From an optimization exercise on the open Yosys and OpenROAD flow, aimed at a short achievable clock period and few clock cycles; shortcuts taken in it are not production practice. At most, simulation tests tie the RTL to the original design; equivalence was not proved. The series may have gaps, and a smaller design here may also do less where the tests do not look. For runs 2 and 3, only the layout was checked, not whether the RTL still works.

==> design/flow/design.v <==
`timescale 1ns / 1ps
module PC(
    input  wire        rst,
    input  wire        clk,
    input  wire [31:0] din,
    input  wire        stop,
    output reg  [31:0] pc
);
    wire rst_n = ~rst;
    always @(posedge clk or posedge rst) begin
        if(rst) begin
            pc <= 32'h0;
        end else if (stop)begin
            pc <= pc;
        end else begin
            pc <= din;            
        end
    end
endmodule
`timescale 1ns / 1ps
module NPC(
    input  wire [31:0] PC,
    input  wire [31:0] pc_jump,
    input  wire   op,
    output wire [31:0] npc,
    output wire [31:0] pc4
);
    assign pc4 = PC + 4;
    assign npc = op ? pc_jump : PC + 32'd4;
endmodule
`timescale 1ns / 1ps
module REG_IF_ID(
    input wire clk,
    input wire rst,
    input wire [31:0] inst_in,
    input wire [31:0] pc_in,
    input wire [31:0] pc4_in,
    input wire pipeline_stop,
    input wire flush,
    output reg [31:0] pc_out,
    output reg [31:0] pc4_out,
    output reg [31:0] inst_out
    );
    wire rst_n = ~rst;
    always @(posedge clk or posedge rst) begin
        if(rst)          pc_out <= 32'b0;
        else if (flush)     pc_out <= 32'b0;
        else if (pipeline_stop) pc_out <= pc_out;
        else                pc_out <= pc_in;
    end
    always @(posedge clk or posedge rst) begin
        if(rst)          pc4_out <= 32'b0;
        else if (flush)     pc4_out <= 32'b0;
        else if (pipeline_stop) pc4_out <= pc4_out;
        else                pc4_out <= pc4_in;
    end
    always @(posedge clk or posedge rst) begin
        if(rst)          inst_out <= 32'b0;
        else if (flush)     inst_out <= 32'b0;
        else if (pipeline_stop) inst_out <= inst_out;
        else                inst_out <= inst_in;
    end
endmodule
`timescale 1ns / 1ps
module SEXT(
    input  wire [24:0] imm,
    input  wire [2:0] op,
    output reg [31:0] ext
);
    always @(*) begin
        case (op)
            3'b000: ext = {{20{imm[24]}}, imm[24:13]};
            3'b001: ext = {{20{imm[24]}}, imm[24:18], imm[4:0]};
            3'b011: ext = {imm[24:5], 12'b0};
            3'b010: ext = {{20{imm[24]}},imm[0],imm[23:18],imm[4:1],1'b0};
            3'b100: ext = {{12{imm[24]}}, imm[12:5], imm[13], imm[23:14], 1'b0};
            default: ext = 32'b0;
        endcase
    end
endmodule
`timescale 1ns / 1ps
module RF(
    input  wire        clk,
    input  wire        rst,
    input  wire [4:0] rR1,
    output wire  [31:0] rD1,
    input  wire [4:0] rR2,
    output wire  [31:0] rD2,
    input  wire        we,
    input  wire [4:0] wR,
    input  wire [31:0] wD
);
    reg [31:0] rf[31:0];
    wire rst_n = ~rst;
    assign rD1 = rf[rR1];
    assign rD2 = rf[rR2];
    always @(posedge clk or posedge rst) begin
        if (rst) begin
            rf[0]  <= 32'b0;
            rf[1]  <= 32'b0;
            rf[2]  <= 32'b0;
            rf[3]  <= 32'b0;
            rf[4]  <= 32'b0;
            rf[5]  <= 32'b0;
            rf[6]  <= 32'b0;
            rf[7]  <= 32'b0;
            rf[8]  <= 32'b0;
            rf[9]  <= 32'b0;
            rf[10] <= 32'b0;
            rf[11] <= 32'b0;
            rf[12] <= 32'b0;
            rf[13] <= 32'b0;
            rf[14] <= 32'b0;
            rf[15] <= 32'b0;
            rf[16] <= 32'b0;
            rf[17] <= 32'b0;
            rf[18] <= 32'b0;
            rf[19] <= 32'b0;
            rf[20] <= 32'b0;
            rf[21] <= 32'b0;
            rf[22] <= 32'b0;
            rf[23] <= 32'b0;
            rf[24] <= 32'b0;
            rf[25] <= 32'b0;
            rf[26] <= 32'b0;
            rf[27] <= 32'b0;
            rf[28] <= 32'b0;
            rf[29] <= 32'b0;
            rf[30] <= 32'b0;
            rf[31] <= 32'b0;
        end else if(we && wR) begin
            rf[wR] <= wD;
        end else begin
            rf[0] <= 32'b0;
        end
    end
endmodule
`timescale 1ns / 1ps
module Ctrl(
    input  wire [6:0] opcode,
    input  wire [6:0] funct7,
    input  wire [2:0] funct3,
    output wire read_rD1,
    output wire read_rD2,
    output wire [2:0] branch,
    output reg have_inst,
    output reg       rf_we,
    output reg  [3:0] alu_op,
    output reg       alub_sel,
    output reg       ram_we,
    output reg [2:0] sext_op,
    output reg [1:0] rf_wsel
);
    assign read_rD1 = (opcode == 7'b0110011) | (opcode == 7'b0000011) | (opcode == 7'b1100111) | (opcode == 7'b0010011) | (opcode == 7'b0100011) | (opcode == 7'b1100011);
    assign read_rD2 = (opcode == 7'b0110011) | (opcode == 7'b0000011) | (opcode == 7'b1100111) | (opcode == 7'b0100011) | (opcode == 7'b1100011);
    wire is_B = (opcode == 7'b1100011)? 1'b1 : 1'b0;
    wire is_JAL = (opcode == 7'b1101111)? 1'b1 : 1'b0;
    wire is_JALR = (opcode == 7'b1100111)? 1'b1 : 1'b0;
    assign branch = {is_B, is_JAL, is_JALR};
    always @(*) begin
        case (opcode)
            7'b0110011,7'b0010011,7'b0000011,7'b0100011,7'b0110111,7'b1100011,7'b1101111,7'b1100111: 
                have_inst = 1'b1;
            default: have_inst = 1'b0;
        endcase
    end
    always @(*) begin
        case (opcode)
            7'b0110011,7'b0010011,7'b0000011,7'b0110111,7'b1101111,7'b1100111:
                rf_we = 1'b1;
            7'b0100011,7'b1100011: rf_we = 1'b0;
            default: rf_we = 1'b0;
        endcase
    end
    always @(*) begin
        case (opcode)
            7'b0110011,7'b0010011: rf_wsel = 2'b00;
            7'b0000011: rf_wsel = 2'b11;
            7'b0100011,7'b0110111: rf_wsel = 2'b01;
            7'b1101111,7'b1100111: rf_wsel = 2'b10;
            default: rf_wsel = 2'b00;
        endcase
    end
    always @(*) begin
        case (opcode)
            7'b0110011: sext_op = 3'b111;
            7'b0010011,7'b0000011,7'b1100111: sext_op = 3'b000;
            7'b0100011: sext_op = 3'b001;
            7'b1100011: sext_op = 3'b010;
            7'b0110111: sext_op = 3'b011;
            7'b1101111: sext_op = 3'b100;
            default: sext_op = 3'b111;
        endcase
    end
    always @(*) begin
        case (opcode)
            7'b0110011: begin
                case (funct3)
                    3'b000: alu_op = funct7[5] ? 4'b0001 : 4'b0000;
                    3'b001: alu_op = 4'b0101;
                    3'b100: alu_op = 4'b0100;
                    3'b101: alu_op = funct7[5] ? 4'b0111 : 4'b0110;
                    3'b110: alu_op = 4'b0011;
                    3'b111: alu_op = 4'b0010;
                    default: alu_op = 4'b0010;
                endcase
            end
            7'b0010011: begin
                case (funct3)
                    3'b000: alu_op = 4'b0000;
                    3'b001: alu_op = 4'b0101;
                    3'b100: alu_op = 4'b0100;
                    3'b101: alu_op = funct7[5] ? 4'b0111 : 4'b0110;
                    3'b110: alu_op = 4'b0011;
                    3'b111: alu_op = 4'b0010;
                    default: alu_op = 4'b0010;
                endcase
            end
            7'b0000011,7'b1100111,7'b0100011: alu_op = 4'b0000;
            7'b1100011: begin
                case (funct3)
                    3'b000: alu_op = 4'b1000;
                    3'b001: alu_op = 4'b1001;
                    3'b100: alu_op = 4'b1010;
                    3'b101: alu_op = 4'b1011;
                    default: alu_op = 4'b1000;
                endcase
            end
            default: alu_op = 4'b0010;
        endcase
    end
    always @(*) begin
        case (opcode)
            7'b0110011,7'b1100011: alub_sel = 1'b0;
            7'b0010011,7'b0000011,7'b1100111,7'b0100011: alub_sel = 1'b1;
            default: alub_sel = 1'b0;
        endcase
    end
    always @(*) begin
        if (opcode == 7'b0100011) begin
            ram_we = 1'b1;
        end else begin
            ram_we = 1'b0;
        end
    end
endmodule
`timescale 1ns / 1ps
module REG_ID_EX(
    input wire        clk,
    input wire        rst,  
    input wire [31:0] rD1_in,
    input wire [31:0] rD2_in,
    input wire [4 :0] wR_in,
    input wire [31:0] pc_in,
    input wire [31:0] pc4_in,
    input wire [31:0] imm_in,
    input wire        have_inst_in,
    output reg [31:0] rD1_out,
    output reg [31:0] rD2_out,
    output reg [4 :0] wR_out,
    output reg [31:0] pc_out,
    output reg [31:0] pc4_out,
    output reg [31:0] imm_out,
    output reg        have_inst_out,
    input wire        forward_op1,
    input wire        forward_op2,
    input wire [31:0] rD1_forward,
    input wire [31:0] rD2_forward,
    input wire        flush,
    input wire [1 :0] rf_wsel_in,
    input wire [2 :0] branch_in,
    input wire        rf_we_in,
    input wire [3 :0] alu_op_in,
    input wire        alub_sel_in,
    input wire        ram_we_in,
    output reg [1 :0] rf_wsel_out,
    output reg [2 :0] branch_out,
    output reg        rf_we_out,
    output reg [3 :0] alu_op_out,
    output reg        alub_sel_out,
    output reg        ram_we_out
    );
    wire rst_n = ~rst;
    always @(posedge clk or posedge rst) begin
        if(rst)         wR_out <= 5'b0;
        else if(flush)  wR_out <= 5'b0;
        else            wR_out <= wR_in;
    end
    always @(posedge clk or posedge rst) begin
        if(rst)         pc_out <= 32'b0;
        else if(flush)  pc_out <= 32'b0;
        else            pc_out <= pc_in;
    end
    always @(posedge clk or posedge rst) begin
        if(rst)         pc4_out <= 32'b0;
        else if(flush)  pc4_out <= 32'b0;
        else            pc4_out <= pc4_in;
    end
    always @(posedge clk or posedge rst) begin
        if(rst)         have_inst_out <= 1'b0;
        else if(flush)  have_inst_out <= 1'b0;
        else            have_inst_out <= have_inst_in;
    end
    always @(posedge clk or posedge rst) begin
        if(rst)         imm_out <= 32'b0;
        else if(flush)  imm_out <= 32'b0;
        else            imm_out <= imm_in;
    end
    always @(posedge clk or posedge rst) begin
        if(rst)         rD1_out <= 32'b0;
        else if(forward_op1)  rD1_out <= rD1_forward;
        else            rD1_out <= rD1_in;
    end
    always @(posedge clk or posedge rst) begin
        if(rst)         rD2_out <= 32'b0;
        else if(forward_op2)  rD2_out <= rD2_forward;
        else            rD2_out <= rD2_in;
    end
    always @(posedge clk or posedge rst) begin
        if(rst)         rf_wsel_out <= 2'b0;
        else if(flush)  rf_wsel_out <= 2'b0;
        else            rf_wsel_out <= rf_wsel_in;
    end
    always @(posedge clk or posedge rst) begin
        if(rst)         branch_out <= 3'b0;
        else if(flush)  branch_out <= 3'b0;
        else            branch_out <= branch_in;
    end
    always @(posedge clk or posedge rst) begin
        if(rst)         rf_we_out <= 1'b0;
        else if(flush)  rf_we_out <= 1'b0;
        else            rf_we_out <= rf_we_in;
    end
    always @(posedge clk or posedge rst) begin
        if(rst)         alu_op_out <= 4'b0;
        else if(flush)  alu_op_out <= 4'b0;
        else            alu_op_out <= alu_op_in;
    end
    always @(posedge clk or posedge rst) begin
        if(rst)         alub_sel_out <= 1'b0;
        else if(flush)  alub_sel_out <= 1'b0;
        else            alub_sel_out <= alub_sel_in;
    end
    always @(posedge clk or posedge rst) begin
        if(rst)         ram_we_out <= 1'b0;
        else if(flush)  ram_we_out <= 1'b0;
        else            ram_we_out <= ram_we_in;
    end
endmodule
`timescale 1ns / 1ps
module ALU(
    input  wire alub_sel,
    input  wire [3:0] alu_op,       
    input  wire [31:0] rD1,
    input  wire [31:0] rD2,
    input  wire [31:0] imm,
    output reg [31:0] C,
    output reg        f
);
    reg [31:0] B;
    wire [31:0] A = rD1;
    always @ (*) begin
        case (alub_sel)
            1'b0  : B = rD2;
            1'b1: B = imm;
            default        : B = rD2;
        endcase
    end
    wire [4 :0]shamt = B[4:0];
    always @(*) begin
        C = 32'b0;
        f = 1'b0;
        case (alu_op)
            4'b0000: C = A+B;
            4'b0010: C = A&B;
            4'b0011: C = A|B;
            4'b0100: C = A^B;
            4'b0101: C = A<<shamt;
            4'b0110: C = A>>shamt;
            4'b0111: C = $signed(A)>>>shamt;
            4'b0001: C = A-B;
            4'b1000: f = (A==B)? 1'b1 : 1'b0;
            4'b1001: f = (A!=B)? 1'b1 : 1'b0;
            4'b1010: begin
                C = A+(~B)+1;
                f = ($signed(A) < $signed(B))?  1'b1 : 1'b0;
            end
            4'b1011: begin
                C = A+(~B)+1;
                f = ($signed(A) >= $signed(B))?  1'b1 : 1'b0;
            end
            default: C = 32'b0;
        endcase
    end
endmodule
`timescale 1ns / 1ps
module Judge_Jump(
    input wire [2:0] branch,
    input wire bf,
    input wire [31:0] imm,
    input wire [31:0] PC,
    input wire [31:0] PC4,
    input wire [31:0] aluc,
    output reg npc_op,
    output reg [31:0] pc_jump
    );
    always @(*) begin
        if(branch[2] & bf)      pc_jump = PC+imm;       
        else if(branch[1])      pc_jump = PC+imm;       
        else if(branch[0])      pc_jump = aluc;         
        else                    pc_jump = PC+32'd4;
    end
    always @(*) begin
        if(branch[2] & bf)          npc_op = 1'b1;           
        else if(branch[2] & !bf)    npc_op = 1'b0;           
        else if(branch[1])          npc_op = 1'b1;           
        else if(branch[0])          npc_op = 1'b1;           
        else                        npc_op = 1'b0; 
    end
endmodule
`timescale 1ns / 1ps
module REG_EX_MEM(
    input wire clk,
    input wire rst,
    input wire [4:0] wR_in,
    input wire [31:0] rD2_in,
    input wire [31:0] aluc_in,
    input wire [31:0] wD_in,
    input wire [31:0] pc_in,
    input wire       have_inst_in,
    output reg [4:0] wR_out,
    output reg [31:0] rD2_out,
    output reg [31:0] aluc_out,
    output reg [31:0] wD_out,
    output reg [31:0] pc_out,
    output reg       have_inst_out,
    input wire [1 :0] rf_wsel_in,
    input wire        rf_we_in,
    input wire        ram_we_in,
    output reg [1 :0] rf_wsel_out,
    output reg        rf_we_out,
    output reg        ram_we_out
    );
    wire rst_n = ~rst;
    always @(posedge clk or posedge rst) begin
        if(rst)           wD_out <= 32'b0;
        else              wD_out <= wD_in;
    end
    always @(posedge clk or posedge rst) begin
        if(rst)           wR_out <= 5'b0;
        else              wR_out <= wR_in;
    end
    always @(posedge clk or posedge rst) begin
        if(rst)           rD2_out <= 32'b0;
        else              rD2_out <= rD2_in;
    end
    always @(posedge clk or posedge rst) begin
        if(rst)           pc_out <= 32'b0;
        else              pc_out <= pc_in;
    end
    always @(posedge clk or posedge rst) begin
        if(rst)           aluc_out <= 32'b0;
        else              aluc_out <= aluc_in;
    end
    always @(posedge clk or posedge rst) begin
        if(rst)           have_inst_out <= 1'b0;
        else              have_inst_out <= have_inst_in;
    end
    always @(posedge clk or posedge rst) begin
        if(rst)           rf_wsel_out <= 2'b0;
        else              rf_wsel_out <= rf_wsel_in;
    end
    always @(posedge clk or posedge rst) begin
        if(rst)           rf_we_out <= 1'b0;
        else              rf_we_out <= rf_we_in;
    end
    always @(posedge clk or posedge rst) begin
        if(rst)           ram_we_out <= 1'b0;
        else              ram_we_out <= ram_we_in;
    end
endmodule
`timescale 1ns / 1ps
module REG_MEM_WB(
    input wire        clk,
    input wire        rst,  
    input wire [4 :0] wR_in,
    input wire [31:0] wD_in,
    input wire [31:0] pc_in,
    input wire        have_inst_in,
    input wire        rf_we_in,
    output reg [4 :0] wR_out,
    output reg [31:0] wD_out,
    output reg [31:0] pc_out,
    output reg        have_inst_out,
    output reg        rf_we_out
    );
    wire rst_n = ~rst;
    always @ (posedge clk or posedge rst) begin
        if(rst)      wR_out <= 5'b0;
        else         wR_out <= wR_in;
    end
    always @ (posedge clk or posedge rst) begin
        if(rst)      wD_out <= 32'b0;
        else         wD_out <= wD_in;
    end
    always @ (posedge clk or posedge rst) begin
        if(rst)      pc_out <= 32'b0;
        else         pc_out <= pc_in;
    end
    always @(posedge clk or posedge rst) begin
        if(rst)      have_inst_out <= 1'b0;
        else         have_inst_out <= have_inst_in;
    end
    always @ (posedge clk or posedge rst) begin
        if(rst)      rf_we_out <= 1'b0;
        else         rf_we_out <= rf_we_in;
    end
endmodule
`timescale 1ns / 1ps
module Control_HazardDetection(
    input wire        is_control_hazard,
    output wire       flush_REG_ID_EX,
    output wire       flush_REG_IF_ID
    );
    assign flush_REG_ID_EX = is_control_hazard? 1'b1 :1'b0;
    assign flush_REG_IF_ID = is_control_hazard? 1'b1 :1'b0;
endmodule
`timescale 1ns / 1ps
module Data_HazardDetection(
    input wire [4 :0] rR1_ID,
    input wire [4 :0] rR2_ID,
    input wire        read_rD1,
    input wire        read_rD2,
    input wire [1 :0] rf_wsel,
    input wire [4 :0] wR_EX,
    input wire [4 :0] wR_MEM,
    input wire [4 :0] wR_WB,
    input wire [31:0] wD_EX,
    input wire [31:0] wD_MEM,
    input wire [31:0] wD_WB,
    input wire        rf_we_EX,
    input wire        rf_we_MEM,
    input wire        rf_we_WB,
    output wire       forward_op1,
    output wire       forward_op2,
    output reg [31:0] rD1_forward,
    output reg [31:0] rD2_forward,
    output reg        pipeline_stop_PC,
    output reg        pipeline_stop_REG_IF_ID,
    output reg        flush_REG_ID_EX
    );
    wire RAW_A_rR1 = (wR_EX == rR1_ID) && rf_we_EX && read_rD1 && (wR_EX != 5'b0);
    wire RAW_A_rR2 = (wR_EX == rR2_ID) && rf_we_EX && read_rD2 && (wR_EX != 5'b0);
    wire RAW_B_rR1 = (wR_MEM == rR1_ID) && rf_we_MEM && read_rD1 && (wR_MEM != 5'b0);
    wire RAW_B_rR2 = (wR_MEM == rR2_ID) && rf_we_MEM && read_rD2 && (wR_MEM != 5'b0);
    wire RAW_C_rR1 = (wR_WB == rR1_ID) && rf_we_WB && read_rD1 && (wR_WB != 5'b0);
    wire RAW_C_rR2 = (wR_WB == rR2_ID) && rf_we_WB && read_rD2 && (wR_WB != 5'b0);
    assign forward_op1 = RAW_A_rR1 | RAW_B_rR1 | RAW_C_rR1;
    assign forward_op2 = RAW_A_rR2 | RAW_B_rR2 | RAW_C_rR2;
    always @ (*) begin
        if (RAW_A_rR1)      rD1_forward = wD_EX;
        else if (RAW_B_rR1) rD1_forward = wD_MEM;
        else if (RAW_C_rR1) rD1_forward = wD_WB;
        else                rD1_forward = 32'b0;
    end
    always @ (*) begin
        if (RAW_A_rR2)      rD2_forward = wD_EX;
        else if (RAW_B_rR2) rD2_forward = wD_MEM;
        else if (RAW_C_rR2) rD2_forward = wD_WB;
        else                rD2_forward = 32'b0;
    end
    wire load_hazard = (RAW_A_rR1 || RAW_A_rR2) && (rf_wsel == 2'b11);
    always @ (*) begin
        if(load_hazard)  begin
            pipeline_stop_PC = 1'b1;
            pipeline_stop_REG_IF_ID = 1'b1;
            flush_REG_ID_EX = 1'b1;
        end
        else begin
            pipeline_stop_PC = 1'b0;
            pipeline_stop_REG_IF_ID = 1'b0;
            flush_REG_ID_EX = 1'b0;
        end
    end
endmodule
`timescale 1ns / 1ps
module myCPU (
    input  wire         cpu_rst,
    input  wire         cpu_clk,
    output wire [15:0]  inst_addr,
    input  wire [31:0]  inst,
    output wire [31:0]  Bus_addr,
    input  wire [31:0]  Bus_rdata,
    output wire         Bus_we,
    output wire [31:0]  Bus_wdata
    , 
    output wire         debug_wb_have_inst,
    output wire [31:0]  debug_wb_pc,
    output              debug_wb_ena,
    output wire [ 4:0]  debug_wb_reg,
    output wire [31:0]  debug_wb_value
);
    wire [31:0] PC4_IF;
    wire [31:0] PC_IF;
    wire [31:0] npc;
    wire [31:0] pc_jump;
    wire        npc_op;
    wire pipeline_stop_PC;
    wire pipeline_stop_REG_IF_ID;
    wire flush_REG_IF_ID;
    wire [31:0] PC4_ID;
    wire [31:0] PC_ID;
    wire [31:0] inst_ID;
    wire [31:0] imm_ID;
    wire [31:0] rD1_ID;
    wire [31:0] rD2_ID;
    wire have_inst_ID;
    wire        rf_we_ID;
    wire [3:0] alu_op_ID;
    wire        alub_sel_ID;
    wire        ram_we_ID;
    wire [2:0]    sext_op_ID;
    wire [1:0]    rf_wsel_ID;
    wire [2:0] branch_ID;
    wire read_rD1;
    wire read_rD2;
    wire [31:0] PC4_EX;
    wire [31:0] PC_EX;
    wire [31:0] imm_EX;
    wire [31:0] rD1_EX;
    wire [31:0] rD2_EX;
    wire [4:0] wR_EX;
    wire have_inst_EX;
    wire        rf_we_EX;
    wire [3:0] alu_op_EX;
    wire        alub_sel_EX;
    wire        ram_we_EX;
    wire [2:0]    sext_op_EX;
    wire [1:0]    rf_wsel_EX;
    wire [2:0] branch_EX;
    wire forward_op1;
    wire forward_op2;
    wire [31:0] rD1_forward;
    wire [31:0] rD2_forward;
    wire flush_REG_ID_EX;
    wire [31:0] aluc_EX;
    wire bf_EX ;
    reg [31:0] wD_EX;
    wire [4:0] wR_MEM;
    wire [31:0] rD2_MEM;
    wire [31:0] aluc_MEM;
    wire [31:0] wD_MEM;
    wire [31:0] PC_MEM;
    wire have_inst_MEM;
    wire        rf_we_MEM;
    wire        ram_we_MEM;
    wire [1:0]    rf_wsel_MEM;
    reg [31:0] wD;
    wire [31:0] DRAM_rdo;
    wire [4:0] wR_WB;
    wire [31:0] wD_WB;
    wire [31:0] PC_WB;
    wire have_inst_WB;
    wire        rf_we_WB;
    wire flush_REG_ID_EX_Control;
    wire flush_REG_ID_EX_Data;
    PC U_PC (
        .rst        (cpu_rst),               
        .clk        (cpu_clk),               
        .din        (npc),               
        .stop       (pipeline_stop_PC),
        .pc         (PC_IF)                  
    );
    NPC U_NPC (
        .PC         (PC_IF),                 
        .pc_jump     (pc_jump),                  
        .op         (npc_op),              
        .npc        (npc),                
        .pc4        (PC4_IF)                
    );
    REG_IF_ID U_REG_IF_ID (
        .clk    (cpu_clk),
        .rst    (cpu_rst),
        .inst_in   (inst),
        .pc_in      (PC_IF),
        .pc4_in     (PC4_IF),
        .pipeline_stop(pipeline_stop_REG_IF_ID),
        .flush(flush_REG_IF_ID),
        .pc_out(PC_ID),
        .pc4_out(PC4_ID),
        .inst_out(inst_ID)
    );
    SEXT U_SEXT (
        .op         (sext_op_ID),              
        .imm        (inst_ID[31:7]),   
        .ext        (imm_ID)               
    );
    RF U_RF (
        .clk        (cpu_clk),               
        .rst        (cpu_rst),               
        .rR1        (inst_ID[19:15]),      
        .rD1        (rD1_ID),                
        .rR2        (inst_ID[24:20]),      
        .rD2        (rD2_ID),                
        .we         (rf_we_WB),            
        .wR         (wR_WB),       
        .wD         (wD_WB)                  
    );
    Ctrl U_Ctrl (
        .opcode     (inst_ID[6:0]),        
        .funct7     (inst_ID[31:25]),      
        .funct3     (inst_ID[14:12]),      
        .read_rD1   (read_rD1),
        .read_rD2   (read_rD2),
        .rf_we      (rf_we_ID),            
        .alu_op     (alu_op_ID),           
        .alub_sel   (alub_sel_ID),         
        .ram_we     (ram_we_ID),            
        .sext_op    (sext_op_ID),      
        .rf_wsel    (rf_wsel_ID),        
        .have_inst  (have_inst_ID),
        .branch     (branch_ID)
    );
    REG_ID_EX U_REG_ID_EX (
        .clk    (cpu_clk),
        .rst    (cpu_rst),
        .rD1_in (rD1_ID),
        .rD2_in (rD2_ID),
        .wR_in  (inst_ID[11:7]),
        .pc_in      (PC_ID),
        .pc4_in     (PC4_ID),
        .imm_in     (imm_ID),
        .have_inst_in(have_inst_ID),
        .rD1_out(rD1_EX),
        .rD2_out(rD2_EX),
        .wR_out(wR_EX),
        .pc_out(PC_EX),
        .pc4_out(PC4_EX),
        .imm_out(imm_EX),
        .have_inst_out(have_inst_EX),
        .rf_wsel_in(rf_wsel_ID),
        .branch_in(branch_ID),
        .rf_we_in(rf_we_ID),
        .alu_op_in(alu_op_ID),
        .alub_sel_in(alub_sel_ID),
        .ram_we_in(ram_we_ID),
        .rf_wsel_out(rf_wsel_EX),
        .branch_out(branch_EX),
        .rf_we_out(rf_we_EX),
        .alu_op_out(alu_op_EX),
        .alub_sel_out(alub_sel_EX),
        .ram_we_out(ram_we_EX),
        .forward_op1(forward_op1),
        .forward_op2(forward_op2),
        .rD1_forward(rD1_forward),
        .rD2_forward(rD2_forward),
        .flush(flush_REG_ID_EX)
    );
    ALU U_ALU (
        .alub_sel   (alub_sel_EX),
        .alu_op         (alu_op_EX),           
        .rD1          (rD1_EX),                
        .rD2          (rD2_EX),      
        .imm          (imm_EX),      
        .C          (aluc_EX),                  
        .f          (bf_EX)                  
    );
    Judge_Jump U_Judge_Jump (
        .branch(branch_EX),
        .bf(bf_EX),
        .imm(imm_EX),
        .PC(PC_EX),
        .PC4(PC4_EX),
        .aluc(aluc_EX),
        .npc_op(npc_op),
        .pc_jump(pc_jump)
    );
    always @ (*) begin
        case (rf_wsel_EX)
            2'b00   : wD_EX = aluc_EX;
            2'b10 : wD_EX = PC4_EX;
            2'b01: wD_EX = imm_EX;
            default  : wD_EX = aluc_EX;
        endcase
    end
    REG_EX_MEM U_REG_EX_MEM (
        .clk    (cpu_clk),
        .rst    (cpu_rst),
        .wR_in  (wR_EX),
        .rD2_in (rD2_EX),
        .aluc_in(aluc_EX),
        .wD_in  (wD_EX),
        .pc_in  (PC_EX),
        .have_inst_in(have_inst_EX),
        .wR_out  (wR_MEM),
        .rD2_out (rD2_MEM),
        .aluc_out(aluc_MEM),
        .wD_out  (wD_MEM),
        .pc_out     (PC_MEM),
        .have_inst_out(have_inst_MEM),
        .ram_we_in  (ram_we_EX),
        .rf_wsel_in (rf_wsel_EX),
        .rf_we_in   (rf_we_EX),
        .ram_we_out  (ram_we_MEM),
        .rf_wsel_out (rf_wsel_MEM),
        .rf_we_out   (rf_we_MEM)
    );
    always @ (*) begin
        case (rf_wsel_MEM)
            2'b00   : wD = wD_MEM;
            2'b11 : wD = DRAM_rdo;
            2'b10 : wD = wD_MEM;
            2'b01: wD = wD_MEM;
            default  : wD = 32'h0;
        endcase
    end
    REG_MEM_WB U_REG_MEM_WB(
        .clk(cpu_clk),
        .rst(cpu_rst),
        .wR_in(wR_MEM),
        .wD_in(wD),
        .pc_in(PC_MEM),
        .have_inst_in(have_inst_MEM),
        .rf_we_in(rf_we_MEM),
        .wR_out(wR_WB),
        .wD_out(wD_WB),
        .pc_out(PC_WB),
        .have_inst_out(have_inst_WB),
        .rf_we_out(rf_we_WB)
    );
    assign inst_addr = PC_IF[17:2];
    assign Bus_addr = aluc_MEM;
    assign Bus_we = ram_we_MEM;
    assign Bus_wdata = rD2_MEM;
    assign DRAM_rdo = Bus_rdata;
    assign flush_REG_ID_EX = flush_REG_ID_EX_Control | flush_REG_ID_EX_Data;
    Control_HazardDetection U_Control_HazardDetection(
        .is_control_hazard(npc_op),       
        .flush_REG_ID_EX(flush_REG_ID_EX_Control),
        .flush_REG_IF_ID(flush_REG_IF_ID)
    );
    Data_HazardDetection U_Data_HazardDetection(
        .rR1_ID(inst_ID[19:15]),
        .rR2_ID(inst_ID[24:20]),
        .read_rD1(read_rD1),
        .read_rD2(read_rD2),
        .rf_wsel(rf_wsel_EX),
        .wR_EX(wR_EX),
        .wR_MEM(wR_MEM),
        .wR_WB(wR_WB),
        .wD_EX(wD_EX),
        .wD_MEM(wD),
        .wD_WB(wD_WB),
        .rf_we_EX(rf_we_EX),
        .rf_we_MEM(rf_we_MEM),
        .rf_we_WB(rf_we_WB),
        .forward_op1(forward_op1),
        .forward_op2(forward_op2),
        .rD1_forward(rD1_forward),
        .rD2_forward(rD2_forward),
        .pipeline_stop_PC(pipeline_stop_PC),
        .pipeline_stop_REG_IF_ID(pipeline_stop_REG_IF_ID),
        .flush_REG_ID_EX(flush_REG_ID_EX_Data)
    );
    assign debug_wb_have_inst = have_inst_WB ;
    assign debug_wb_pc        = PC_WB ;
    assign debug_wb_ena       = rf_we_WB ;
    assign debug_wb_reg       = wR_WB ;
    assign debug_wb_value     = wD_WB ;
endmodule
==> design/flow/run.sh <==
#!/bin/bash
# synth_recipe.tcl (not shown) runs the flow's synth.tcl, then flattens the netlist and writes it again
# the make line also repeats each setting of config.mk as NAME=value (left out here)
make -C /OpenROAD-flow-scripts/flow DESIGN_CONFIG=/design/flow/config.mk WORK_HOME=/design/flow/orfs CLKGATE_MAP_FILE= SYNTH_SCRIPT=/design/flow/synth_recipe.tcl finish
==> design/flow/config.mk <==
export PLATFORM = sky130hd
export DESIGN_NAME = myCPU
export DESIGN_NICKNAME = myCPU
export VERILOG_FILES = /design/flow/design.v
export SDC_FILE = /design/flow/constraint.sdc
export NUM_CORES = 4
export LEC_CHECK = 0
export CAP_MARGIN = 20
export CORE_MARGIN = 2
export CORE_UTILIZATION = 30
export PLACE_DENSITY = 0.5
export SLEW_MARGIN = 20
==> design/flow/constraint.sdc <==
create_clock -name core_clock -period 7.5 [get_ports {cpu_clk}]
set_input_delay 1.5000 -clock core_clock [delete_from_list [all_inputs] [get_ports {cpu_clk}]]
set_output_delay 1.5000 -clock core_clock [all_outputs]
set_load 0.01 [all_outputs]
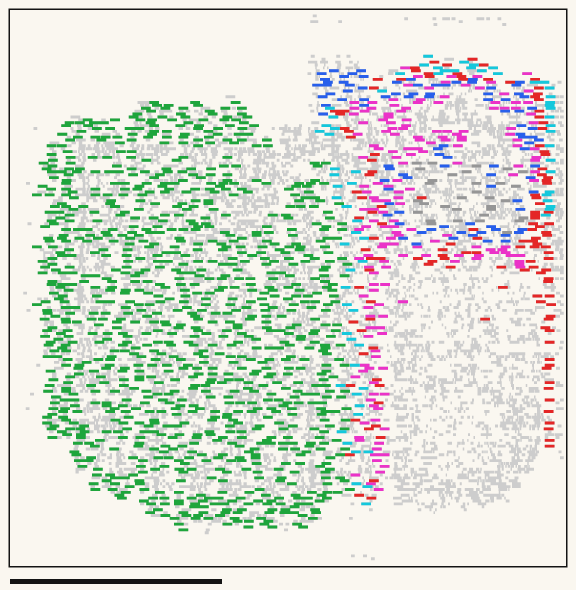
*Hierarchy map of the flops, run 1*
Bar = 200 um. Other sequential cells in the stronger grey, the rest of the logic in the fainter grey.
Key: blue = `U_REG_IF_ID` [placed flops 94, where top right]; green = `U_RF` [placed flops 1024]; magenta = `U_REG_ID_EX` [placed flops 176]; cyan = `U_REG_MEM_WB` [placed flops 71]; red = `U_REG_EX_MEM` [placed flops 138]
Another 32 sequential cells are not coloured.

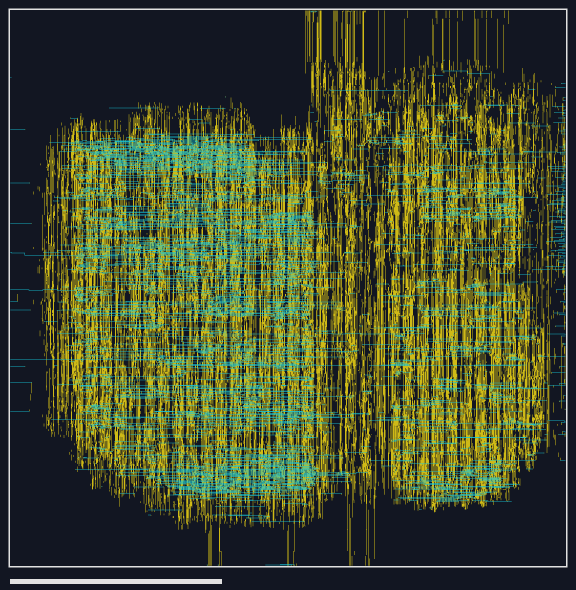
*Signal wires by layer, run 1*
Bar = 200 um. Only two layers are drawn.
Key: cyan = met3 [wire length 50.2 mm]; yellow = met2 [wire length 182 mm]

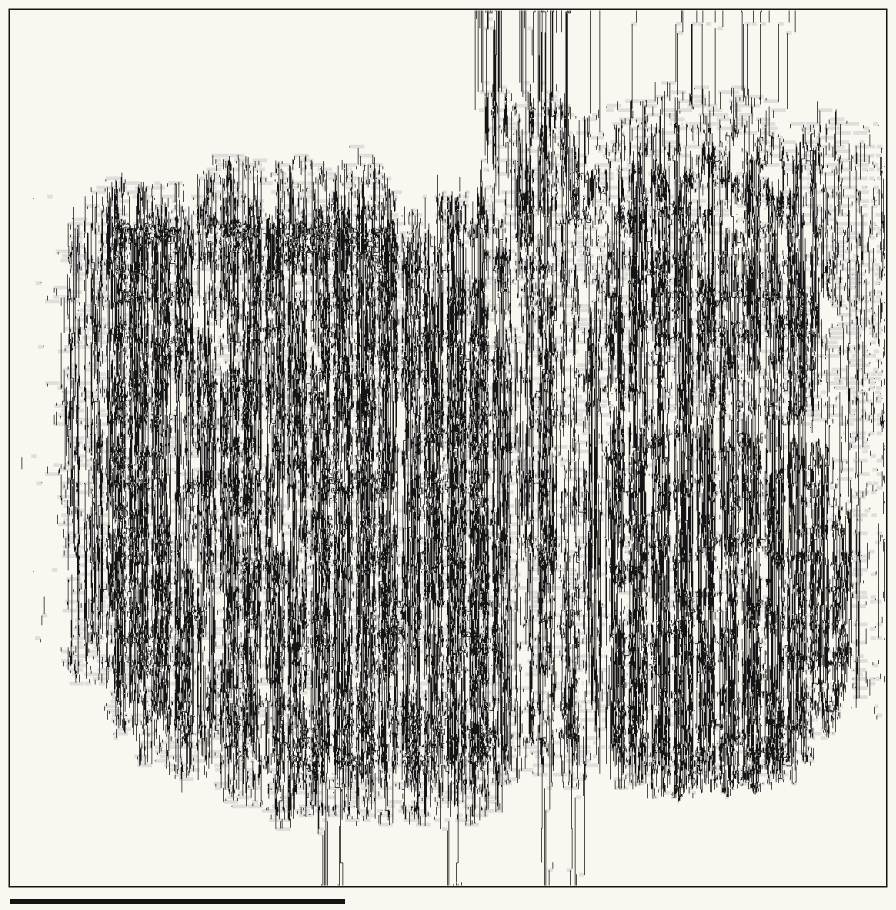
*Signal wires on met2, run 1*
Bar = 200 um.
The layer carries 182 mm of wire. The wires run mostly vertical. The layer holds 42% of the routed length.

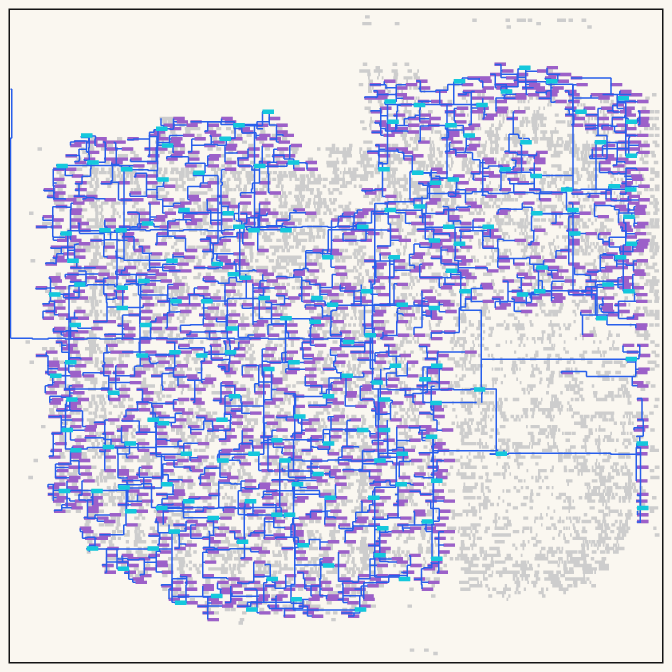
*Clock wires, drivers and flops, run 1*
Key: purple = flip-flops [count 1535]; cyan = cells driving clock nets [count 173]; blue = clock wires [length 21.7 mm]
There are 174 routed clock nets. Position of the flops: all over the die.
Clock Skew: 53.7 ps
clock latency (worst-skew pair): 870 ps

==> impl_metrics.ini, run 1 <==
[yosys]
synth.most_common_cell = dfrtp_1
ys.flop_type = dfrtp_1
yosysWarningCount = 13
synth_top_family_by_area = compound AO/OA/AOI/OAI gates
synth_compound_area_share_pct = 19.0
synth_top_area_share_pct = 47.4
ys_types = 110
ys_ff_latch = 1535
netlist_area_um2 = 81000
synth_fp_nets = 7634
synthArstFlopShare_pct = 100
ys_top_cells_by_area = dfrtp_1, mux2_2, a22oi_1, a221oi_1, a22o_1
yosysSeqAreaShare_pct = 47.4
synth_common_cells = dfrtp_1, mux2_2, clkbuf_1, a22oi_1, nand2_1
synthCells = 7429
synthMuxAreaShare_pct = 17.1
yosysTopAreaCell = dfrtp_1
synthSimpleGateAreaFrac_pct = 9.03
synth_xor_area_share_pct = 1.20
synthAdderAreaFrac_pct = 2.17
syn_area_per_cell_um2 = 10.9

[floorplan]
die-area_um2 = 274000
rows = 190
tap_cells = 3552
fp.dieW_um = 524
die_h_um = 524
initial_core_util_pct = 30.2
core-area_um2 = 268000
ioPinCount = 218

[outcome]
run_status = finished clean

[global_routing]
grt_max_degree = 164
grt_usage_pct = 30.6
grtUsageMet1_pct = 38.6
grt_pass1_vias = 69900
grt_pass1_wl_um = 589000
antenna_found_initial = 35
overflow = 0
gr-usage-met3_pct = 10.1
top_usage_layer = met2
grt_util_met2_pct = 45.2

[place]
hpwl_um = 275000
placed_cell_area_um2 = 88200
gp_congestion = 1.01
post-place-ws_ps = 1810
dp.cells = 10800

[detailed_routing]
wl_per_cell_um = 38.6
first_pass_iters = 8
drc_errors = 0
via_per_inst = 6.47
drt_iter0_markers = 10300
top_layer_used = met5
ant_nets = 0
wl_met2_um = 182000
route.met3.wl_um = 50200
met1_length_um = 165000
wirelength_um = 431000
vias = 72300

[critical_path]
cpMostUsedCell = mux2i_1
crit_path_max_incr_delay_ps = 940
cp_max_fo = 28
crit_start = U_REG_ID_EX.alub_sel_out$_DFF_PP0_
endpoint = U_PC.pc[11]$_DFFE_PP0N_
rr_startpoint = U_REG_ID_EX.alub_sel_out$_DFF_PP0_
cp_num_buf_inv = 2
required_ps = 8190
r2r-end = U_PC.pc[11]$_DFFE_PP0N_
path_cells = buf_4, mux2i_1, ha_1, nor4_1, nand4_1, nor4_2, mux2i_1, clkinv_1, and3_1, o21ai_4, nand2_1, a211oi_1, a311oi_1
ff2ff_path_depth = 13
worst-path-stages = 13
setup.worst_path.class = reg2reg
arrival_ps = 6450
cpMaxStageDelayCell = nor4_1
cp-start-kind = register
cp_top_family = simple AND/OR/NAND/NOR gates
rrSetupSlack_ps = 1740
critPathCaptureType = register

[layout]
multi_input_area_um2 = 40100
clk_share_pct = 6.40
multi_input_area_share_pct = 42.6
fill_cells = 26600
layout.nonclk_buf_share_pct = 4.81
nNonClkBuffers = 505
most-common-layout-cells = dfrtp_1, mux2_2, a22oi_1
num-nets-final = 7663
area_dominant_class = multi-input combinational cells
largest_reg_flops = 1024
multi_input_gates = 5053
seq_area_share_pct = 40.7
layout_commonest_cell = dfrtp_1
largest_register = U_RF.rf
nClkBuffers = 248
antenna_cells = 10
design.seq.count = 1535
stdcell_area_um2 = 94300
area_delta_synth_final_pct = 16.4
num-nonclk-inverters = 190
drive_gt1_share_pct = 23.9
utilization_pct = 35.1

[sta]
slew-limit-headroom_pct = 16.2
hold_ws_ps = 318
hold_violations = 0
slew_viol_final = 0
setup-tns-final_ps = 0
fin_crit_ps = 5760
worst_pin_slew_ps = 1250
min_period_over_period_pct = 76.8
setup_violations = 0
timing.final.ws_setup_ps = 1740
rsz0062_at_grt = no

[cts]
clkTransAtPathRegs_ps = 60
clk_path_buf_depth = 3
post_cts_buffers = 0
cts_resized = 0
hold_buffers = 0
clockRootBuffer = clkbuf_16
cts_tree = yes
cts.sinks = 1535
cts_buffers = 173
htreeDepth = 4

[min_path]
whs_path_depth = 0
hp-start = U_REG_EX_MEM.pc_out[29]$_DFF_PP0_
hp-class = reg2reg
hold_end = U_REG_MEM_WB.pc_out[29]$_DFF_PP0_

[run]
cap_violations = 0
Testbench counts for the RTL of run 1, summed over its fixed seeds: cycles 31,139.
### The clock network, run 1

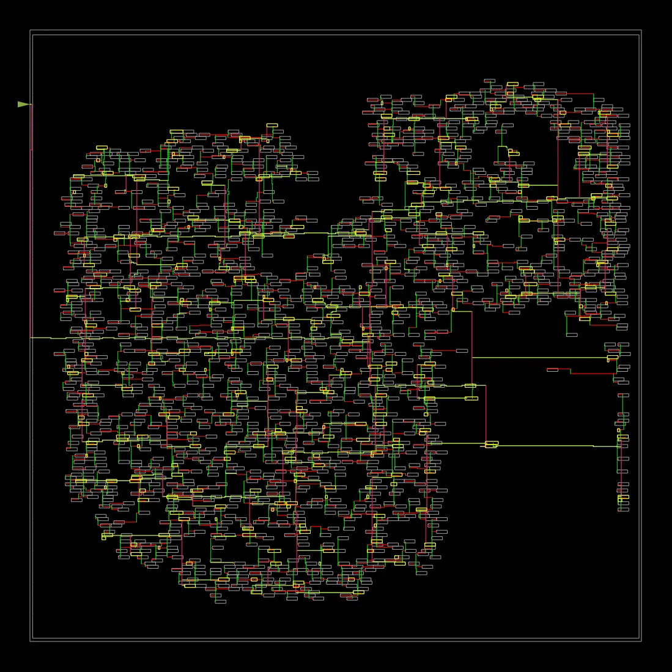

## Run 2: files that changed since run 1, shown whole
==> design/flow/design.v <==
`timescale 1ns / 1ps
module myCPU (
    input  wire         cpu_rst,
    input  wire         cpu_clk,
    output wire [15:0]  inst_addr,
    input  wire [31:0]  inst,
    output wire [31:0]  Bus_addr,
    input  wire [31:0]  Bus_rdata,
    output wire         Bus_we,
    output wire [31:0]  Bus_wdata,
    output wire         debug_wb_have_inst,
    output wire [31:0]  debug_wb_pc,
    output wire         debug_wb_ena,
    output wire [ 4:0]  debug_wb_reg,
    output wire [31:0]  debug_wb_value
);
    localparam BTB_N = 16;
    reg  [31:0] pc_f;
    reg         e_valid;         
    reg         e_have;          
    reg  [31:0] e_pc, e_pc4, e_imm;
    reg  [31:0] e_a_rf, e_b_rf;
    reg         e_aM, e_aW, e_aX, e_bM, e_bW, e_bX;
    reg         e_ld_dep;
    reg         e_wen, e_is_ld, e_is_st, e_is_br, e_is_jal, e_is_jalr;
    reg  [4:0]  e_rd;
    reg         e_use_imm;
    reg         e_r_add, e_r_sub, e_r_sll, e_r_srl, e_r_sra, e_r_xor, e_r_or, e_r_and, e_r_imm, e_r_link;
    reg         e_beq, e_bne, e_blt, e_bge;
    reg         e_pred;
    reg         m_have, m_wen, m_is_ld, m_st;
    reg  [4:0]  m_rd;
    reg  [31:0] m_res, m_sdata, m_pc;
    reg         w_have, w_wen;
    reg  [4:0]  w_rd;
    reg  [31:0] w_val, w_pc;
    reg  [31:0] x_val;
    reg  [31:0] rf [1:31];
    reg         btb_v   [0:BTB_N-1];
    reg  [1:0]  btb_c   [0:BTB_N-1];
    reg  [25:0] btb_tag [0:BTB_N-1];
    reg  [31:0] btb_tgt [0:BTB_N-1];
    wire [6:0] op  = inst[6:0];
    wire [2:0] f3  = inst[14:12];
    wire [4:0] rd  = inst[11:7];
    wire [4:0] rs1 = inst[19:15];
    wire [4:0] rs2 = inst[24:20];
    wire is_r    = (op == 7'b0110011);
    wire is_i    = (op == 7'b0010011);
    wire is_ld   = (op == 7'b0000011);
    wire is_st   = (op == 7'b0100011);
    wire is_br   = (op == 7'b1100011);
    wire is_lui  = (op == 7'b0110111);
    wire is_jal  = (op == 7'b1101111);
    wire is_jalr = (op == 7'b1100111);
    wire known   = is_r | is_i | is_ld | is_st | is_br | is_lui | is_jal | is_jalr;
    wire use1 = is_r | is_i | is_ld | is_st | is_br | is_jalr;
    wire use2 = is_r | is_st | is_br;
    wire wen  = is_r | is_i | is_ld | is_lui | is_jal | is_jalr;
    wire [31:0] imm_i = {{20{inst[31]}}, inst[31:20]};
    wire [31:0] imm_s = {{20{inst[31]}}, inst[31:25], inst[11:7]};
    wire [31:0] imm_b = {{20{inst[31]}}, inst[7], inst[30:25], inst[11:8], 1'b0};
    wire [31:0] imm_u = {inst[31:12], 12'b0};
    wire [31:0] imm_j = {{12{inst[31]}}, inst[19:12], inst[20], inst[30:21], 1'b0};
    wire [31:0] imm   = ({32{is_i | is_ld | is_jalr}} & imm_i) |
                        ({32{is_st}}  & imm_s) |
                        ({32{is_br}}  & imm_b) |
                        ({32{is_lui}} & imm_u) |
                        ({32{is_jal}} & imm_j);
    wire ri   = is_r | is_i;
    wire f_add = (ri & f3 == 3'b000 & ~(is_r & inst[30])) | is_ld | is_st;
    wire f_sub = is_r & f3 == 3'b000 & inst[30];
    wire f_sll = ri & f3 == 3'b001;
    wire f_srl = ri & f3 == 3'b101 & ~inst[30];
    wire f_sra = ri & f3 == 3'b101 & inst[30];
    wire f_xor = ri & f3 == 3'b100;
    wire f_or  = ri & f3 == 3'b110;
    wire f_and = ri & (f3 == 3'b111 | f3 == 3'b010 | f3 == 3'b011);
    wire f_bne = f3 == 3'b001;
    wire f_blt = f3 == 3'b100;
    wire f_bge = f3 == 3'b101;
    wire f_beq = ~(f_bne | f_blt | f_bge);
    wire [31:0] rf_a = (rs1 == 5'd0) ? 32'd0 : rf[rs1];
    wire [31:0] rf_b = (rs2 == 5'd0) ? 32'd0 : rf[rs2];
    wire e_w = e_valid & e_wen & (e_rd != 5'd0);
    wire m_w = m_wen & (m_rd != 5'd0);
    wire hitE_a = e_w & (e_rd == rs1);
    wire hitE_b = e_w & (e_rd == rs2);
    wire hitM_a = m_w & (m_rd == rs1);
    wire hitM_b = m_w & (m_rd == rs2);
    wire ld_dep = e_is_ld & ((hitE_a & use1) | (hitE_b & use2));
    wire [3:0]  fi = pc_f[5:2];
    wire        f_pred = btb_v[fi] & (btb_tag[fi] == pc_f[31:6]) & btb_c[fi][1];
    wire [31:0] pc_f4 = pc_f + 32'd4;
    wire [31:0] srcA = ({32{e_aM}} & m_res) | ({32{e_aW}} & w_val) | ({32{e_aX}} & x_val) |
                       ({32{~(e_aM | e_aW | e_aX)}} & e_a_rf);
    wire [31:0] srcB = ({32{e_bM}} & m_res) | ({32{e_bW}} & w_val) | ({32{e_bX}} & x_val) |
                       ({32{~(e_bM | e_bW | e_bX)}} & e_b_rf);
    wire [31:0] opB  = e_use_imm ? e_imm : srcB;
    wire [4:0]  sh   = opB[4:0];
    wire [31:0] sra_v = $signed(srcA) >>> sh;
    wire [31:0] sum  = srcA + opB;
    wire [31:0] dif  = srcA - srcB;
    wire [31:0] res  = ({32{e_r_add}}  & sum) |
                       ({32{e_r_sub}}  & dif) |
                       ({32{e_r_sll}}  & (srcA << sh)) |
                       ({32{e_r_srl}}  & (srcA >> sh)) |
                       ({32{e_r_sra}}  & sra_v) |
                       ({32{e_r_xor}}  & (srcA ^ opB)) |
                       ({32{e_r_or}}   & (srcA | opB)) |
                       ({32{e_r_and}}  & (srcA & opB)) |
                       ({32{e_r_imm}}  & e_imm) |
                       ({32{e_r_link}} & e_pc4);
    wire eq = (srcA == srcB);
    wire lt = ($signed(srcA) < $signed(srcB));
    wire br_taken = (e_beq & eq) | (e_bne & ~eq) | (e_blt & lt) | (e_bge & ~lt);
    wire stall = e_valid & e_ld_dep;
    wire go    = e_valid & ~e_ld_dep;
    wire taken = e_is_jal | e_is_jalr | (e_is_br & br_taken);
    wire mispredict = go & (e_is_jalr | (taken ^ e_pred));
    wire [31:0] btgt = e_pc + e_imm;
    wire [31:0] redirect_pc = e_is_jalr ? sum : (taken ? btgt : e_pc4);
    wire [31:0] npc = mispredict ? redirect_pc :
                      stall      ? pc_f :
                      f_pred     ? btb_tgt[fi] : pc_f4;
    wire [3:0] ei = e_pc[5:2];
    wire       e_btb_hit = btb_v[ei] & (btb_tag[ei] == e_pc[31:6]);
    wire [1:0] e_c = btb_c[ei];
    wire [31:0] m_val = m_is_ld ? Bus_rdata : m_res;
    always @(posedge cpu_clk or posedge cpu_rst) begin
        if (cpu_rst) pc_f <= 32'd0;
        else         pc_f <= npc;
    end
    always @(posedge cpu_clk or posedge cpu_rst) begin
        if (cpu_rst) begin
            e_valid <= 1'b0; e_have <= 1'b0; e_wen <= 1'b0; e_pred <= 1'b0;
            e_is_ld <= 1'b0; e_is_st <= 1'b0; e_is_br <= 1'b0; e_is_jal <= 1'b0; e_is_jalr <= 1'b0;
            e_ld_dep <= 1'b0;
            e_aM <= 1'b0; e_aW <= 1'b0; e_aX <= 1'b0;
            e_bM <= 1'b0; e_bW <= 1'b0; e_bX <= 1'b0;
        end else if (mispredict) begin
            e_valid <= 1'b0; e_have <= 1'b0; e_wen <= 1'b0; e_pred <= 1'b0;
            e_is_ld <= 1'b0; e_is_st <= 1'b0; e_is_br <= 1'b0; e_is_jal <= 1'b0; e_is_jalr <= 1'b0;
            e_ld_dep <= 1'b0;
        end else if (stall) begin
            e_ld_dep <= 1'b0;
            e_aM <= 1'b0; e_aW <= e_aM; e_aX <= e_aW;
            e_bM <= 1'b0; e_bW <= e_bM; e_bX <= e_bW;
        end else begin
            e_valid   <= 1'b1;
            e_have    <= known;
            e_wen     <= wen;
            e_pred    <= f_pred;
            e_is_ld   <= is_ld;
            e_is_st   <= is_st;
            e_is_br   <= is_br;
            e_is_jal  <= is_jal;
            e_is_jalr <= is_jalr;
            e_ld_dep  <= ld_dep;
            e_aM <= hitE_a; e_aW <= ~hitE_a & hitM_a; e_aX <= 1'b0;
            e_bM <= hitE_b; e_bW <= ~hitE_b & hitM_b; e_bX <= 1'b0;
        end
    end
    always @(posedge cpu_clk) begin
        if (~stall) begin
            e_pc      <= pc_f;
            e_pc4     <= pc_f4;
            e_imm     <= imm;
            e_a_rf    <= rf_a;
            e_b_rf    <= rf_b;
            e_rd      <= rd;
            e_use_imm <= is_i | is_ld | is_st | is_jalr;
            e_r_add   <= f_add;
            e_r_sub   <= f_sub;
            e_r_sll   <= f_sll;
            e_r_srl   <= f_srl;
            e_r_sra   <= f_sra;
            e_r_xor   <= f_xor;
            e_r_or    <= f_or;
            e_r_and   <= f_and;
            e_r_imm   <= is_lui;
            e_r_link  <= is_jal | is_jalr;
            e_beq     <= f_beq;
            e_bne     <= f_bne;
            e_blt     <= f_blt;
            e_bge     <= f_bge;
        end
    end
    always @(posedge cpu_clk or posedge cpu_rst) begin
        if (cpu_rst) begin
            m_have <= 1'b0; m_wen <= 1'b0; m_is_ld <= 1'b0; m_st <= 1'b0;
        end else begin
            m_have  <= go & e_have;
            m_wen   <= go & e_wen;
            m_is_ld <= e_is_ld;
            m_st    <= go & e_is_st;
        end
    end
    always @(posedge cpu_clk) begin
        m_rd    <= e_rd;
        m_res   <= res;
        m_sdata <= srcB;
        m_pc    <= e_pc;
    end
    always @(posedge cpu_clk or posedge cpu_rst) begin
        if (cpu_rst) begin
            w_have <= 1'b0; w_wen <= 1'b0;
        end else begin
            w_have <= m_have;
            w_wen  <= m_wen;
        end
    end
    always @(posedge cpu_clk) begin
        w_rd  <= m_rd;
        w_val <= m_val;
        w_pc  <= m_pc;
        x_val <= w_val;
    end
    integer i;
    always @(posedge cpu_clk or posedge cpu_rst) begin
        if (cpu_rst) begin
            for (i = 1; i < 32; i = i + 1) rf[i] <= 32'd0;
        end else if (m_w) begin
            rf[m_rd] <= m_val;
        end
    end
    integer j;
    always @(posedge cpu_clk or posedge cpu_rst) begin
        if (cpu_rst) begin
            for (j = 0; j < BTB_N; j = j + 1) btb_v[j] <= 1'b0;
        end else if (go & taken & ~e_is_jalr) begin
            btb_v[ei] <= 1'b1;
        end
    end
    always @(posedge cpu_clk) begin
        if (go & (e_is_br | e_is_jal)) begin
            if (taken) begin
                btb_tag[ei] <= e_pc[31:6];
                btb_tgt[ei] <= btgt;
                btb_c[ei]   <= ~e_btb_hit ? 2'b10 : (e_c == 2'b11 ? 2'b11 : e_c + 2'b01);
            end else if (e_btb_hit) begin
                btb_c[ei]   <= (e_c == 2'b00) ? 2'b00 : e_c - 2'b01;
            end
        end
    end
    assign inst_addr = pc_f[17:2];
    assign Bus_addr  = m_res;
    assign Bus_we    = m_st;
    assign Bus_wdata = m_sdata;
    assign debug_wb_have_inst = w_have;
    assign debug_wb_pc        = w_pc;
    assign debug_wb_ena       = w_wen;
    assign debug_wb_reg       = w_rd;
    assign debug_wb_value     = w_val;
endmodule
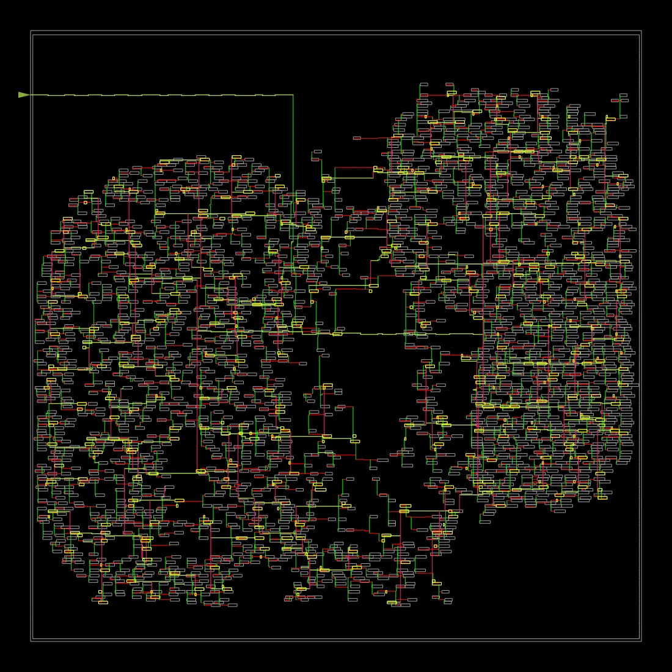
*The clock network, run 2*
Clock Skew: 65.8 ps

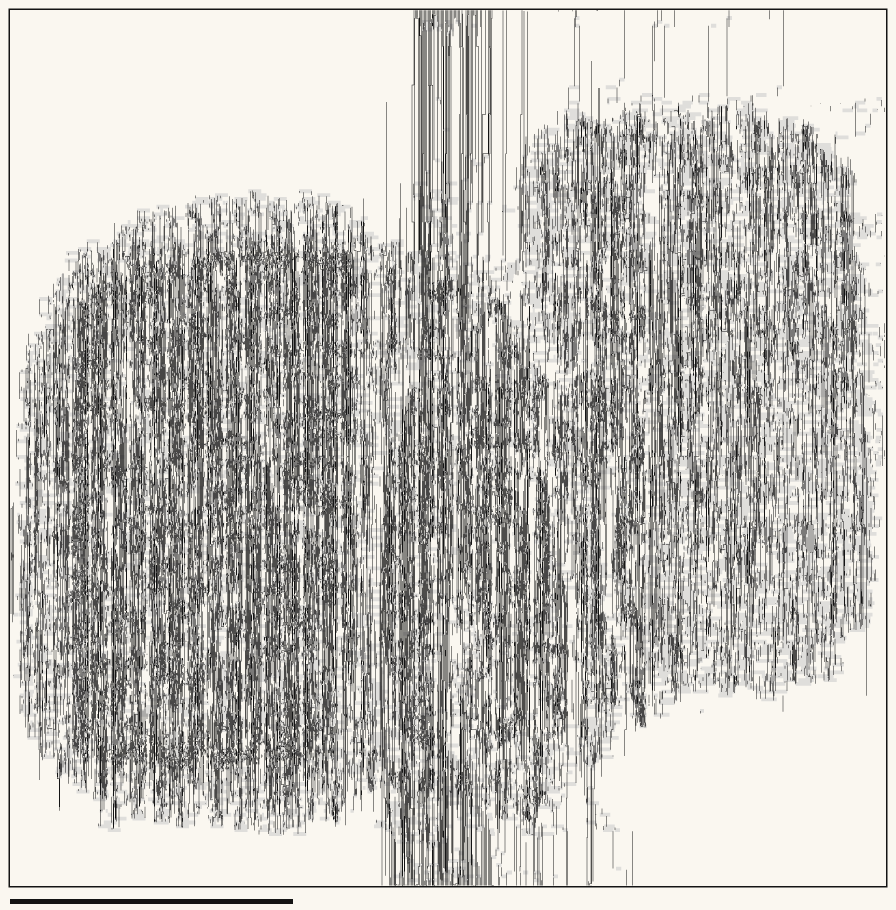
*Signal wires on met2, run 2*
Bar = 200 um.
The layer holds 46% of the routed length. 8177 nets have wire on it.

==> impl_metrics.ini, run 2 <==
[outcome]
run_status = finished clean

[yosys]
synth_fp_nets = 9782
ys_ff_latch = 2406
netlist_area_um2 = 113000
syn_area_per_cell_um2 = 11.8
yosysWarningCount = 3
ys_types = 86
ys.flop_type = edfxtp_1
synth_top_family_by_area = compound AO/OA/AOI/OAI gates
synthMuxAreaShare_pct = 10.8
yosysTopAreaCell = edfxtp_1
synth_top_area_share_pct = 30.1
yosysSeqAreaShare_pct = 57.2

[place]
post-place-ws_ps = 884
hpwl_um = 352000
gp_congestion = 0.970
placed_cell_area_um2 = 123000

[floorplan]
tap_cells = 4994
initial_core_util_pct = 30.2
core-area_um2 = 376000

[sta]
setup-tns-final_ps = 0
slew_viol_final = 0
min_period_over_period_pct = 89.0
hold_ws_ps = 325
setup_violations = 0

[layout]
area_delta_synth_final_pct = 16.9
drive_gt1_share_pct = 14.8
antenna_cells = 14
multi_input_gates = 6188
layout.nonclk_buf_share_pct = 4.41
largest_register = rf
nNonClkBuffers = 593
num-nonclk-inverters = 176
clk_share_pct = 6.69
most-common-layout-cells = edfxtp_1, dfrtp_1, a21oi_1
fill_cells = 37000
num-nets-final = 9841

[run]
cap_violations = 0

[detailed_routing]
vias = 90900
ant_nets = 0
first_pass_iters = 11
top_layer_used = met5
wl_met2_um = 244000
drc_errors = 0
route.met3.wl_um = 52700

[cts]
clk_path_buf_depth = 4
clkLatencyLatePin_ps = 940
cts_resized = 0
clockRootBuffer = clkbuf_16
clkTransAtPathRegs_ps = 60
htreeDepth = 5

[critical_path]
crit_start = e_bM$_DFFE_PP0P_
setup.worst_path.class = reg2reg
cpMaxStageDelayCell = nor2_4
path_cells = or4b_2, and2_1, fa_1, nand3_1, a21oi_1, o31a_1, o311a_1, o221a_1, nor3_2, nand2_1, nor2_4, buf_4
rrSetupSlack_ps = 830

[global_routing]
gr-usage-met3_pct = 6.67
grt_max_degree = 168

[min_path]
hold_end = w_pc[8]$_DFF_P_
hp-class = reg2reg
### Cell density map, run 2

31 x 31 tiles, from dark blue (low) to red (high), 0 to 100% covered.
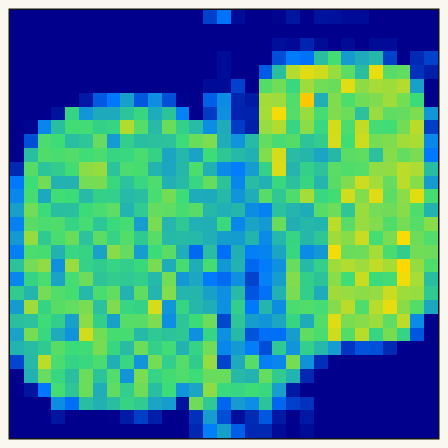

--- run 3 (diff from run 2) ---
--- a/design/flow/config.mk
+++ b/design/flow/config.mk
@@ -5,8 +5,10 @@
 export SDC_FILE = /design/flow/constraint.sdc
 export NUM_CORES = 4
 export LEC_CHECK = 0
+export ABC_CLOCK_PERIOD_IN_PS = 3000
 export CAP_MARGIN = 20
 export CORE_MARGIN = 2
 export CORE_UTILIZATION = 30
 export PLACE_DENSITY = 0.5
+export SETUP_SLACK_MARGIN = 4.5
 export SLEW_MARGIN = 20
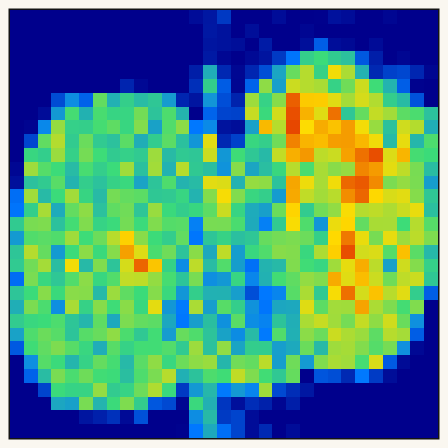
*Cell density map, run 3*
31 x 31 tiles, from dark blue (low) to red (high), 0 to 100% covered.
5.2% of the tiles are over 75% full. The densest ninth of the die: right middle. The fullest tile reaches 92%.

==> impl_metrics.ini, run 3 <==
[critical_path]
path_cells = buf_12, buf_6, or4b_4, and2_4, buf_4, ha_4, nand4_1, nor3_4, a31o_2, nand3_1, a2111oi_4, buf_4, nor3_4, buf_12, nand2_8, buf_12, buf_8, nor2_4, buf_12, buf_12, buf_12, buf_16
rrSetupSlack_ps = 2610
cp-start-kind = register
arrival_ps = 5570
cpMaxStageDelayCell = dfrtp_4
cp_max_fo = 6
crit_start = e_bM$_DFFE_PP0P_
endpoint = btb_tgt[14][14]$_DFFE_PP_
required_ps = 8180
cp_num_buf_inv = 11
cp_top_family = buffers and inverters
worst-path-stages = 22
critPathCaptureType = register
cpMostUsedCell = buf_12
rr_startpoint = e_bM$_DFFE_PP0P_

[yosys]
synth_top_area_share_pct = 30.1
synth_common_cells = edfxtp_1, dfrtp_1, a21oi_1, nor2_1, nand2_1
synthAdderAreaFrac_pct = 1.51
synthSimpleGateAreaFrac_pct = 8.73
netlist_area_um2 = 113000
synth_compound_area_share_pct = 16.9
synth_fp_nets = 9782
ys_types = 86
synthCells = 9581
synth_top_family_by_area = compound AO/OA/AOI/OAI gates
yosysTopAreaCell = edfxtp_1
synth_xor_area_share_pct = 1.45
yosysSeqAreaShare_pct = 57.2
synthArstFlopShare_pct = 44.1
ys_ff_latch = 2406
ys.flop_type = edfxtp_1
synthMuxAreaShare_pct = 10.8
synth.most_common_cell = edfxtp_1

[cts]
clockRootBuffer = clkbuf_16
clk_path_buf_depth = 4
cts_resized = 1756
cts.sinks = 2406
htreeDepth = 5
clkLatencyLatePin_ps = 950
hold_buffers = 0
post_cts_buffers = 489

[place]
gp_congestion = 0.967
post-place-ws_ps = 1340
hpwl_um = 349000
dp.cells = 14400
placed_cell_area_um2 = 124000

[layout]
most-common-layout-cells = edfxtp_1, dfrtp_1, a21oi_1
area_dominant_class = flip-flops and latches
stdcell_area_um2 = 149000
layout_commonest_cell = edfxtp_1
multi_input_area_share_pct = 33.5
num-nonclk-inverters = 179
largest_register = rf
utilization_pct = 39.6
design.seq.count = 2406
largest_reg_flops = 992
num-nets-final = 10700
drive_gt1_share_pct = 28.5
nNonClkBuffers = 1430
area_delta_synth_final_pct = 31.2
fill_cells = 35300
multi_input_gates = 6211
layout.nonclk_buf_share_pct = 11.8

[detailed_routing]
ant_nets = 0
wl_met2_um = 267000
drc_errors = 0
drt_iter0_markers = 17100
first_pass_iters = 13
wl_per_cell_um = 38.2
route.met3.wl_um = 70000
met1_length_um = 208000

[outcome]
run_status = finished clean

[sta]
setup_violations = 0
min_period_over_period_pct = 65.2
slew-limit-headroom_pct = 15.9
fin_crit_ps = 4890
hold_ws_ps = 324
slew_viol_final = 0
fin_skew_ps = 56.4
hold_violations = 0
worst_pin_slew_ps = 1260
rsz0062_at_grt = yes

[global_routing]
overflow = 0
grt_pass1_vias = 93300
grt_util_met2_pct = 46.3
grt_usage_pct = 29.7
antenna_found_initial = 33
top_usage_layer = met2
gr-usage-met3_pct = 9.05
grt_pass1_wl_um = 792000
grt_max_degree = 134

[floorplan]
initial_core_util_pct = 30.2
ioPinCount = 218
core-area_um2 = 376000
tap_cells = 4994
die-area_um2 = 383000
rows = 225

[min_path]
whs_path_depth = 0
hp-start = m_pc[31]$_DFF_P_
hp-class = reg2reg
hold_end = w_pc[31]$_DFF_P_

[run]
cap_violations = 0
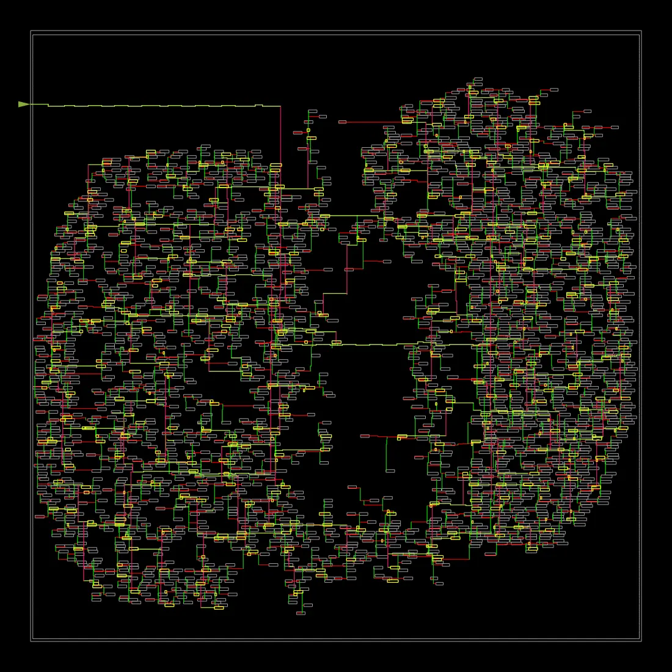
*The clock network, run 3*
clock buffer count from CTS: 274
Layout clock buffers: 362

### Signal wires on met2, run 3

Bar = 200 um.
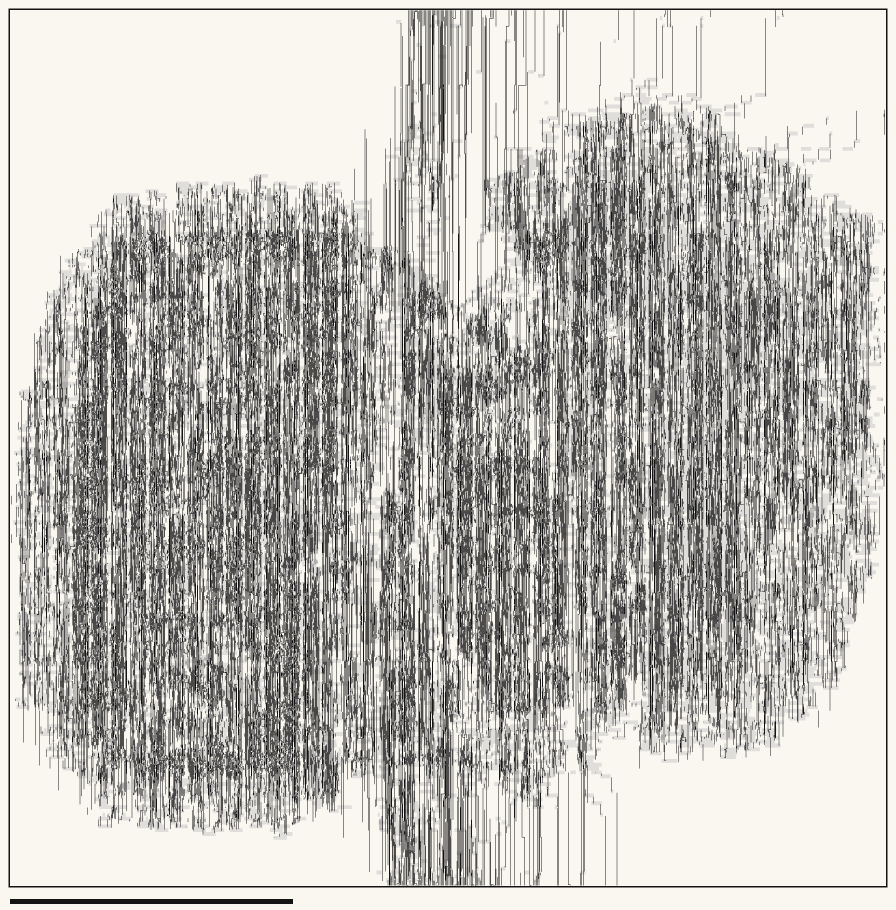

--- run 4 (changed files replaced; the others as in run 3) ---
==> design/flow/design.v <==
`timescale 1ns / 1ps
module myCPU (
    input  wire         cpu_rst,
    input  wire         cpu_clk,
    output wire [15:0]  inst_addr,
    input  wire [31:0]  inst,
    output wire [31:0]  Bus_addr,
    input  wire [31:0]  Bus_rdata,
    output wire         Bus_we,
    output wire [31:0]  Bus_wdata,
    output wire         debug_wb_have_inst,
    output wire [31:0]  debug_wb_pc,
    output wire         debug_wb_ena,
    output wire [ 4:0]  debug_wb_reg,
    output wire [31:0]  debug_wb_value
);
    localparam BHT_N = 64;
    reg  [31:0] pc_f;
    reg         e_valid;         
    reg         e_have;          
    reg  [31:0] e_pc, e_pc4, e_imm, e_alt;
    reg  [31:0] e_a_rf, e_b_rf;
    reg         e_aM, e_aW, e_aX, e_bM, e_bW, e_bX;
    reg         e_ld_dep;
    reg         e_wen, e_is_ld, e_is_st, e_is_br, e_is_jalr;
    reg  [4:0]  e_rd;
    reg         e_use_imm;
    reg         e_r_add, e_r_sub, e_r_sll, e_r_srl, e_r_sra, e_r_xor, e_r_or, e_r_and, e_r_imm, e_r_link;
    reg         e_beq, e_bne, e_blt, e_bge;
    reg         e_pred;
    reg         m_have, m_wen, m_is_ld, m_st;
    reg  [4:0]  m_rd;
    reg  [31:0] m_res, m_sdata, m_pc;
    reg         w_have, w_wen;
    reg  [4:0]  w_rd;
    reg  [31:0] w_val, w_pc;
    reg  [31:0] x_val;
    reg  [31:0] rf [1:31];
    reg         bht_v   [0:BHT_N-1];
    reg  [1:0]  bht_c   [0:BHT_N-1];
    reg  [3:0]  bht_tag [0:BHT_N-1];
    reg         u_en, u_taken;
    reg  [9:0]  u_pc;
    wire [6:0] op  = inst[6:0];
    wire [2:0] f3  = inst[14:12];
    wire [4:0] rd  = inst[11:7];
    wire [4:0] rs1 = inst[19:15];
    wire [4:0] rs2 = inst[24:20];
    wire is_r    = (op == 7'b0110011);
    wire is_i    = (op == 7'b0010011);
    wire is_ld   = (op == 7'b0000011);
    wire is_st   = (op == 7'b0100011);
    wire is_br   = (op == 7'b1100011);
    wire is_lui  = (op == 7'b0110111);
    wire is_jal  = (op == 7'b1101111);
    wire is_jalr = (op == 7'b1100111);
    wire known   = is_r | is_i | is_ld | is_st | is_br | is_lui | is_jal | is_jalr;
    wire use1 = is_r | is_i | is_ld | is_st | is_br | is_jalr;
    wire use2 = is_r | is_st | is_br;
    wire wen  = is_r | is_i | is_ld | is_lui | is_jal | is_jalr;
    wire [31:0] imm_i = {{20{inst[31]}}, inst[31:20]};
    wire [31:0] imm_s = {{20{inst[31]}}, inst[31:25], inst[11:7]};
    wire [31:0] imm_b = {{20{inst[31]}}, inst[7], inst[30:25], inst[11:8], 1'b0};
    wire [31:0] imm_u = {inst[31:12], 12'b0};
    wire [31:0] imm_j = {{12{inst[31]}}, inst[19:12], inst[20], inst[30:21], 1'b0};
    wire [31:0] imm   = ({32{is_i | is_ld | is_jalr}} & imm_i) |
                        ({32{is_st}}  & imm_s) |
                        ({32{is_lui}} & imm_u);
    wire ri   = is_r | is_i;
    wire f_add = (ri & f3 == 3'b000 & ~(is_r & inst[30])) | is_ld | is_st;
    wire f_sub = is_r & f3 == 3'b000 & inst[30];
    wire f_sll = ri & f3 == 3'b001;
    wire f_srl = ri & f3 == 3'b101 & ~inst[30];
    wire f_sra = ri & f3 == 3'b101 & inst[30];
    wire f_xor = ri & f3 == 3'b100;
    wire f_or  = ri & f3 == 3'b110;
    wire f_and = ri & (f3 == 3'b111 | f3 == 3'b010 | f3 == 3'b011);
    wire f_bne = f3 == 3'b001;
    wire f_blt = f3 == 3'b100;
    wire f_bge = f3 == 3'b101;
    wire f_beq = ~(f_bne | f_blt | f_bge);
    wire br_eff  = is_br & (imm_b != 32'd4);
    wire br_same = (rs1 == rs2);
    wire [31:0] rf_a = (rs1 == 5'd0) ? 32'd0 : rf[rs1];
    wire [31:0] rf_b = (rs2 == 5'd0) ? 32'd0 : rf[rs2];
    wire e_w = e_valid & e_wen & (e_rd != 5'd0);
    wire m_w = m_wen & (m_rd != 5'd0);
    wire hitE_a = e_w & (e_rd == rs1);
    wire hitE_b = e_w & (e_rd == rs2);
    wire hitM_a = m_w & (m_rd == rs1);
    wire hitM_b = m_w & (m_rd == rs2);
    wire ld_dep = e_is_ld & ((hitE_a & use1) | (hitE_b & use2));
    wire [5:0]  fi = pc_f[7:2];
    wire        bht_hit = bht_v[fi] & (bht_tag[fi] == pc_f[11:8]);
    wire        bht_taken = bht_c[fi][1];
    wire        br_pred = br_same ? (f_beq | f_bge) :
                          bht_hit ? bht_taken : inst[31];      
    wire        f_pred = is_jal | (br_eff & br_pred);
    wire [31:0] pc_f4  = pc_f + 32'd4;
    wire [31:0] tgt_b  = pc_f + imm_b;
    wire [31:0] tgt_j  = pc_f + imm_j;
    wire [31:0] f_tgt  = is_jal ? tgt_j : tgt_b;
    wire [31:0] srcA = ({32{e_aM}} & m_res) | ({32{e_aW}} & w_val) | ({32{e_aX}} & x_val) |
                       ({32{~(e_aM | e_aW | e_aX)}} & e_a_rf);
    wire [31:0] srcB = ({32{e_bM}} & m_res) | ({32{e_bW}} & w_val) | ({32{e_bX}} & x_val) |
                       ({32{~(e_bM | e_bW | e_bX)}} & e_b_rf);
    wire [31:0] opB  = e_use_imm ? e_imm : srcB;
    wire [4:0]  sh   = opB[4:0];
    wire [31:0] sra_v = $signed(srcA) >>> sh;
    wire [31:0] sum  = srcA + opB;
    wire [31:0] dif  = srcA - srcB;
    wire [31:0] res  = ({32{e_r_add}}  & sum) |
                       ({32{e_r_sub}}  & dif) |
                       ({32{e_r_sll}}  & (srcA << sh)) |
                       ({32{e_r_srl}}  & (srcA >> sh)) |
                       ({32{e_r_sra}}  & sra_v) |
                       ({32{e_r_xor}}  & (srcA ^ opB)) |
                       ({32{e_r_or}}   & (srcA | opB)) |
                       ({32{e_r_and}}  & (srcA & opB)) |
                       ({32{e_r_imm}}  & e_imm) |
                       ({32{e_r_link}} & e_pc4);
    wire eq = (srcA == srcB);
    wire lt = ($signed(srcA) < $signed(srcB));
    wire br_taken = (e_beq & eq) | (e_bne & ~eq) | (e_blt & lt) | (e_bge & ~lt);
    wire stall = e_valid & e_ld_dep;
    wire go    = e_valid & ~e_ld_dep;
    wire mispredict = go & (e_is_jalr | (e_is_br & (br_taken ^ e_pred)));
    wire [31:0] redirect_pc = e_is_jalr ? sum : e_alt;
    wire [31:0] npc = mispredict ? redirect_pc :
                      stall      ? pc_f :
                      f_pred     ? f_tgt : pc_f4;
    wire [31:0] m_val = m_is_ld ? Bus_rdata : m_res;
    always @(posedge cpu_clk or posedge cpu_rst) begin
        if (cpu_rst) pc_f <= 32'd0;
        else         pc_f <= npc;
    end
    always @(posedge cpu_clk or posedge cpu_rst) begin
        if (cpu_rst) begin
            e_valid <= 1'b0; e_have <= 1'b0; e_wen <= 1'b0; e_pred <= 1'b0;
            e_is_ld <= 1'b0; e_is_st <= 1'b0; e_is_br <= 1'b0; e_is_jalr <= 1'b0;
            e_ld_dep <= 1'b0;
            e_aM <= 1'b0; e_aW <= 1'b0; e_aX <= 1'b0;
            e_bM <= 1'b0; e_bW <= 1'b0; e_bX <= 1'b0;
        end else if (mispredict) begin
            e_valid <= 1'b0; e_have <= 1'b0; e_wen <= 1'b0; e_pred <= 1'b0;
            e_is_ld <= 1'b0; e_is_st <= 1'b0; e_is_br <= 1'b0; e_is_jalr <= 1'b0;
            e_ld_dep <= 1'b0;
        end else if (stall) begin
            e_ld_dep <= 1'b0;
            e_aM <= 1'b0; e_aW <= e_aM; e_aX <= e_aW;
            e_bM <= 1'b0; e_bW <= e_bM; e_bX <= e_bW;
        end else begin
            e_valid   <= 1'b1;
            e_have    <= known;
            e_wen     <= wen;
            e_pred    <= f_pred;
            e_is_ld   <= is_ld;
            e_is_st   <= is_st;
            e_is_br   <= br_eff;
            e_is_jalr <= is_jalr;
            e_ld_dep  <= ld_dep;
            e_aM <= hitE_a; e_aW <= ~hitE_a & hitM_a; e_aX <= 1'b0;
            e_bM <= hitE_b; e_bW <= ~hitE_b & hitM_b; e_bX <= 1'b0;
        end
    end
    always @(posedge cpu_clk) begin
        if (~stall) begin
            e_pc      <= pc_f;
            e_pc4     <= pc_f4;
            e_imm     <= imm;
            e_alt     <= f_pred ? pc_f4 : f_tgt;
            e_a_rf    <= rf_a;
            e_b_rf    <= rf_b;
            e_rd      <= rd;
            e_use_imm <= is_i | is_ld | is_st | is_jalr;
            e_r_add   <= f_add;
            e_r_sub   <= f_sub;
            e_r_sll   <= f_sll;
            e_r_srl   <= f_srl;
            e_r_sra   <= f_sra;
            e_r_xor   <= f_xor;
            e_r_or    <= f_or;
            e_r_and   <= f_and;
            e_r_imm   <= is_lui;
            e_r_link  <= is_jal | is_jalr;
            e_beq     <= f_beq;
            e_bne     <= f_bne;
            e_blt     <= f_blt;
            e_bge     <= f_bge;
        end
    end
    always @(posedge cpu_clk or posedge cpu_rst) begin
        if (cpu_rst) begin
            m_have <= 1'b0; m_wen <= 1'b0; m_is_ld <= 1'b0; m_st <= 1'b0;
        end else begin
            m_have  <= go & e_have;
            m_wen   <= go & e_wen;
            m_is_ld <= e_is_ld;
            m_st    <= go & e_is_st;
        end
    end
    always @(posedge cpu_clk) begin
        m_rd    <= e_rd;
        m_res   <= res;
        m_sdata <= srcB;
        m_pc    <= e_pc;
    end
    always @(posedge cpu_clk or posedge cpu_rst) begin
        if (cpu_rst) begin
            w_have <= 1'b0; w_wen <= 1'b0;
        end else begin
            w_have <= m_have;
            w_wen  <= m_wen;
        end
    end
    always @(posedge cpu_clk) begin
        w_rd  <= m_rd;
        w_val <= m_val;
        w_pc  <= m_pc;
        x_val <= w_val;
    end
    integer i;
    always @(posedge cpu_clk or posedge cpu_rst) begin
        if (cpu_rst) begin
            for (i = 1; i < 32; i = i + 1) rf[i] <= 32'd0;
        end else if (m_w) begin
            rf[m_rd] <= m_val;
        end
    end
    always @(posedge cpu_clk or posedge cpu_rst) begin
        if (cpu_rst) begin
            u_en <= 1'b0;
        end else begin
            u_en <= go & e_is_br;
        end
    end
    always @(posedge cpu_clk) begin
        u_taken <= br_taken;
        u_pc    <= e_pc[11:2];
    end
    wire [5:0] ui = u_pc[5:0];
    wire       u_hit = bht_v[ui] & (bht_tag[ui] == u_pc[9:6]);
    wire [1:0] u_c = bht_c[ui];
    integer j;
    always @(posedge cpu_clk or posedge cpu_rst) begin
        if (cpu_rst) begin
            for (j = 0; j < BHT_N; j = j + 1) bht_v[j] <= 1'b0;
        end else if (u_en) begin
            bht_v[ui] <= 1'b1;
        end
    end
    always @(posedge cpu_clk) begin
        if (u_en) begin
            bht_tag[ui] <= u_pc[9:6];
            if (~u_hit)
                bht_c[ui] <= u_taken ? 2'b10 : 2'b01;
            else if (u_taken)
                bht_c[ui] <= (u_c == 2'b11) ? 2'b11 : u_c + 2'b01;
            else
                bht_c[ui] <= (u_c == 2'b00) ? 2'b00 : u_c - 2'b01;
        end
    end
    assign inst_addr = pc_f[17:2];
    assign Bus_addr  = m_res;
    assign Bus_we    = m_st;
    assign Bus_wdata = m_sdata;
    assign debug_wb_have_inst = w_have;
    assign debug_wb_pc        = w_pc;
    assign debug_wb_ena       = w_wen;
    assign debug_wb_reg       = w_rd;
    assign debug_wb_value     = w_val;
endmodule
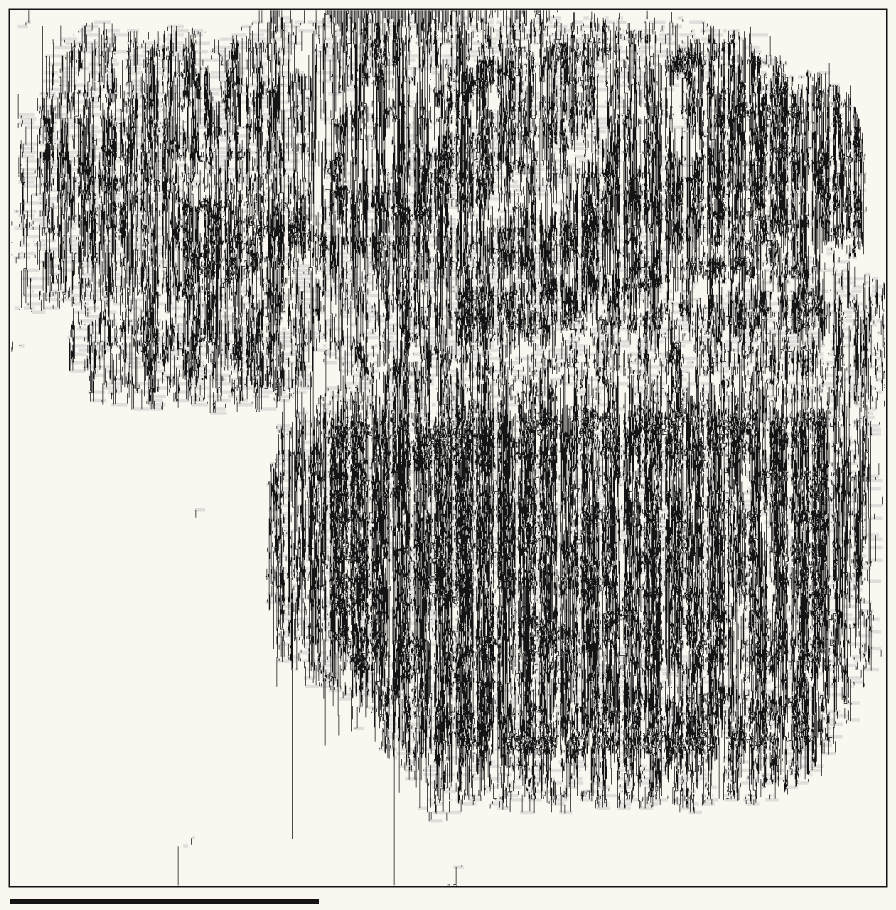
*Signal wires on met2, run 4*
Bar = 200 um.
The layer carries 217 mm of wire. The longest straight run is 158 um. 8726 nets have wire on it.

==> impl_metrics.ini, run 4 <==
[outcome]
run_status = finished clean

[layout]
multi_input_area_um2 = 48600
multi_input_area_share_pct = 37.8
drive_gt1_share_pct = 30.7
design.seq.count = 1906
clk_share_pct = 5.60
nClkBuffers = 290
area_dominant_class = flip-flops and latches
layout_commonest_cell = dfrtp_1
antenna_cells = 26
layout.nonclk_buf_share_pct = 13.0
most-common-layout-cells = dfrtp_1, nor2_1, a21oi_1
seq_area_share_pct = 38.9
fill_cells = 30000

[floorplan]
die-area_um2 = 321000
ioPinCount = 218
rows = 206
fp.dieW_um = 567
die_h_um = 567

[critical_path]
required_ps = 8250
cp_top_family = compound AO/OA/AOI/OAI gates
worst-path-stages = 18
arrival_ps = 5470
cp_num_buf_inv = 5
critPathCaptureType = register
endpoint = m_res[23]$_DFF_P_
crit_path_max_incr_delay_ps = 560
ff2ff_path_depth = 18
cpMaxStageDelayCell = dfrtp_4
crit_start = e_bM$_DFFE_PP0P_

[sta]
rsz0062_at_grt = yes
slew-limit-headroom_pct = 17.6
hold_violations = 0
timing.final.ws_setup_ps = 2780
setup_violations = 0

[run]
cap_violations = 0

[cts]
htreeDepth = 4
clk_path_buf_depth = 4
clkTransAtPathRegs_ps = 70
clockRootBuffer = clkbuf_16
cts_resized = 2103

[yosys]
synth_common_cells = dfrtp_1, nor2_1, a21oi_1, nand2_1, clkbuf_1
synth_fp_nets = 9480
ys_ff_latch = 1906
synth_top_area_share_pct = 29.2
ys.flop_type = dfrtp_1
yosysWarningCount = 3
synthSimpleGateAreaFrac_pct = 12.0
synthMuxAreaShare_pct = 6.93
synthArstFlopShare_pct = 58.2
syn_area_per_cell_um2 = 10.2
synthCells = 9280
synth_top_family_by_area = compound AO/OA/AOI/OAI gates
synth_xor_area_share_pct = 1.29
yosysSeqAreaShare_pct = 52.2
netlist_area_um2 = 95100

[min_path]
whs_path_depth = 0
hp-start = m_pc[15]$_DFF_P_
hold_end = w_pc[15]$_DFF_P_

[global_routing]
grt_usage_pct = 31.6
antenna_found_initial = 31
grt_pass1_wl_um = 718000
overflow = 0
top_usage_layer = met2

[place]
placed_cell_area_um2 = 103000
gp_congestion = 0.987
hpwl_um = 320000
dp.cells = 13200

[detailed_routing]
drc_errors = 0
route.met3.wl_um = 70600
via_per_inst = 6.34
wirelength_um = 534000
Testbench counts for the RTL of run 4, summed over its fixed seeds: cycles 24,309.
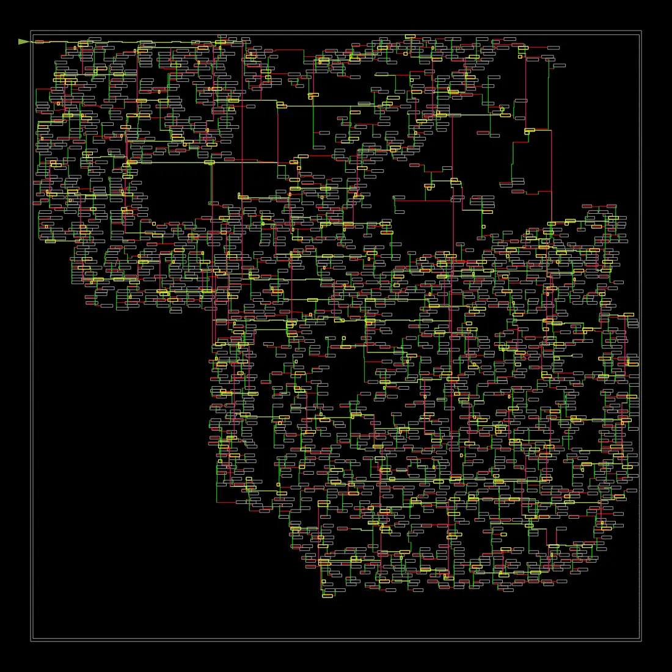
*The clock network, run 4*
Clock Skew: 125 ps
clock sink count: 1906

### Clock wires, drivers and flops, run 4

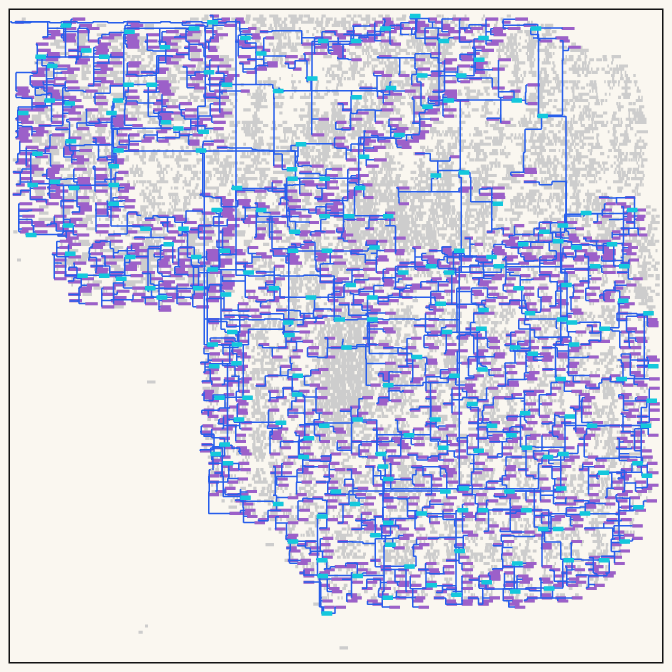

## Run 5: files that changed since run 4, shown whole
==> design/flow/design.v <==
`timescale 1ns / 1ps
module ks_add #(parameter W = 32) (
    input  wire [W-1:0] a,
    input  wire [W-1:0] b,
    input  wire         cin,
    output reg  [W-1:0] s,
    output reg          cout
);
    reg [W-1:0] g, p, p0;
    integer k, n;
    always @(*) begin
        p0 = a ^ b;
        p  = p0;
        g  = a & b;
        g[0] = g[0] | (p0[0] & cin);
        for (k = 1; k < W; k = k * 2) begin
            for (n = W - 1; n >= k; n = n - 1) begin
                g[n] = g[n] | (p[n] & g[n-k]);
                p[n] = p[n] & p[n-k];
            end
        end
        s    = p0 ^ {g[W-2:0], cin};
        cout = g[W-1];
    end
endmodule
`timescale 1ns / 1ps
module myCPU (
    input  wire         cpu_rst,
    input  wire         cpu_clk,
    output wire [15:0]  inst_addr,
    input  wire [31:0]  inst,
    output wire [31:0]  Bus_addr,
    input  wire [31:0]  Bus_rdata,
    output wire         Bus_we,
    output wire [31:0]  Bus_wdata,
    output wire         debug_wb_have_inst,
    output wire [31:0]  debug_wb_pc,
    output wire         debug_wb_ena,
    output wire [ 4:0]  debug_wb_reg,
    output wire [31:0]  debug_wb_value
);
    localparam BHT_N = 64;
    reg  [31:0] pc_f;
    reg         e_valid;         
    reg         e_have;          
    reg  [31:0] e_pc, e_pc4, e_const, e_tgt;
    reg  [31:0] e_a, e_b, e_bo;  
    reg         e_aM, e_bM, e_boM;   
    reg         e_wen, e_is_ld, e_is_st, e_is_br, e_is_jalr;
    reg  [4:0]  e_rd;
    reg         e_r_add, e_r_sub, e_r_sll, e_r_srl, e_r_sra, e_r_xor, e_r_or, e_r_and, e_r_const;
    reg         e_beq, e_bne, e_blt, e_bge;
    reg         e_pred;
    reg         m_have, m_wen, m_is_ld, m_st;
    reg  [4:0]  m_rd;
    reg  [31:0] m_res, m_sdata, m_pc;
    reg         w_have, w_wen;
    reg  [4:0]  w_rd;
    reg  [31:0] w_val, w_pc;
    reg  [31:0] rf [1:31];
    reg         bht_v   [0:BHT_N-1];
    reg  [1:0]  bht_c   [0:BHT_N-1];
    reg  [3:0]  bht_tag [0:BHT_N-1];
    reg         u_en, u_taken;
    reg  [9:0]  u_pc;
    wire [31:0] m_val = m_is_ld ? Bus_rdata : m_res;
    wire        m_w   = m_wen & (m_rd != 5'd0);
    wire [6:0] op  = inst[6:0];
    wire [2:0] f3  = inst[14:12];
    wire [4:0] rd  = inst[11:7];
    wire [4:0] rs1 = inst[19:15];
    wire [4:0] rs2 = inst[24:20];
    wire is_r    = (op == 7'b0110011);
    wire is_i    = (op == 7'b0010011);
    wire is_ld   = (op == 7'b0000011);
    wire is_st   = (op == 7'b0100011);
    wire is_br   = (op == 7'b1100011);
    wire is_lui  = (op == 7'b0110111);
    wire is_jal  = (op == 7'b1101111);
    wire is_jalr = (op == 7'b1100111);
    wire known   = is_r | is_i | is_ld | is_st | is_br | is_lui | is_jal | is_jalr;
    wire use1    = is_r | is_i | is_ld | is_st | is_br | is_jalr;
    wire use2    = is_r | is_st | is_br;
    wire wen     = is_r | is_i | is_ld | is_lui | is_jal | is_jalr;
    wire use_imm = is_i | is_ld | is_st | is_jalr;
    wire [31:0] imm_i = {{20{inst[31]}}, inst[31:20]};
    wire [31:0] imm_s = {{20{inst[31]}}, inst[31:25], inst[11:7]};
    wire [31:0] imm_b = {{20{inst[31]}}, inst[7], inst[30:25], inst[11:8], 1'b0};
    wire [31:0] imm_u = {inst[31:12], 12'b0};
    wire [31:0] imm_j = {{12{inst[31]}}, inst[19:12], inst[20], inst[30:21], 1'b0};
    wire [31:0] imm   = is_st ? imm_s : imm_i;
    wire ri   = is_r | is_i;
    wire f_add = (ri & f3 == 3'b000 & ~(is_r & inst[30])) | is_ld | is_st;
    wire f_sub = is_r & f3 == 3'b000 & inst[30];
    wire f_sll = ri & f3 == 3'b001;
    wire f_srl = ri & f3 == 3'b101 & ~inst[30];
    wire f_sra = ri & f3 == 3'b101 & inst[30];
    wire f_xor = ri & f3 == 3'b100;
    wire f_or  = ri & f3 == 3'b110;
    wire f_and = ri & (f3 == 3'b111 | f3 == 3'b010 | f3 == 3'b011);
    wire f_bne = f3 == 3'b001;
    wire f_blt = f3 == 3'b100;
    wire f_bge = f3 == 3'b101;
    wire f_beq = ~(f_bne | f_blt | f_bge);
    wire br_eff  = is_br & (imm_b != 32'd4);
    wire br_same = (rs1 == rs2);
    wire hitM_a = m_w & (m_rd == rs1);
    wire hitM_b = m_w & (m_rd == rs2);
    wire [31:0] rf_a = (rs1 == 5'd0) ? 32'd0 : hitM_a ? m_val : rf[rs1];
    wire [31:0] rf_b = (rs2 == 5'd0) ? 32'd0 : hitM_b ? m_val : rf[rs2];
    wire e_w    = e_valid & e_wen & (e_rd != 5'd0);
    wire hitE_a = e_w & (e_rd == rs1);
    wire hitE_b = e_w & (e_rd == rs2);
    wire ld_stall = e_is_ld & ((hitE_a & use1) | (hitE_b & use2));
    wire [5:0]  fi = pc_f[7:2];
    wire        bht_hit = bht_v[fi] & (bht_tag[fi] == pc_f[11:8]);
    wire        bht_taken = bht_c[fi][1];
    wire        br_pred = br_same ? (f_beq | f_bge) :
                          bht_hit ? bht_taken : inst[31];      
    wire        f_pred = is_jal | (br_eff & br_pred);
    wire [31:0] pc_f4  = pc_f + 32'd4;
    wire [18:0] hi13   = pc_f[31:13];
    wire [18:0] hi13p  = hi13 + 19'd1;
    wire [18:0] hi13m  = hi13 - 19'd1;
    wire [13:0] lo_b;
    ks_add #(13) u_add_b (.a(pc_f[12:0]), .b(imm_b[12:0]), .cin(1'b0), .s(lo_b[12:0]), .cout(lo_b[13]));
    wire [18:0] hi_b   = ({19{lo_b[13] == inst[31]}} & hi13) |
                         ({19{lo_b[13] & ~inst[31]}} & hi13p) |
                         ({19{~lo_b[13] & inst[31]}} & hi13m);
    wire [31:0] tgt_b  = {hi_b, lo_b[12:0]};
    wire [10:0] hi21   = pc_f[31:21];
    wire [10:0] hi21p  = hi21 + 11'd1;
    wire [10:0] hi21m  = hi21 - 11'd1;
    wire [21:0] lo_j;
    ks_add #(21) u_add_j (.a(pc_f[20:0]), .b(imm_j[20:0]), .cin(1'b0), .s(lo_j[20:0]), .cout(lo_j[21]));
    wire [10:0] hi_j   = ({11{lo_j[21] == inst[31]}} & hi21) |
                         ({11{lo_j[21] & ~inst[31]}} & hi21p) |
                         ({11{~lo_j[21] & inst[31]}} & hi21m);
    wire [31:0] tgt_j  = {hi_j, lo_j[20:0]};
    wire [31:0] f_tgt  = is_jal ? tgt_j : tgt_b;
    wire [31:0] srcA = e_aM  ? m_res : e_a;
    wire [31:0] srcB = e_bM  ? m_res : e_b;
    wire [31:0] opB  = e_boM ? m_res : e_bo;
    wire [4:0]  sh   = opB[4:0];
    wire [31:0] sra_v = $signed(srcA) >>> sh;
    wire [31:0] sum  = srcA + opB;
    wire [31:0] dif  = srcA - opB;
    wire [31:0] res  = ({32{e_r_add}}   & sum) |
                       ({32{e_r_sub}}   & dif) |
                       ({32{e_r_sll}}   & (srcA << sh)) |
                       ({32{e_r_srl}}   & (srcA >> sh)) |
                       ({32{e_r_sra}}   & sra_v) |
                       ({32{e_r_xor}}   & (srcA ^ opB)) |
                       ({32{e_r_or}}    & (srcA | opB)) |
                       ({32{e_r_and}}   & (srcA & opB)) |
                       ({32{e_r_const}} & e_const);
    wire eq = (srcA == srcB);
    wire lt = ($signed(srcA) < $signed(srcB));
    wire br_taken = (e_beq & eq) | (e_bne & ~eq) | (e_blt & lt) | (e_bge & ~lt);
    wire go = e_valid;
    wire mispredict = go & (e_is_jalr | (e_is_br & (br_taken ^ e_pred)));
    wire [31:0] redirect_pc = e_is_jalr ? sum : (e_pred ? e_pc4 : e_tgt);
    wire [31:0] npc = mispredict ? redirect_pc :
                      ld_stall   ? pc_f :
                      f_pred     ? f_tgt : pc_f4;
    always @(posedge cpu_clk or posedge cpu_rst) begin
        if (cpu_rst) pc_f <= 32'd0;
        else         pc_f <= npc;
    end
    always @(posedge cpu_clk or posedge cpu_rst) begin
        if (cpu_rst)         e_valid <= 1'b0;
        else                 e_valid <= ~mispredict & ~ld_stall;
    end
    always @(posedge cpu_clk) begin
        begin
            e_have    <= known;
            e_wen     <= wen;
            e_pred    <= f_pred;
            e_is_ld   <= is_ld;
            e_is_st   <= is_st;
            e_is_br   <= br_eff;
            e_is_jalr <= is_jalr;
            e_aM      <= hitE_a;
            e_bM      <= hitE_b;
            e_boM     <= hitE_b & ~use_imm;
            e_a       <= rf_a;
            e_b       <= rf_b;
            e_bo      <= use_imm ? imm : rf_b;
            e_pc      <= pc_f;
            e_const   <= is_lui ? imm_u : pc_f4;
            e_pc4     <= pc_f4;
            e_tgt     <= f_tgt;
            e_rd      <= rd;
            e_r_add   <= f_add;
            e_r_sub   <= f_sub;
            e_r_sll   <= f_sll;
            e_r_srl   <= f_srl;
            e_r_sra   <= f_sra;
            e_r_xor   <= f_xor;
            e_r_or    <= f_or;
            e_r_and   <= f_and;
            e_r_const <= is_lui | is_jal | is_jalr;
            e_beq     <= f_beq;
            e_bne     <= f_bne;
            e_blt     <= f_blt;
            e_bge     <= f_bge;
        end
    end
    always @(posedge cpu_clk or posedge cpu_rst) begin
        if (cpu_rst) begin
            m_have <= 1'b0; m_wen <= 1'b0; m_st <= 1'b0;
        end else begin
            m_have <= go & e_have;
            m_wen  <= go & e_wen;
            m_st   <= go & e_is_st;
        end
    end
    always @(posedge cpu_clk) begin
        m_is_ld <= e_is_ld;
        m_rd    <= e_rd;
        m_res   <= res;
        m_sdata <= srcB;
        m_pc    <= e_pc;
    end
    always @(posedge cpu_clk or posedge cpu_rst) begin
        if (cpu_rst) begin
            w_have <= 1'b0; w_wen <= 1'b0;
        end else begin
            w_have <= m_have;
            w_wen  <= m_wen;
        end
    end
    always @(posedge cpu_clk) begin
        w_rd  <= m_rd;
        w_val <= m_val;
        w_pc  <= m_pc;
    end
    integer i;
    always @(posedge cpu_clk or posedge cpu_rst) begin
        if (cpu_rst) begin
            for (i = 1; i < 32; i = i + 1) rf[i] <= 32'd0;
        end else if (m_w) begin
            rf[m_rd] <= m_val;
        end
    end
    always @(posedge cpu_clk or posedge cpu_rst) begin
        if (cpu_rst) u_en <= 1'b0;
        else         u_en <= go & e_is_br;
    end
    always @(posedge cpu_clk) begin
        u_taken <= br_taken;
        u_pc    <= e_pc[11:2];
    end
    wire [5:0] ui = u_pc[5:0];
    wire       u_hit = bht_v[ui] & (bht_tag[ui] == u_pc[9:6]);
    wire [1:0] u_c = bht_c[ui];
    integer j;
    always @(posedge cpu_clk or posedge cpu_rst) begin
        if (cpu_rst) begin
            for (j = 0; j < BHT_N; j = j + 1) bht_v[j] <= 1'b0;
        end else if (u_en) begin
            bht_v[ui] <= 1'b1;
        end
    end
    always @(posedge cpu_clk) begin
        if (u_en) begin
            bht_tag[ui] <= u_pc[9:6];
            if (~u_hit)
                bht_c[ui] <= u_taken ? 2'b10 : 2'b01;
            else if (u_taken)
                bht_c[ui] <= (u_c == 2'b11) ? 2'b11 : u_c + 2'b01;
            else
                bht_c[ui] <= (u_c == 2'b00) ? 2'b00 : u_c - 2'b01;
        end
    end
    assign inst_addr = pc_f[17:2];
    assign Bus_addr  = m_res;
    assign Bus_we    = m_st;
    assign Bus_wdata = m_sdata;
    assign debug_wb_have_inst = w_have;
    assign debug_wb_pc        = w_pc;
    assign debug_wb_ena       = w_wen;
    assign debug_wb_reg       = w_rd;
    assign debug_wb_value     = w_val;
endmodule
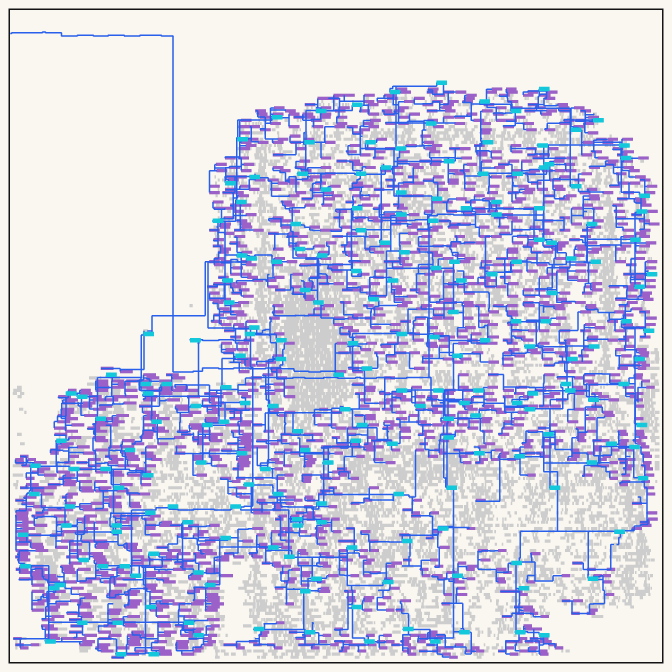
*Clock wires, drivers and flops, run 5*
Key: blue = clock wires [length 26.7 mm]; purple = flip-flops [count 1900]; cyan = cells driving clock nets [count 211]
Position of the flops: all over the die. There are 212 routed clock nets.
Clock Skew: 117 ps
clock latency (worst-skew pair): 910 ps

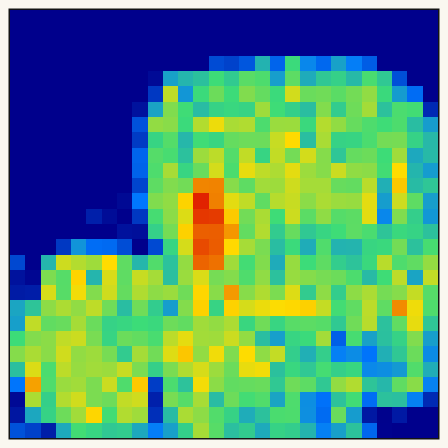
*Cell density map, run 5*
28 x 28 tiles, from dark blue (low) to red (high), 0 to 100% covered.
The densest ninth of the die: middle. The emptiest ninth of the die: top left. The fullest tile reaches 96%. The mean over all tiles is 38%. 4.1% of the tiles are over 75% full.

==> impl_metrics.ini, run 5 <==
[outcome]
run_status = finished clean

[floorplan]
rows = 205
die_h_um = 565
die-area_um2 = 319000
ioPinCount = 218
initial_core_util_pct = 30.2
tap_cells = 4140
fp.dieW_um = 565
core-area_um2 = 312000

[place]
hpwl_um = 305000
dp.cells = 13300
post-place-ws_ps = 610
gp_congestion = 0.979
placed_cell_area_um2 = 102000
portBuffers = 217

[sta]
setup-tns-final_ps = 0
hold_violations = 0
slew_viol_final = 0
slew-limit-headroom_pct = 16.4
fmax_mhz = 213
hold_ws_ps = 317
setup_violations = 0
rsz0062_at_grt = yes
timing.final.ws_setup_ps = 2810
worst_pin_slew_ps = 1230
min_period_over_period_pct = 62.5
fin_crit_ps = 4690

[critical_path]
r2r-end = pc_f[29]$_DFFE_PP0P_
cpMostUsedCell = buf_12
crit_start = e_aM$_DFF_P_
arrival_ps = 5420
crit_path_max_incr_delay_ps = 700
cp_top_family = compound AO/OA/AOI/OAI gates
cp_num_buf_inv = 9
critPathCaptureType = register
required_ps = 8230
path_cells = buf_12, buf_6, buf_12, buf_16, mux2i_4, inv_2, ha_4, nand4_1, or2_4, o211ai_1, mux2i_1, mux2_4, a21o_1, a32oi_4, buf_12, buf_12, buf_12, buf_8, a211oi_1, a221o_1
setup.worst_path.class = reg2reg
cp_max_fo = 5
rr_startpoint = e_aM$_DFF_P_
ff2ff_path_depth = 20
cpMaxStageDelayCell = o211ai_1
cp-start-kind = register
endpoint = pc_f[29]$_DFFE_PP0P_
worst-path-stages = 20
rrSetupSlack_ps = 2810

[min_path]
hp-start = e_pc[30]$_DFF_P_
hp-class = reg2reg
hold_end = m_pc[30]$_DFF_P_
whs_path_depth = 0

[layout]
design.seq.count = 1900
multi_input_gates = 6573
largest_reg_flops = 992
num-nonclk-inverters = 231
nNonClkBuffers = 1436
utilization_pct = 40.8
num-nets-final = 10600
finalNonFillerCells = 14700
nClkBuffers = 295
layout_commonest_cell = dfrtp_1
reg.largest.list = rf: 992 flops, bht_tag: 256 flops, bht_c: 128 flops
most-common-layout-cells = dfrtp_1, nor2_1, a21oi_1
seq_area_share_pct = 37.4
largest_register = rf
seqCellArea_um2 = 47600
layout.nonclk_buf_share_pct = 13.5
area_delta_synth_final_pct = 35.1
clk_share_pct = 5.44
antenna_cells = 36
multi_input_area_share_pct = 38.8
area_dominant_class = multi-input combinational cells
fill_cells = 29500
multi_input_area_um2 = 49500
stdcell_area_um2 = 127000
drive_gt1_share_pct = 28.8

[yosys]
synth_compound_area_share_pct = 21.0
synthArstFlopShare_pct = 57.6
synthSimpleGateAreaFrac_pct = 12.4
ys_top_cells_by_area = dfrtp_1, edfxtp_1, dfxtp_1, a22oi_1, mux4_2
ys.flop_type = dfrtp_1
yosysTopAreaCell = dfrtp_1
synthAdderAreaFrac_pct = 2.29
synth.most_common_cell = dfrtp_1
synthMuxAreaShare_pct = 8.46
yosysWarningCount = 5
yosysSeqAreaShare_pct = 50.2
synth_top_area_share_pct = 29.0
synthCells = 9546
synth_fp_nets = 9782
ys_types = 88
synth-edff-count = 384
synth_xor_area_share_pct = 1.18
synth_common_cells = dfrtp_1, nor2_1, a21oi_1, nand2_1, o21ai_0
ys_ff_latch = 1900
netlist_area_um2 = 94300
syn_area_per_cell_um2 = 9.88
synth_top_family_by_area = compound AO/OA/AOI/OAI gates

[run]
cap_violations = 0

[cts]
hold_buffers = 0
clockRootBuffer = clkbuf_16
clkTransAtPathRegs_ps = 70
cts_tree = yes
cts_buffers = 211
cts.sinks = 1900
post_cts_buffers = 629
clk_path_buf_depth = 4
htreeDepth = 4
cts_resized = 2082

[global_routing]
grt_max_degree = 171
overflow = 0
grtUsageMet1_pct = 40.9
top_usage_layer = met2
gr-usage-met3_pct = 11.6
grt_pass1_vias = 87100
grt_pass1_wl_um = 716000
antenna_found_initial = 43
grt_util_met2_pct = 44.5
grt_usage_pct = 31.8

[detailed_routing]
wirelength_um = 535000
drc_errors = 0
first_pass_iters = 14
drt_iter0_markers = 16900
wl_per_cell_um = 36.4
ant_nets = 0
vias = 93400
via_per_inst = 6.35
route.met3.wl_um = 73900
wl_met2_um = 214000
met1_length_um = 201000
top_layer_used = met5
Testbench counts for the RTL of run 5, summed over its fixed seeds: cycles 24,309.
### Signal wires on met2, run 5

Bar = 200 um.
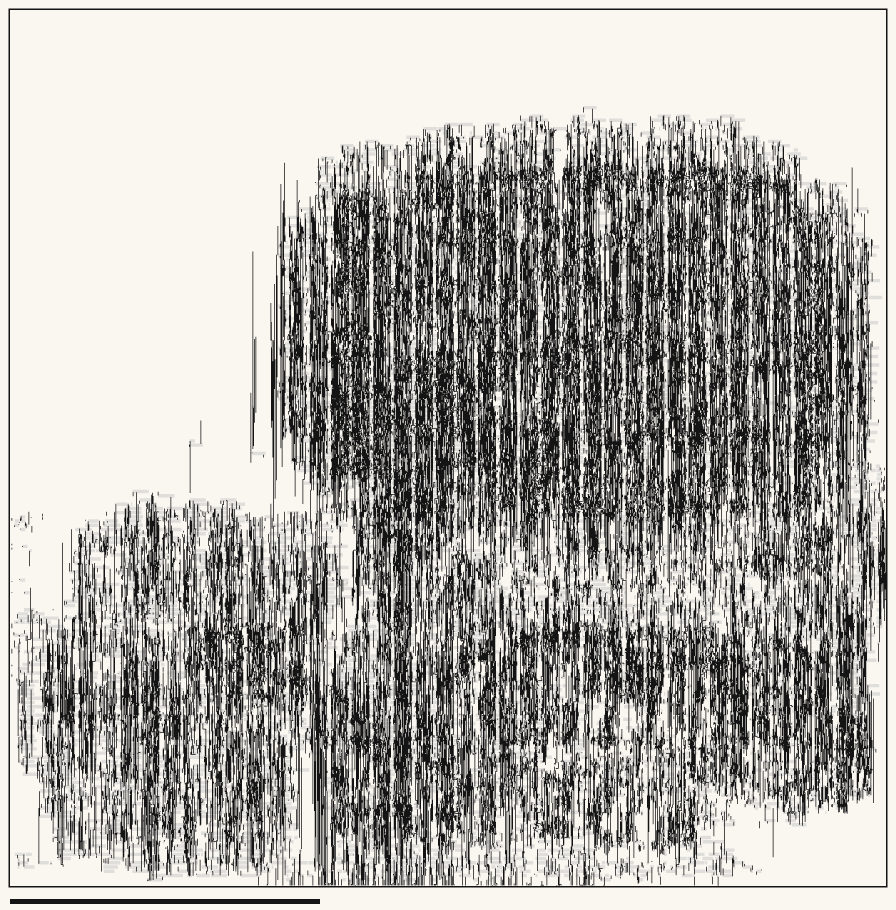

--- run 6 (diff from run 5) ---
--- a/design/flow/design.v
+++ b/design/flow/design.v
@@ -45,7 +45,7 @@
     reg         e_have;          
     reg  [31:0] e_pc, e_pc4, e_const, e_tgt;
     reg  [31:0] e_a, e_b, e_bo;  
-    reg         e_aM, e_bM, e_boM;   
+    reg         e_aR, e_aM, e_aF, e_bR, e_bM, e_bF, e_boR, e_boM, e_boF;
     reg         e_wen, e_is_ld, e_is_st, e_is_br, e_is_jalr;
     reg  [4:0]  e_rd;
     reg         e_r_add, e_r_sub, e_r_sll, e_r_srl, e_r_sra, e_r_xor, e_r_or, e_r_and, e_r_const;
@@ -111,7 +111,6 @@
     wire e_w    = e_valid & e_wen & (e_rd != 5'd0);
     wire hitE_a = e_w & (e_rd == rs1);
     wire hitE_b = e_w & (e_rd == rs2);
-    wire ld_stall = e_is_ld & ((hitE_a & use1) | (hitE_b & use2));
     wire [5:0]  fi = pc_f[7:2];
     wire        bht_hit = bht_v[fi] & (bht_tag[fi] == pc_f[11:8]);
     wire        bht_taken = bht_c[fi][1];
@@ -138,9 +137,9 @@
                          ({11{~lo_j[21] & inst[31]}} & hi21m);
     wire [31:0] tgt_j  = {hi_j, lo_j[20:0]};
     wire [31:0] f_tgt  = is_jal ? tgt_j : tgt_b;
-    wire [31:0] srcA = e_aM  ? m_res : e_a;
-    wire [31:0] srcB = e_bM  ? m_res : e_b;
-    wire [31:0] opB  = e_boM ? m_res : e_bo;
+    wire [31:0] srcA = ({32{e_aR}}  & Bus_rdata) | ({32{e_aM}}  & m_res) | ({32{e_aF}}  & e_a);
+    wire [31:0] srcB = ({32{e_bR}}  & Bus_rdata) | ({32{e_bM}}  & m_res) | ({32{e_bF}}  & e_b);
+    wire [31:0] opB  = ({32{e_boR}} & Bus_rdata) | ({32{e_boM}} & m_res) | ({32{e_boF}} & e_bo);
     wire [4:0]  sh   = opB[4:0];
     wire [31:0] sra_v = $signed(srcA) >>> sh;
     wire [31:0] sum  = srcA + opB;
@@ -161,7 +160,6 @@
     wire mispredict = go & (e_is_jalr | (e_is_br & (br_taken ^ e_pred)));
     wire [31:0] redirect_pc = e_is_jalr ? sum : (e_pred ? e_pc4 : e_tgt);
     wire [31:0] npc = mispredict ? redirect_pc :
-                      ld_stall   ? pc_f :
                       f_pred     ? f_tgt : pc_f4;
     always @(posedge cpu_clk or posedge cpu_rst) begin
         if (cpu_rst) pc_f <= 32'd0;
@@ -169,7 +167,7 @@
     end
     always @(posedge cpu_clk or posedge cpu_rst) begin
         if (cpu_rst)         e_valid <= 1'b0;
-        else                 e_valid <= ~mispredict & ~ld_stall;
+        else                 e_valid <= ~mispredict;
     end
     always @(posedge cpu_clk) begin
         begin
@@ -180,9 +178,15 @@
             e_is_st   <= is_st;
             e_is_br   <= br_eff;
             e_is_jalr <= is_jalr;
-            e_aM      <= hitE_a;
-            e_bM      <= hitE_b;
-            e_boM     <= hitE_b & ~use_imm;
+            e_aR      <= hitE_a & e_is_ld;
+            e_aM      <= hitE_a & ~e_is_ld;
+            e_aF      <= ~hitE_a;
+            e_bR      <= hitE_b & e_is_ld;
+            e_bM      <= hitE_b & ~e_is_ld;
+            e_bF      <= ~hitE_b;
+            e_boR     <= hitE_b & ~use_imm & e_is_ld;
+            e_boM     <= hitE_b & ~use_imm & ~e_is_ld;
+            e_boF     <= ~(hitE_b & ~use_imm);
             e_a       <= rf_a;
             e_b       <= rf_b;
             e_bo      <= use_imm ? imm : rf_b;
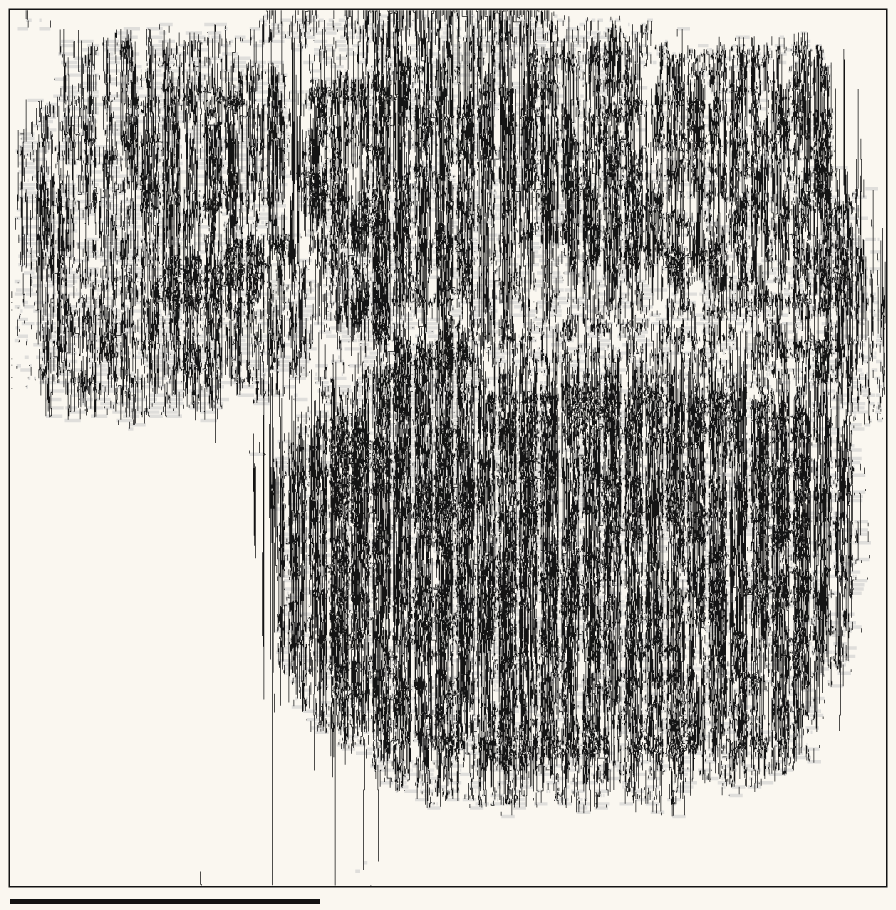
*Signal wires on met2, run 6*
Bar = 200 um.
The wires run mostly vertical. The layer carries 224 mm of wire. The layer holds 41% of the routed length. The longest straight run is 255 um.

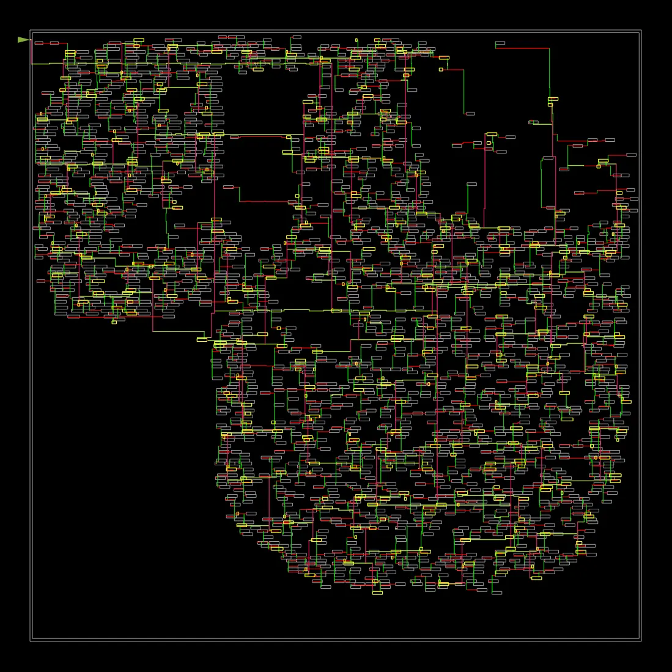
*The clock network, run 6*
Layout clock buffers: 307

==> impl_metrics.ini, run 6 <==
[outcome]
run_status = finished clean

[yosys]
yosysSeqAreaShare_pct = 50.2
synth_common_cells = nor2_1, dfrtp_1, a21oi_1, nand2_1, clkbuf_1
synth-edff-count = 384
ys.flop_type = dfrtp_1
synthAdderAreaFrac_pct = 2.28
synth_xor_area_share_pct = 1.15
synth_top_family_by_area = compound AO/OA/AOI/OAI gates
yosysTopAreaCell = dfrtp_1

[layout]
num-nonclk-inverters = 239
area_dominant_class = multi-input combinational cells
multi_input_gates = 6605
finalNonFillerCells = 14900
design.seq.count = 1906
multi_input_area_um2 = 49700
multi_input_area_share_pct = 38.5
utilization_pct = 41.1
fill_cells = 30000
drive_gt1_share_pct = 30.6

[critical_path]
ff2ff_path_depth = 17
cp_max_fo = 7
cpMaxStageDelayCell = a222oi_1
crit_start = Bus_rdata[2]
rrSetupSlack_ps = 2780
critPathCaptureType = register
crit_path_max_incr_delay_ps = 700
path_cells = buf_12, a222oi_1, ha_4, nand4_1, or4_4, nor3_4, mux2i_2, nand2_1, a211oi_2, o211ai_1, buf_4, and3b_2, buf_12, buf_16, a211o_1, nand2_1, o211ai_1

[sta]
slew_viol_final = 0
fmax_mhz = 210
fin_crit_ps = 4760
worst_pin_slew_ps = 1270
min_period_over_period_pct = 63.5
hold_violations = 0

[floorplan]
rows = 206
tap_cells = 4160

[cts]
cts.sinks = 1906
clockRootBuffer = clkbuf_16
hold_buffers = 0
post_cts_buffers = 747
cts_tree = yes

[global_routing]
grt_pass1_vias = 88900
grt_pass1_wl_um = 734000
overflow = 0
grt_max_degree = 161
antenna_found_initial = 43
grt_usage_pct = 32.6

[min_path]
hp-class = reg2reg
hp-start = e_pc[13]$_DFF_P_
whs_path_depth = 0
hold_end = m_pc[13]$_DFF_P_

[detailed_routing]
wl_per_cell_um = 36.4
top_layer_used = met5
wl_met2_um = 224000
met1_length_um = 202000

[place]
hpwl_um = 324000

[run]
cap_violations = 0

[power]
Testbench counts for the RTL of run 6, summed over its fixed seeds: cycles 23,719.
### Cell density map, run 6

28 x 28 tiles, from dark blue (low) to red (high), 0 to 100% covered.
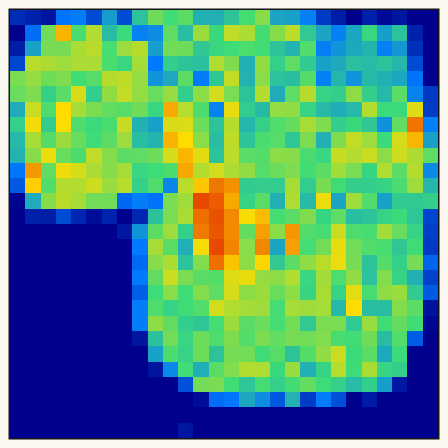

--- run 7: outline of the changes from run 6 ---
design/flow/design.v: 289 -> 345 lines; modules unchanged: 1
  myCPU: edited, 263 -> 319 lines
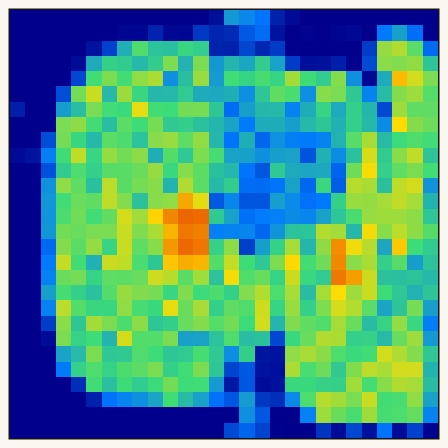
*Cell density map, run 7*
28 x 28 tiles, from dark blue (low) to red (high), 0 to 100% covered.
18% of the tiles are nearly empty. The fullest tile reaches 88%. The mean over all tiles is 38%. 2.7% of the tiles are over 75% full.

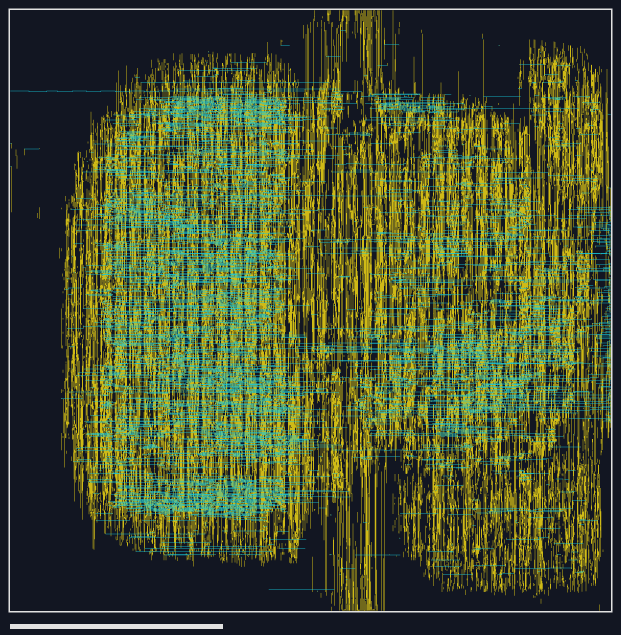
*Signal wires by layer, run 7*
Bar = 200 um. Only two layers are drawn.
Key: yellow = met2 [wire length 231 mm]; cyan = met3 [wire length 66.2 mm]
final WL: 542000 um
Tot GR Track Use: 32.2%
Avg WL per Cell: 36.2 um
DR vias: 94000

==> impl_metrics.ini, run 7 <==
[outcome]
run_status = finished clean

[floorplan]
initial_core_util_pct = 30.2
core-area_um2 = 312000
ioPinCount = 218
rows = 205

[yosys]
synth_common_cells = dfrtp_1, nor2_1, nand2_1, a21oi_1, o21ai_0
synth_compound_area_share_pct = 23.3
synth-edff-count = 96
netlist_area_um2 = 94300
ys.flop_type = dfrtp_1
syn_area_per_cell_um2 = 9.57
synth_xor_area_share_pct = 1.71
ys_ff_latch = 1868
synth.most_common_cell = dfrtp_1
synthArstFlopShare_pct = 70.3
synth_top_area_share_pct = 34.8
synth_top_family_by_area = compound AO/OA/AOI/OAI gates

[sta]
worst_pin_slew_ps = 1330
timing.final.ws_setup_ps = 3240
slew-limit-headroom_pct = 11.1
fin_skew_ps = 91.5
hold_violations = 0
slew_viol_final = 0
fin_crit_ps = 4260
min_period_over_period_pct = 56.7
setup_violations = 0

[cts]
clk_path_buf_depth = 4
cts.sinks = 1868
clkTransAtPathRegs_ps = 60
hold_buffers = 0
post_cts_buffers = 540
cts_resized = 1981
clkLatencyLatePin_ps = 950
htreeDepth = 4
cts_buffers = 216

[layout]
num-nets-final = 10900
finalNonFillerCells = 15000
most-common-layout-cells = dfrtp_1, nor2_1, nand2_1
seq_area_share_pct = 35.9
area_dominant_class = multi-input combinational cells
num-nonclk-inverters = 229
antenna_cells = 18
reg.largest.list = rf: 992 flops, ras: 256 flops, bht_tag: 64 flops
nNonClkBuffers = 1397
clk_share_pct = 5.94
utilization_pct = 40.2
fill_cells = 30200
layout_commonest_cell = dfrtp_1
largest_register = rf
multi_input_area_share_pct = 41.3
nClkBuffers = 307
multi_input_area_um2 = 51900

[place]
gp_congestion = 0.987
dp.cells = 13800
portBuffers = 217
placed_cell_area_um2 = 103000
post-place-ws_ps = 847

[critical_path]
path_cells = buf_8, a222oi_1, buf_4, clkinvlp_4, ha_4, buf_4, nor2b_4, o31ai_4, a21oi_4, a41oi_4, o21ai_4, a31oi_4, o2bb2ai_4, o41a_1, o31a_1, nor3b_1, a211o_1
crit_path_max_incr_delay_ps = 410
required_ps = 8310
cpMaxStageDelayCell = a222oi_1
crit_start = Bus_rdata[1]
cp_num_buf_inv = 4
rr_startpoint = e_a[1]$_SDFF_PN0_
critPathCaptureType = register
cpMostUsedCell = buf_4
r2r-end = m_res[29]$_DFF_P_
worst-path-stages = 17

[run]
cap_violations = 0

[global_routing]
antenna_found_initial = 44
top_usage_layer = met2
grtUsageMet1_pct = 39.9
grt_util_met2_pct = 48.6
overflow = 0
grt_max_degree = 159

[detailed_routing]
ant_nets = 0
wl_met2_um = 231000
met1_length_um = 200000
drt_iter0_markers = 16100
top_layer_used = met5
route.met3.wl_um = 66200

[min_path]
hp-start = m_pc[17]$_DFF_P_
hold_end = w_pc[17]$_DFF_P_
Testbench counts for the RTL of run 7, summed over its fixed seeds: cycles 23,536.
### The clock network, run 7

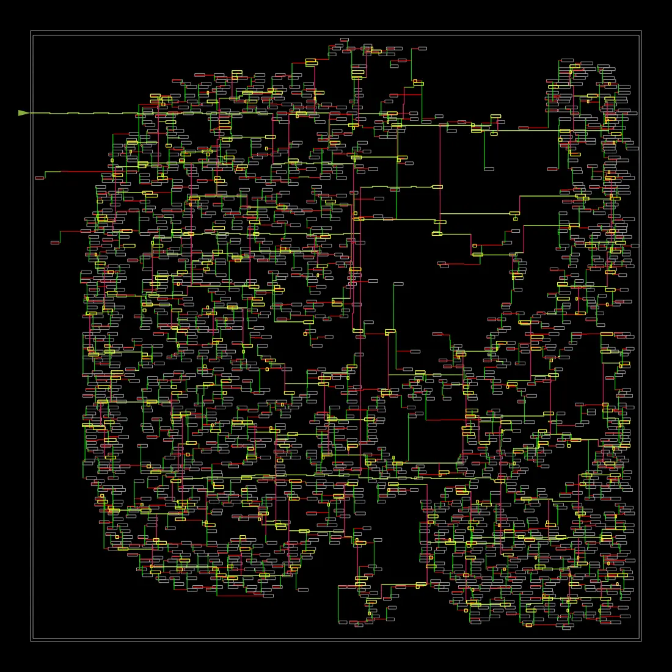

--- run 8 (diff from run 7) ---
--- a/design/flow/design.v
+++ b/design/flow/design.v
@@ -61,6 +61,7 @@
     reg         m_have, m_wen, m_is_ld, m_st;
     reg  [4:0]  m_rd;
     reg  [31:0] m_res, m_sdata, m_pc;
+    reg  [31:0] m_addr;          
     reg         w_have, w_wen;
     reg  [4:0]  w_rd;
     reg  [31:0] w_val, w_pc;
@@ -262,6 +263,7 @@
         m_is_ld <= e_is_ld;
         m_rd    <= e_rd;
         m_res   <= res;
+        m_addr  <= sum;
         m_sdata <= srcB;
         m_pc    <= e_pc;
     end
@@ -334,7 +336,7 @@
         end
     end
     assign inst_addr = pc_f[17:2];
-    assign Bus_addr  = m_res;
+    assign Bus_addr  = m_addr;
     assign Bus_we    = m_st;
     assign Bus_wdata = m_sdata;
     assign debug_wb_have_inst = w_have;
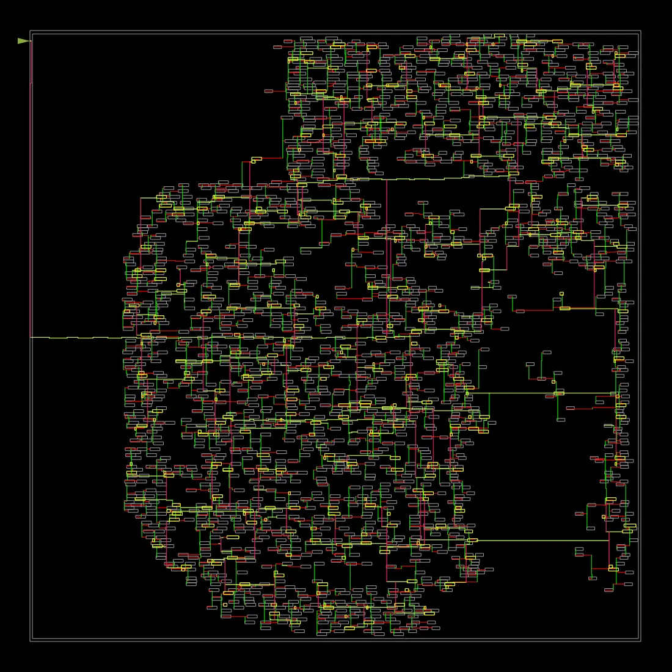
*The clock network, run 8*
clock sink count: 1900
Clock Skew: 99.9 ps
Seq Cell Count: 1900
Layout clock buffers: 283

==> impl_metrics.ini, run 8 <==
[layout]
multi_input_gates = 7036
seq_area_share_pct = 35.9
multi_input_area_share_pct = 41.2
drive_gt1_share_pct = 29.3
num-nonclk-inverters = 227
fill_cells = 30200
finalNonFillerCells = 15200
seqCellArea_um2 = 45800
largest_reg_flops = 992
antenna_cells = 23
most-common-layout-cells = dfrtp_1, nor2_1, a21oi_1

[sta]
slew_viol_final = 0
slew-limit-headroom_pct = 13.6
timing.final.ws_setup_ps = 3420
fin_crit_ps = 4080
worst_pin_slew_ps = 1290

[cts]
clk_path_buf_depth = 4
cts_tree = yes
cts_buffers = 211
clockRootBuffer = clkbuf_16
post_cts_buffers = 583
cts_resized = 1919
clkLatencyLatePin_ps = 910

[floorplan]
die_h_um = 566
rows = 206
core-area_um2 = 315000

[yosys]
netlist_area_um2 = 94800
yosysWarningCount = 6
synth_compound_area_share_pct = 23.1
synth_fp_nets = 10300
syn_area_per_cell_um2 = 9.49
synth_xor_area_share_pct = 1.81
synthAdderAreaFrac_pct = 3.12
yosysSeqAreaShare_pct = 48.1
synthCells = 9989
yosysTopAreaCell = dfrtp_1

[critical_path]
cp_top_family = compound AO/OA/AOI/OAI gates
rrSetupSlack_ps = 3530
worst-path-stages = 17
cp_max_fo = 3
path_cells = buf_12, a222oi_1, inv_1, ha_4, o21bai_4, a21oi_4, o21ai_4, a2111oi_4, or3_4, o31ai_4, o21ai_4, buf_4, buf_6, o21bai_4, o21ai_2, mux2i_1, a221o_1
cp_num_buf_inv = 4
rr_startpoint = e_caM$_DFF_P_
required_ps = 8290
setup.worst_path.class = in2reg
cp-start-kind = input port

[detailed_routing]
vias = 95800
route.met3.wl_um = 65600
first_pass_iters = 15
top_layer_used = met5
met1_length_um = 202000
drc_errors = 0

[place]
post-place-ws_ps = 720
dp.cells = 13900
portBuffers = 217
gp_congestion = 1.01

[outcome]
run_status = finished clean

[global_routing]
antenna_found_initial = 27
overflow = 0
gr-usage-met3_pct = 10.1

[min_path]
hp-start = m_pc[27]$_DFF_P_
hp-class = reg2reg

[run]
cap_violations = 0
Testbench counts for the RTL of run 8, summed over its fixed seeds: cycles 23,536.
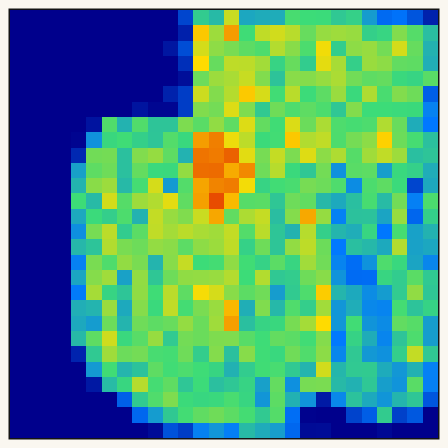
*Cell density map, run 8*
28 x 28 tiles, from dark blue (low) to red (high), 0 to 100% covered.
The fullest tile reaches 91%. The densest ninth of the die: middle. 24% of the tiles are nearly empty. The mean over all tiles is 38%.
Starting Density: 30.1%
final core occ: 40.5%

==> separate check: timing with driven ports <==
Ports are ideal in the flow. The routed layouts listed here were re-timed in OpenROAD.
Step 1, drivers: a clkbuf_16 drives cpu_clk and a buf_2 each remaining input, both assumed.
Step 2, shift: input delay + t, output delay - t, t = (earliest + latest rising clock arrival at the registers) / 2. This alone moves slack from input paths to output paths.
Three values: no drivers, after step 1, after step 2; two values: the first two.
run | shift t [ns] | setup slack, ns | worst hold slack (ns) | worst setup path after step 2 | slew at the worst register clock pin (ns)
run 1 | 0.938 | 1.742 / 1.742 / 1.742 | 0.318 / 0.318 / 0.318 | register to register | 0.07 / 0.07
run 2 | 0.996 | 0.828 / 0.828 / 0.828 | 0.325 / 0.325 / 0.325 | register to register | 0.07 / 0.07
run 3 | 1.035 | 2.611 / 2.611 / 2.611 | 0.324 / 0.324 / 0.324 | register to register | 0.07 / 0.07
run 4 | 0.990 | 2.779 / 2.779 / 2.282 | 0.321 / 0.321 / 0.321 | input to register | 0.08 / 0.08
run 5 | 0.970 | 2.811 / 2.811 / 2.029 | 0.317 / 0.317 / 0.317 | input to register | 0.08 / 0.08
run 6 | 0.996 | 2.735 / 2.777 / 1.786 | 0.322 / 0.322 / 0.322 | input to register | 0.08 / 0.08
run 7 | 1.004 | 3.244 / 3.260 / 2.256 | 0.325 / 0.325 / 0.325 | input to register | 0.08 / 0.08
run 8 | 0.974 | 3.422 / 3.394 / 2.420 | 0.324 / 0.324 / 0.324 | input to register | 0.07 / 0.07
After both steps setup and hold are still met in every run listed. The setup slack of run 8, which loses most, moves by -0.028 ns with the drivers and by -1.002 ns with both steps.
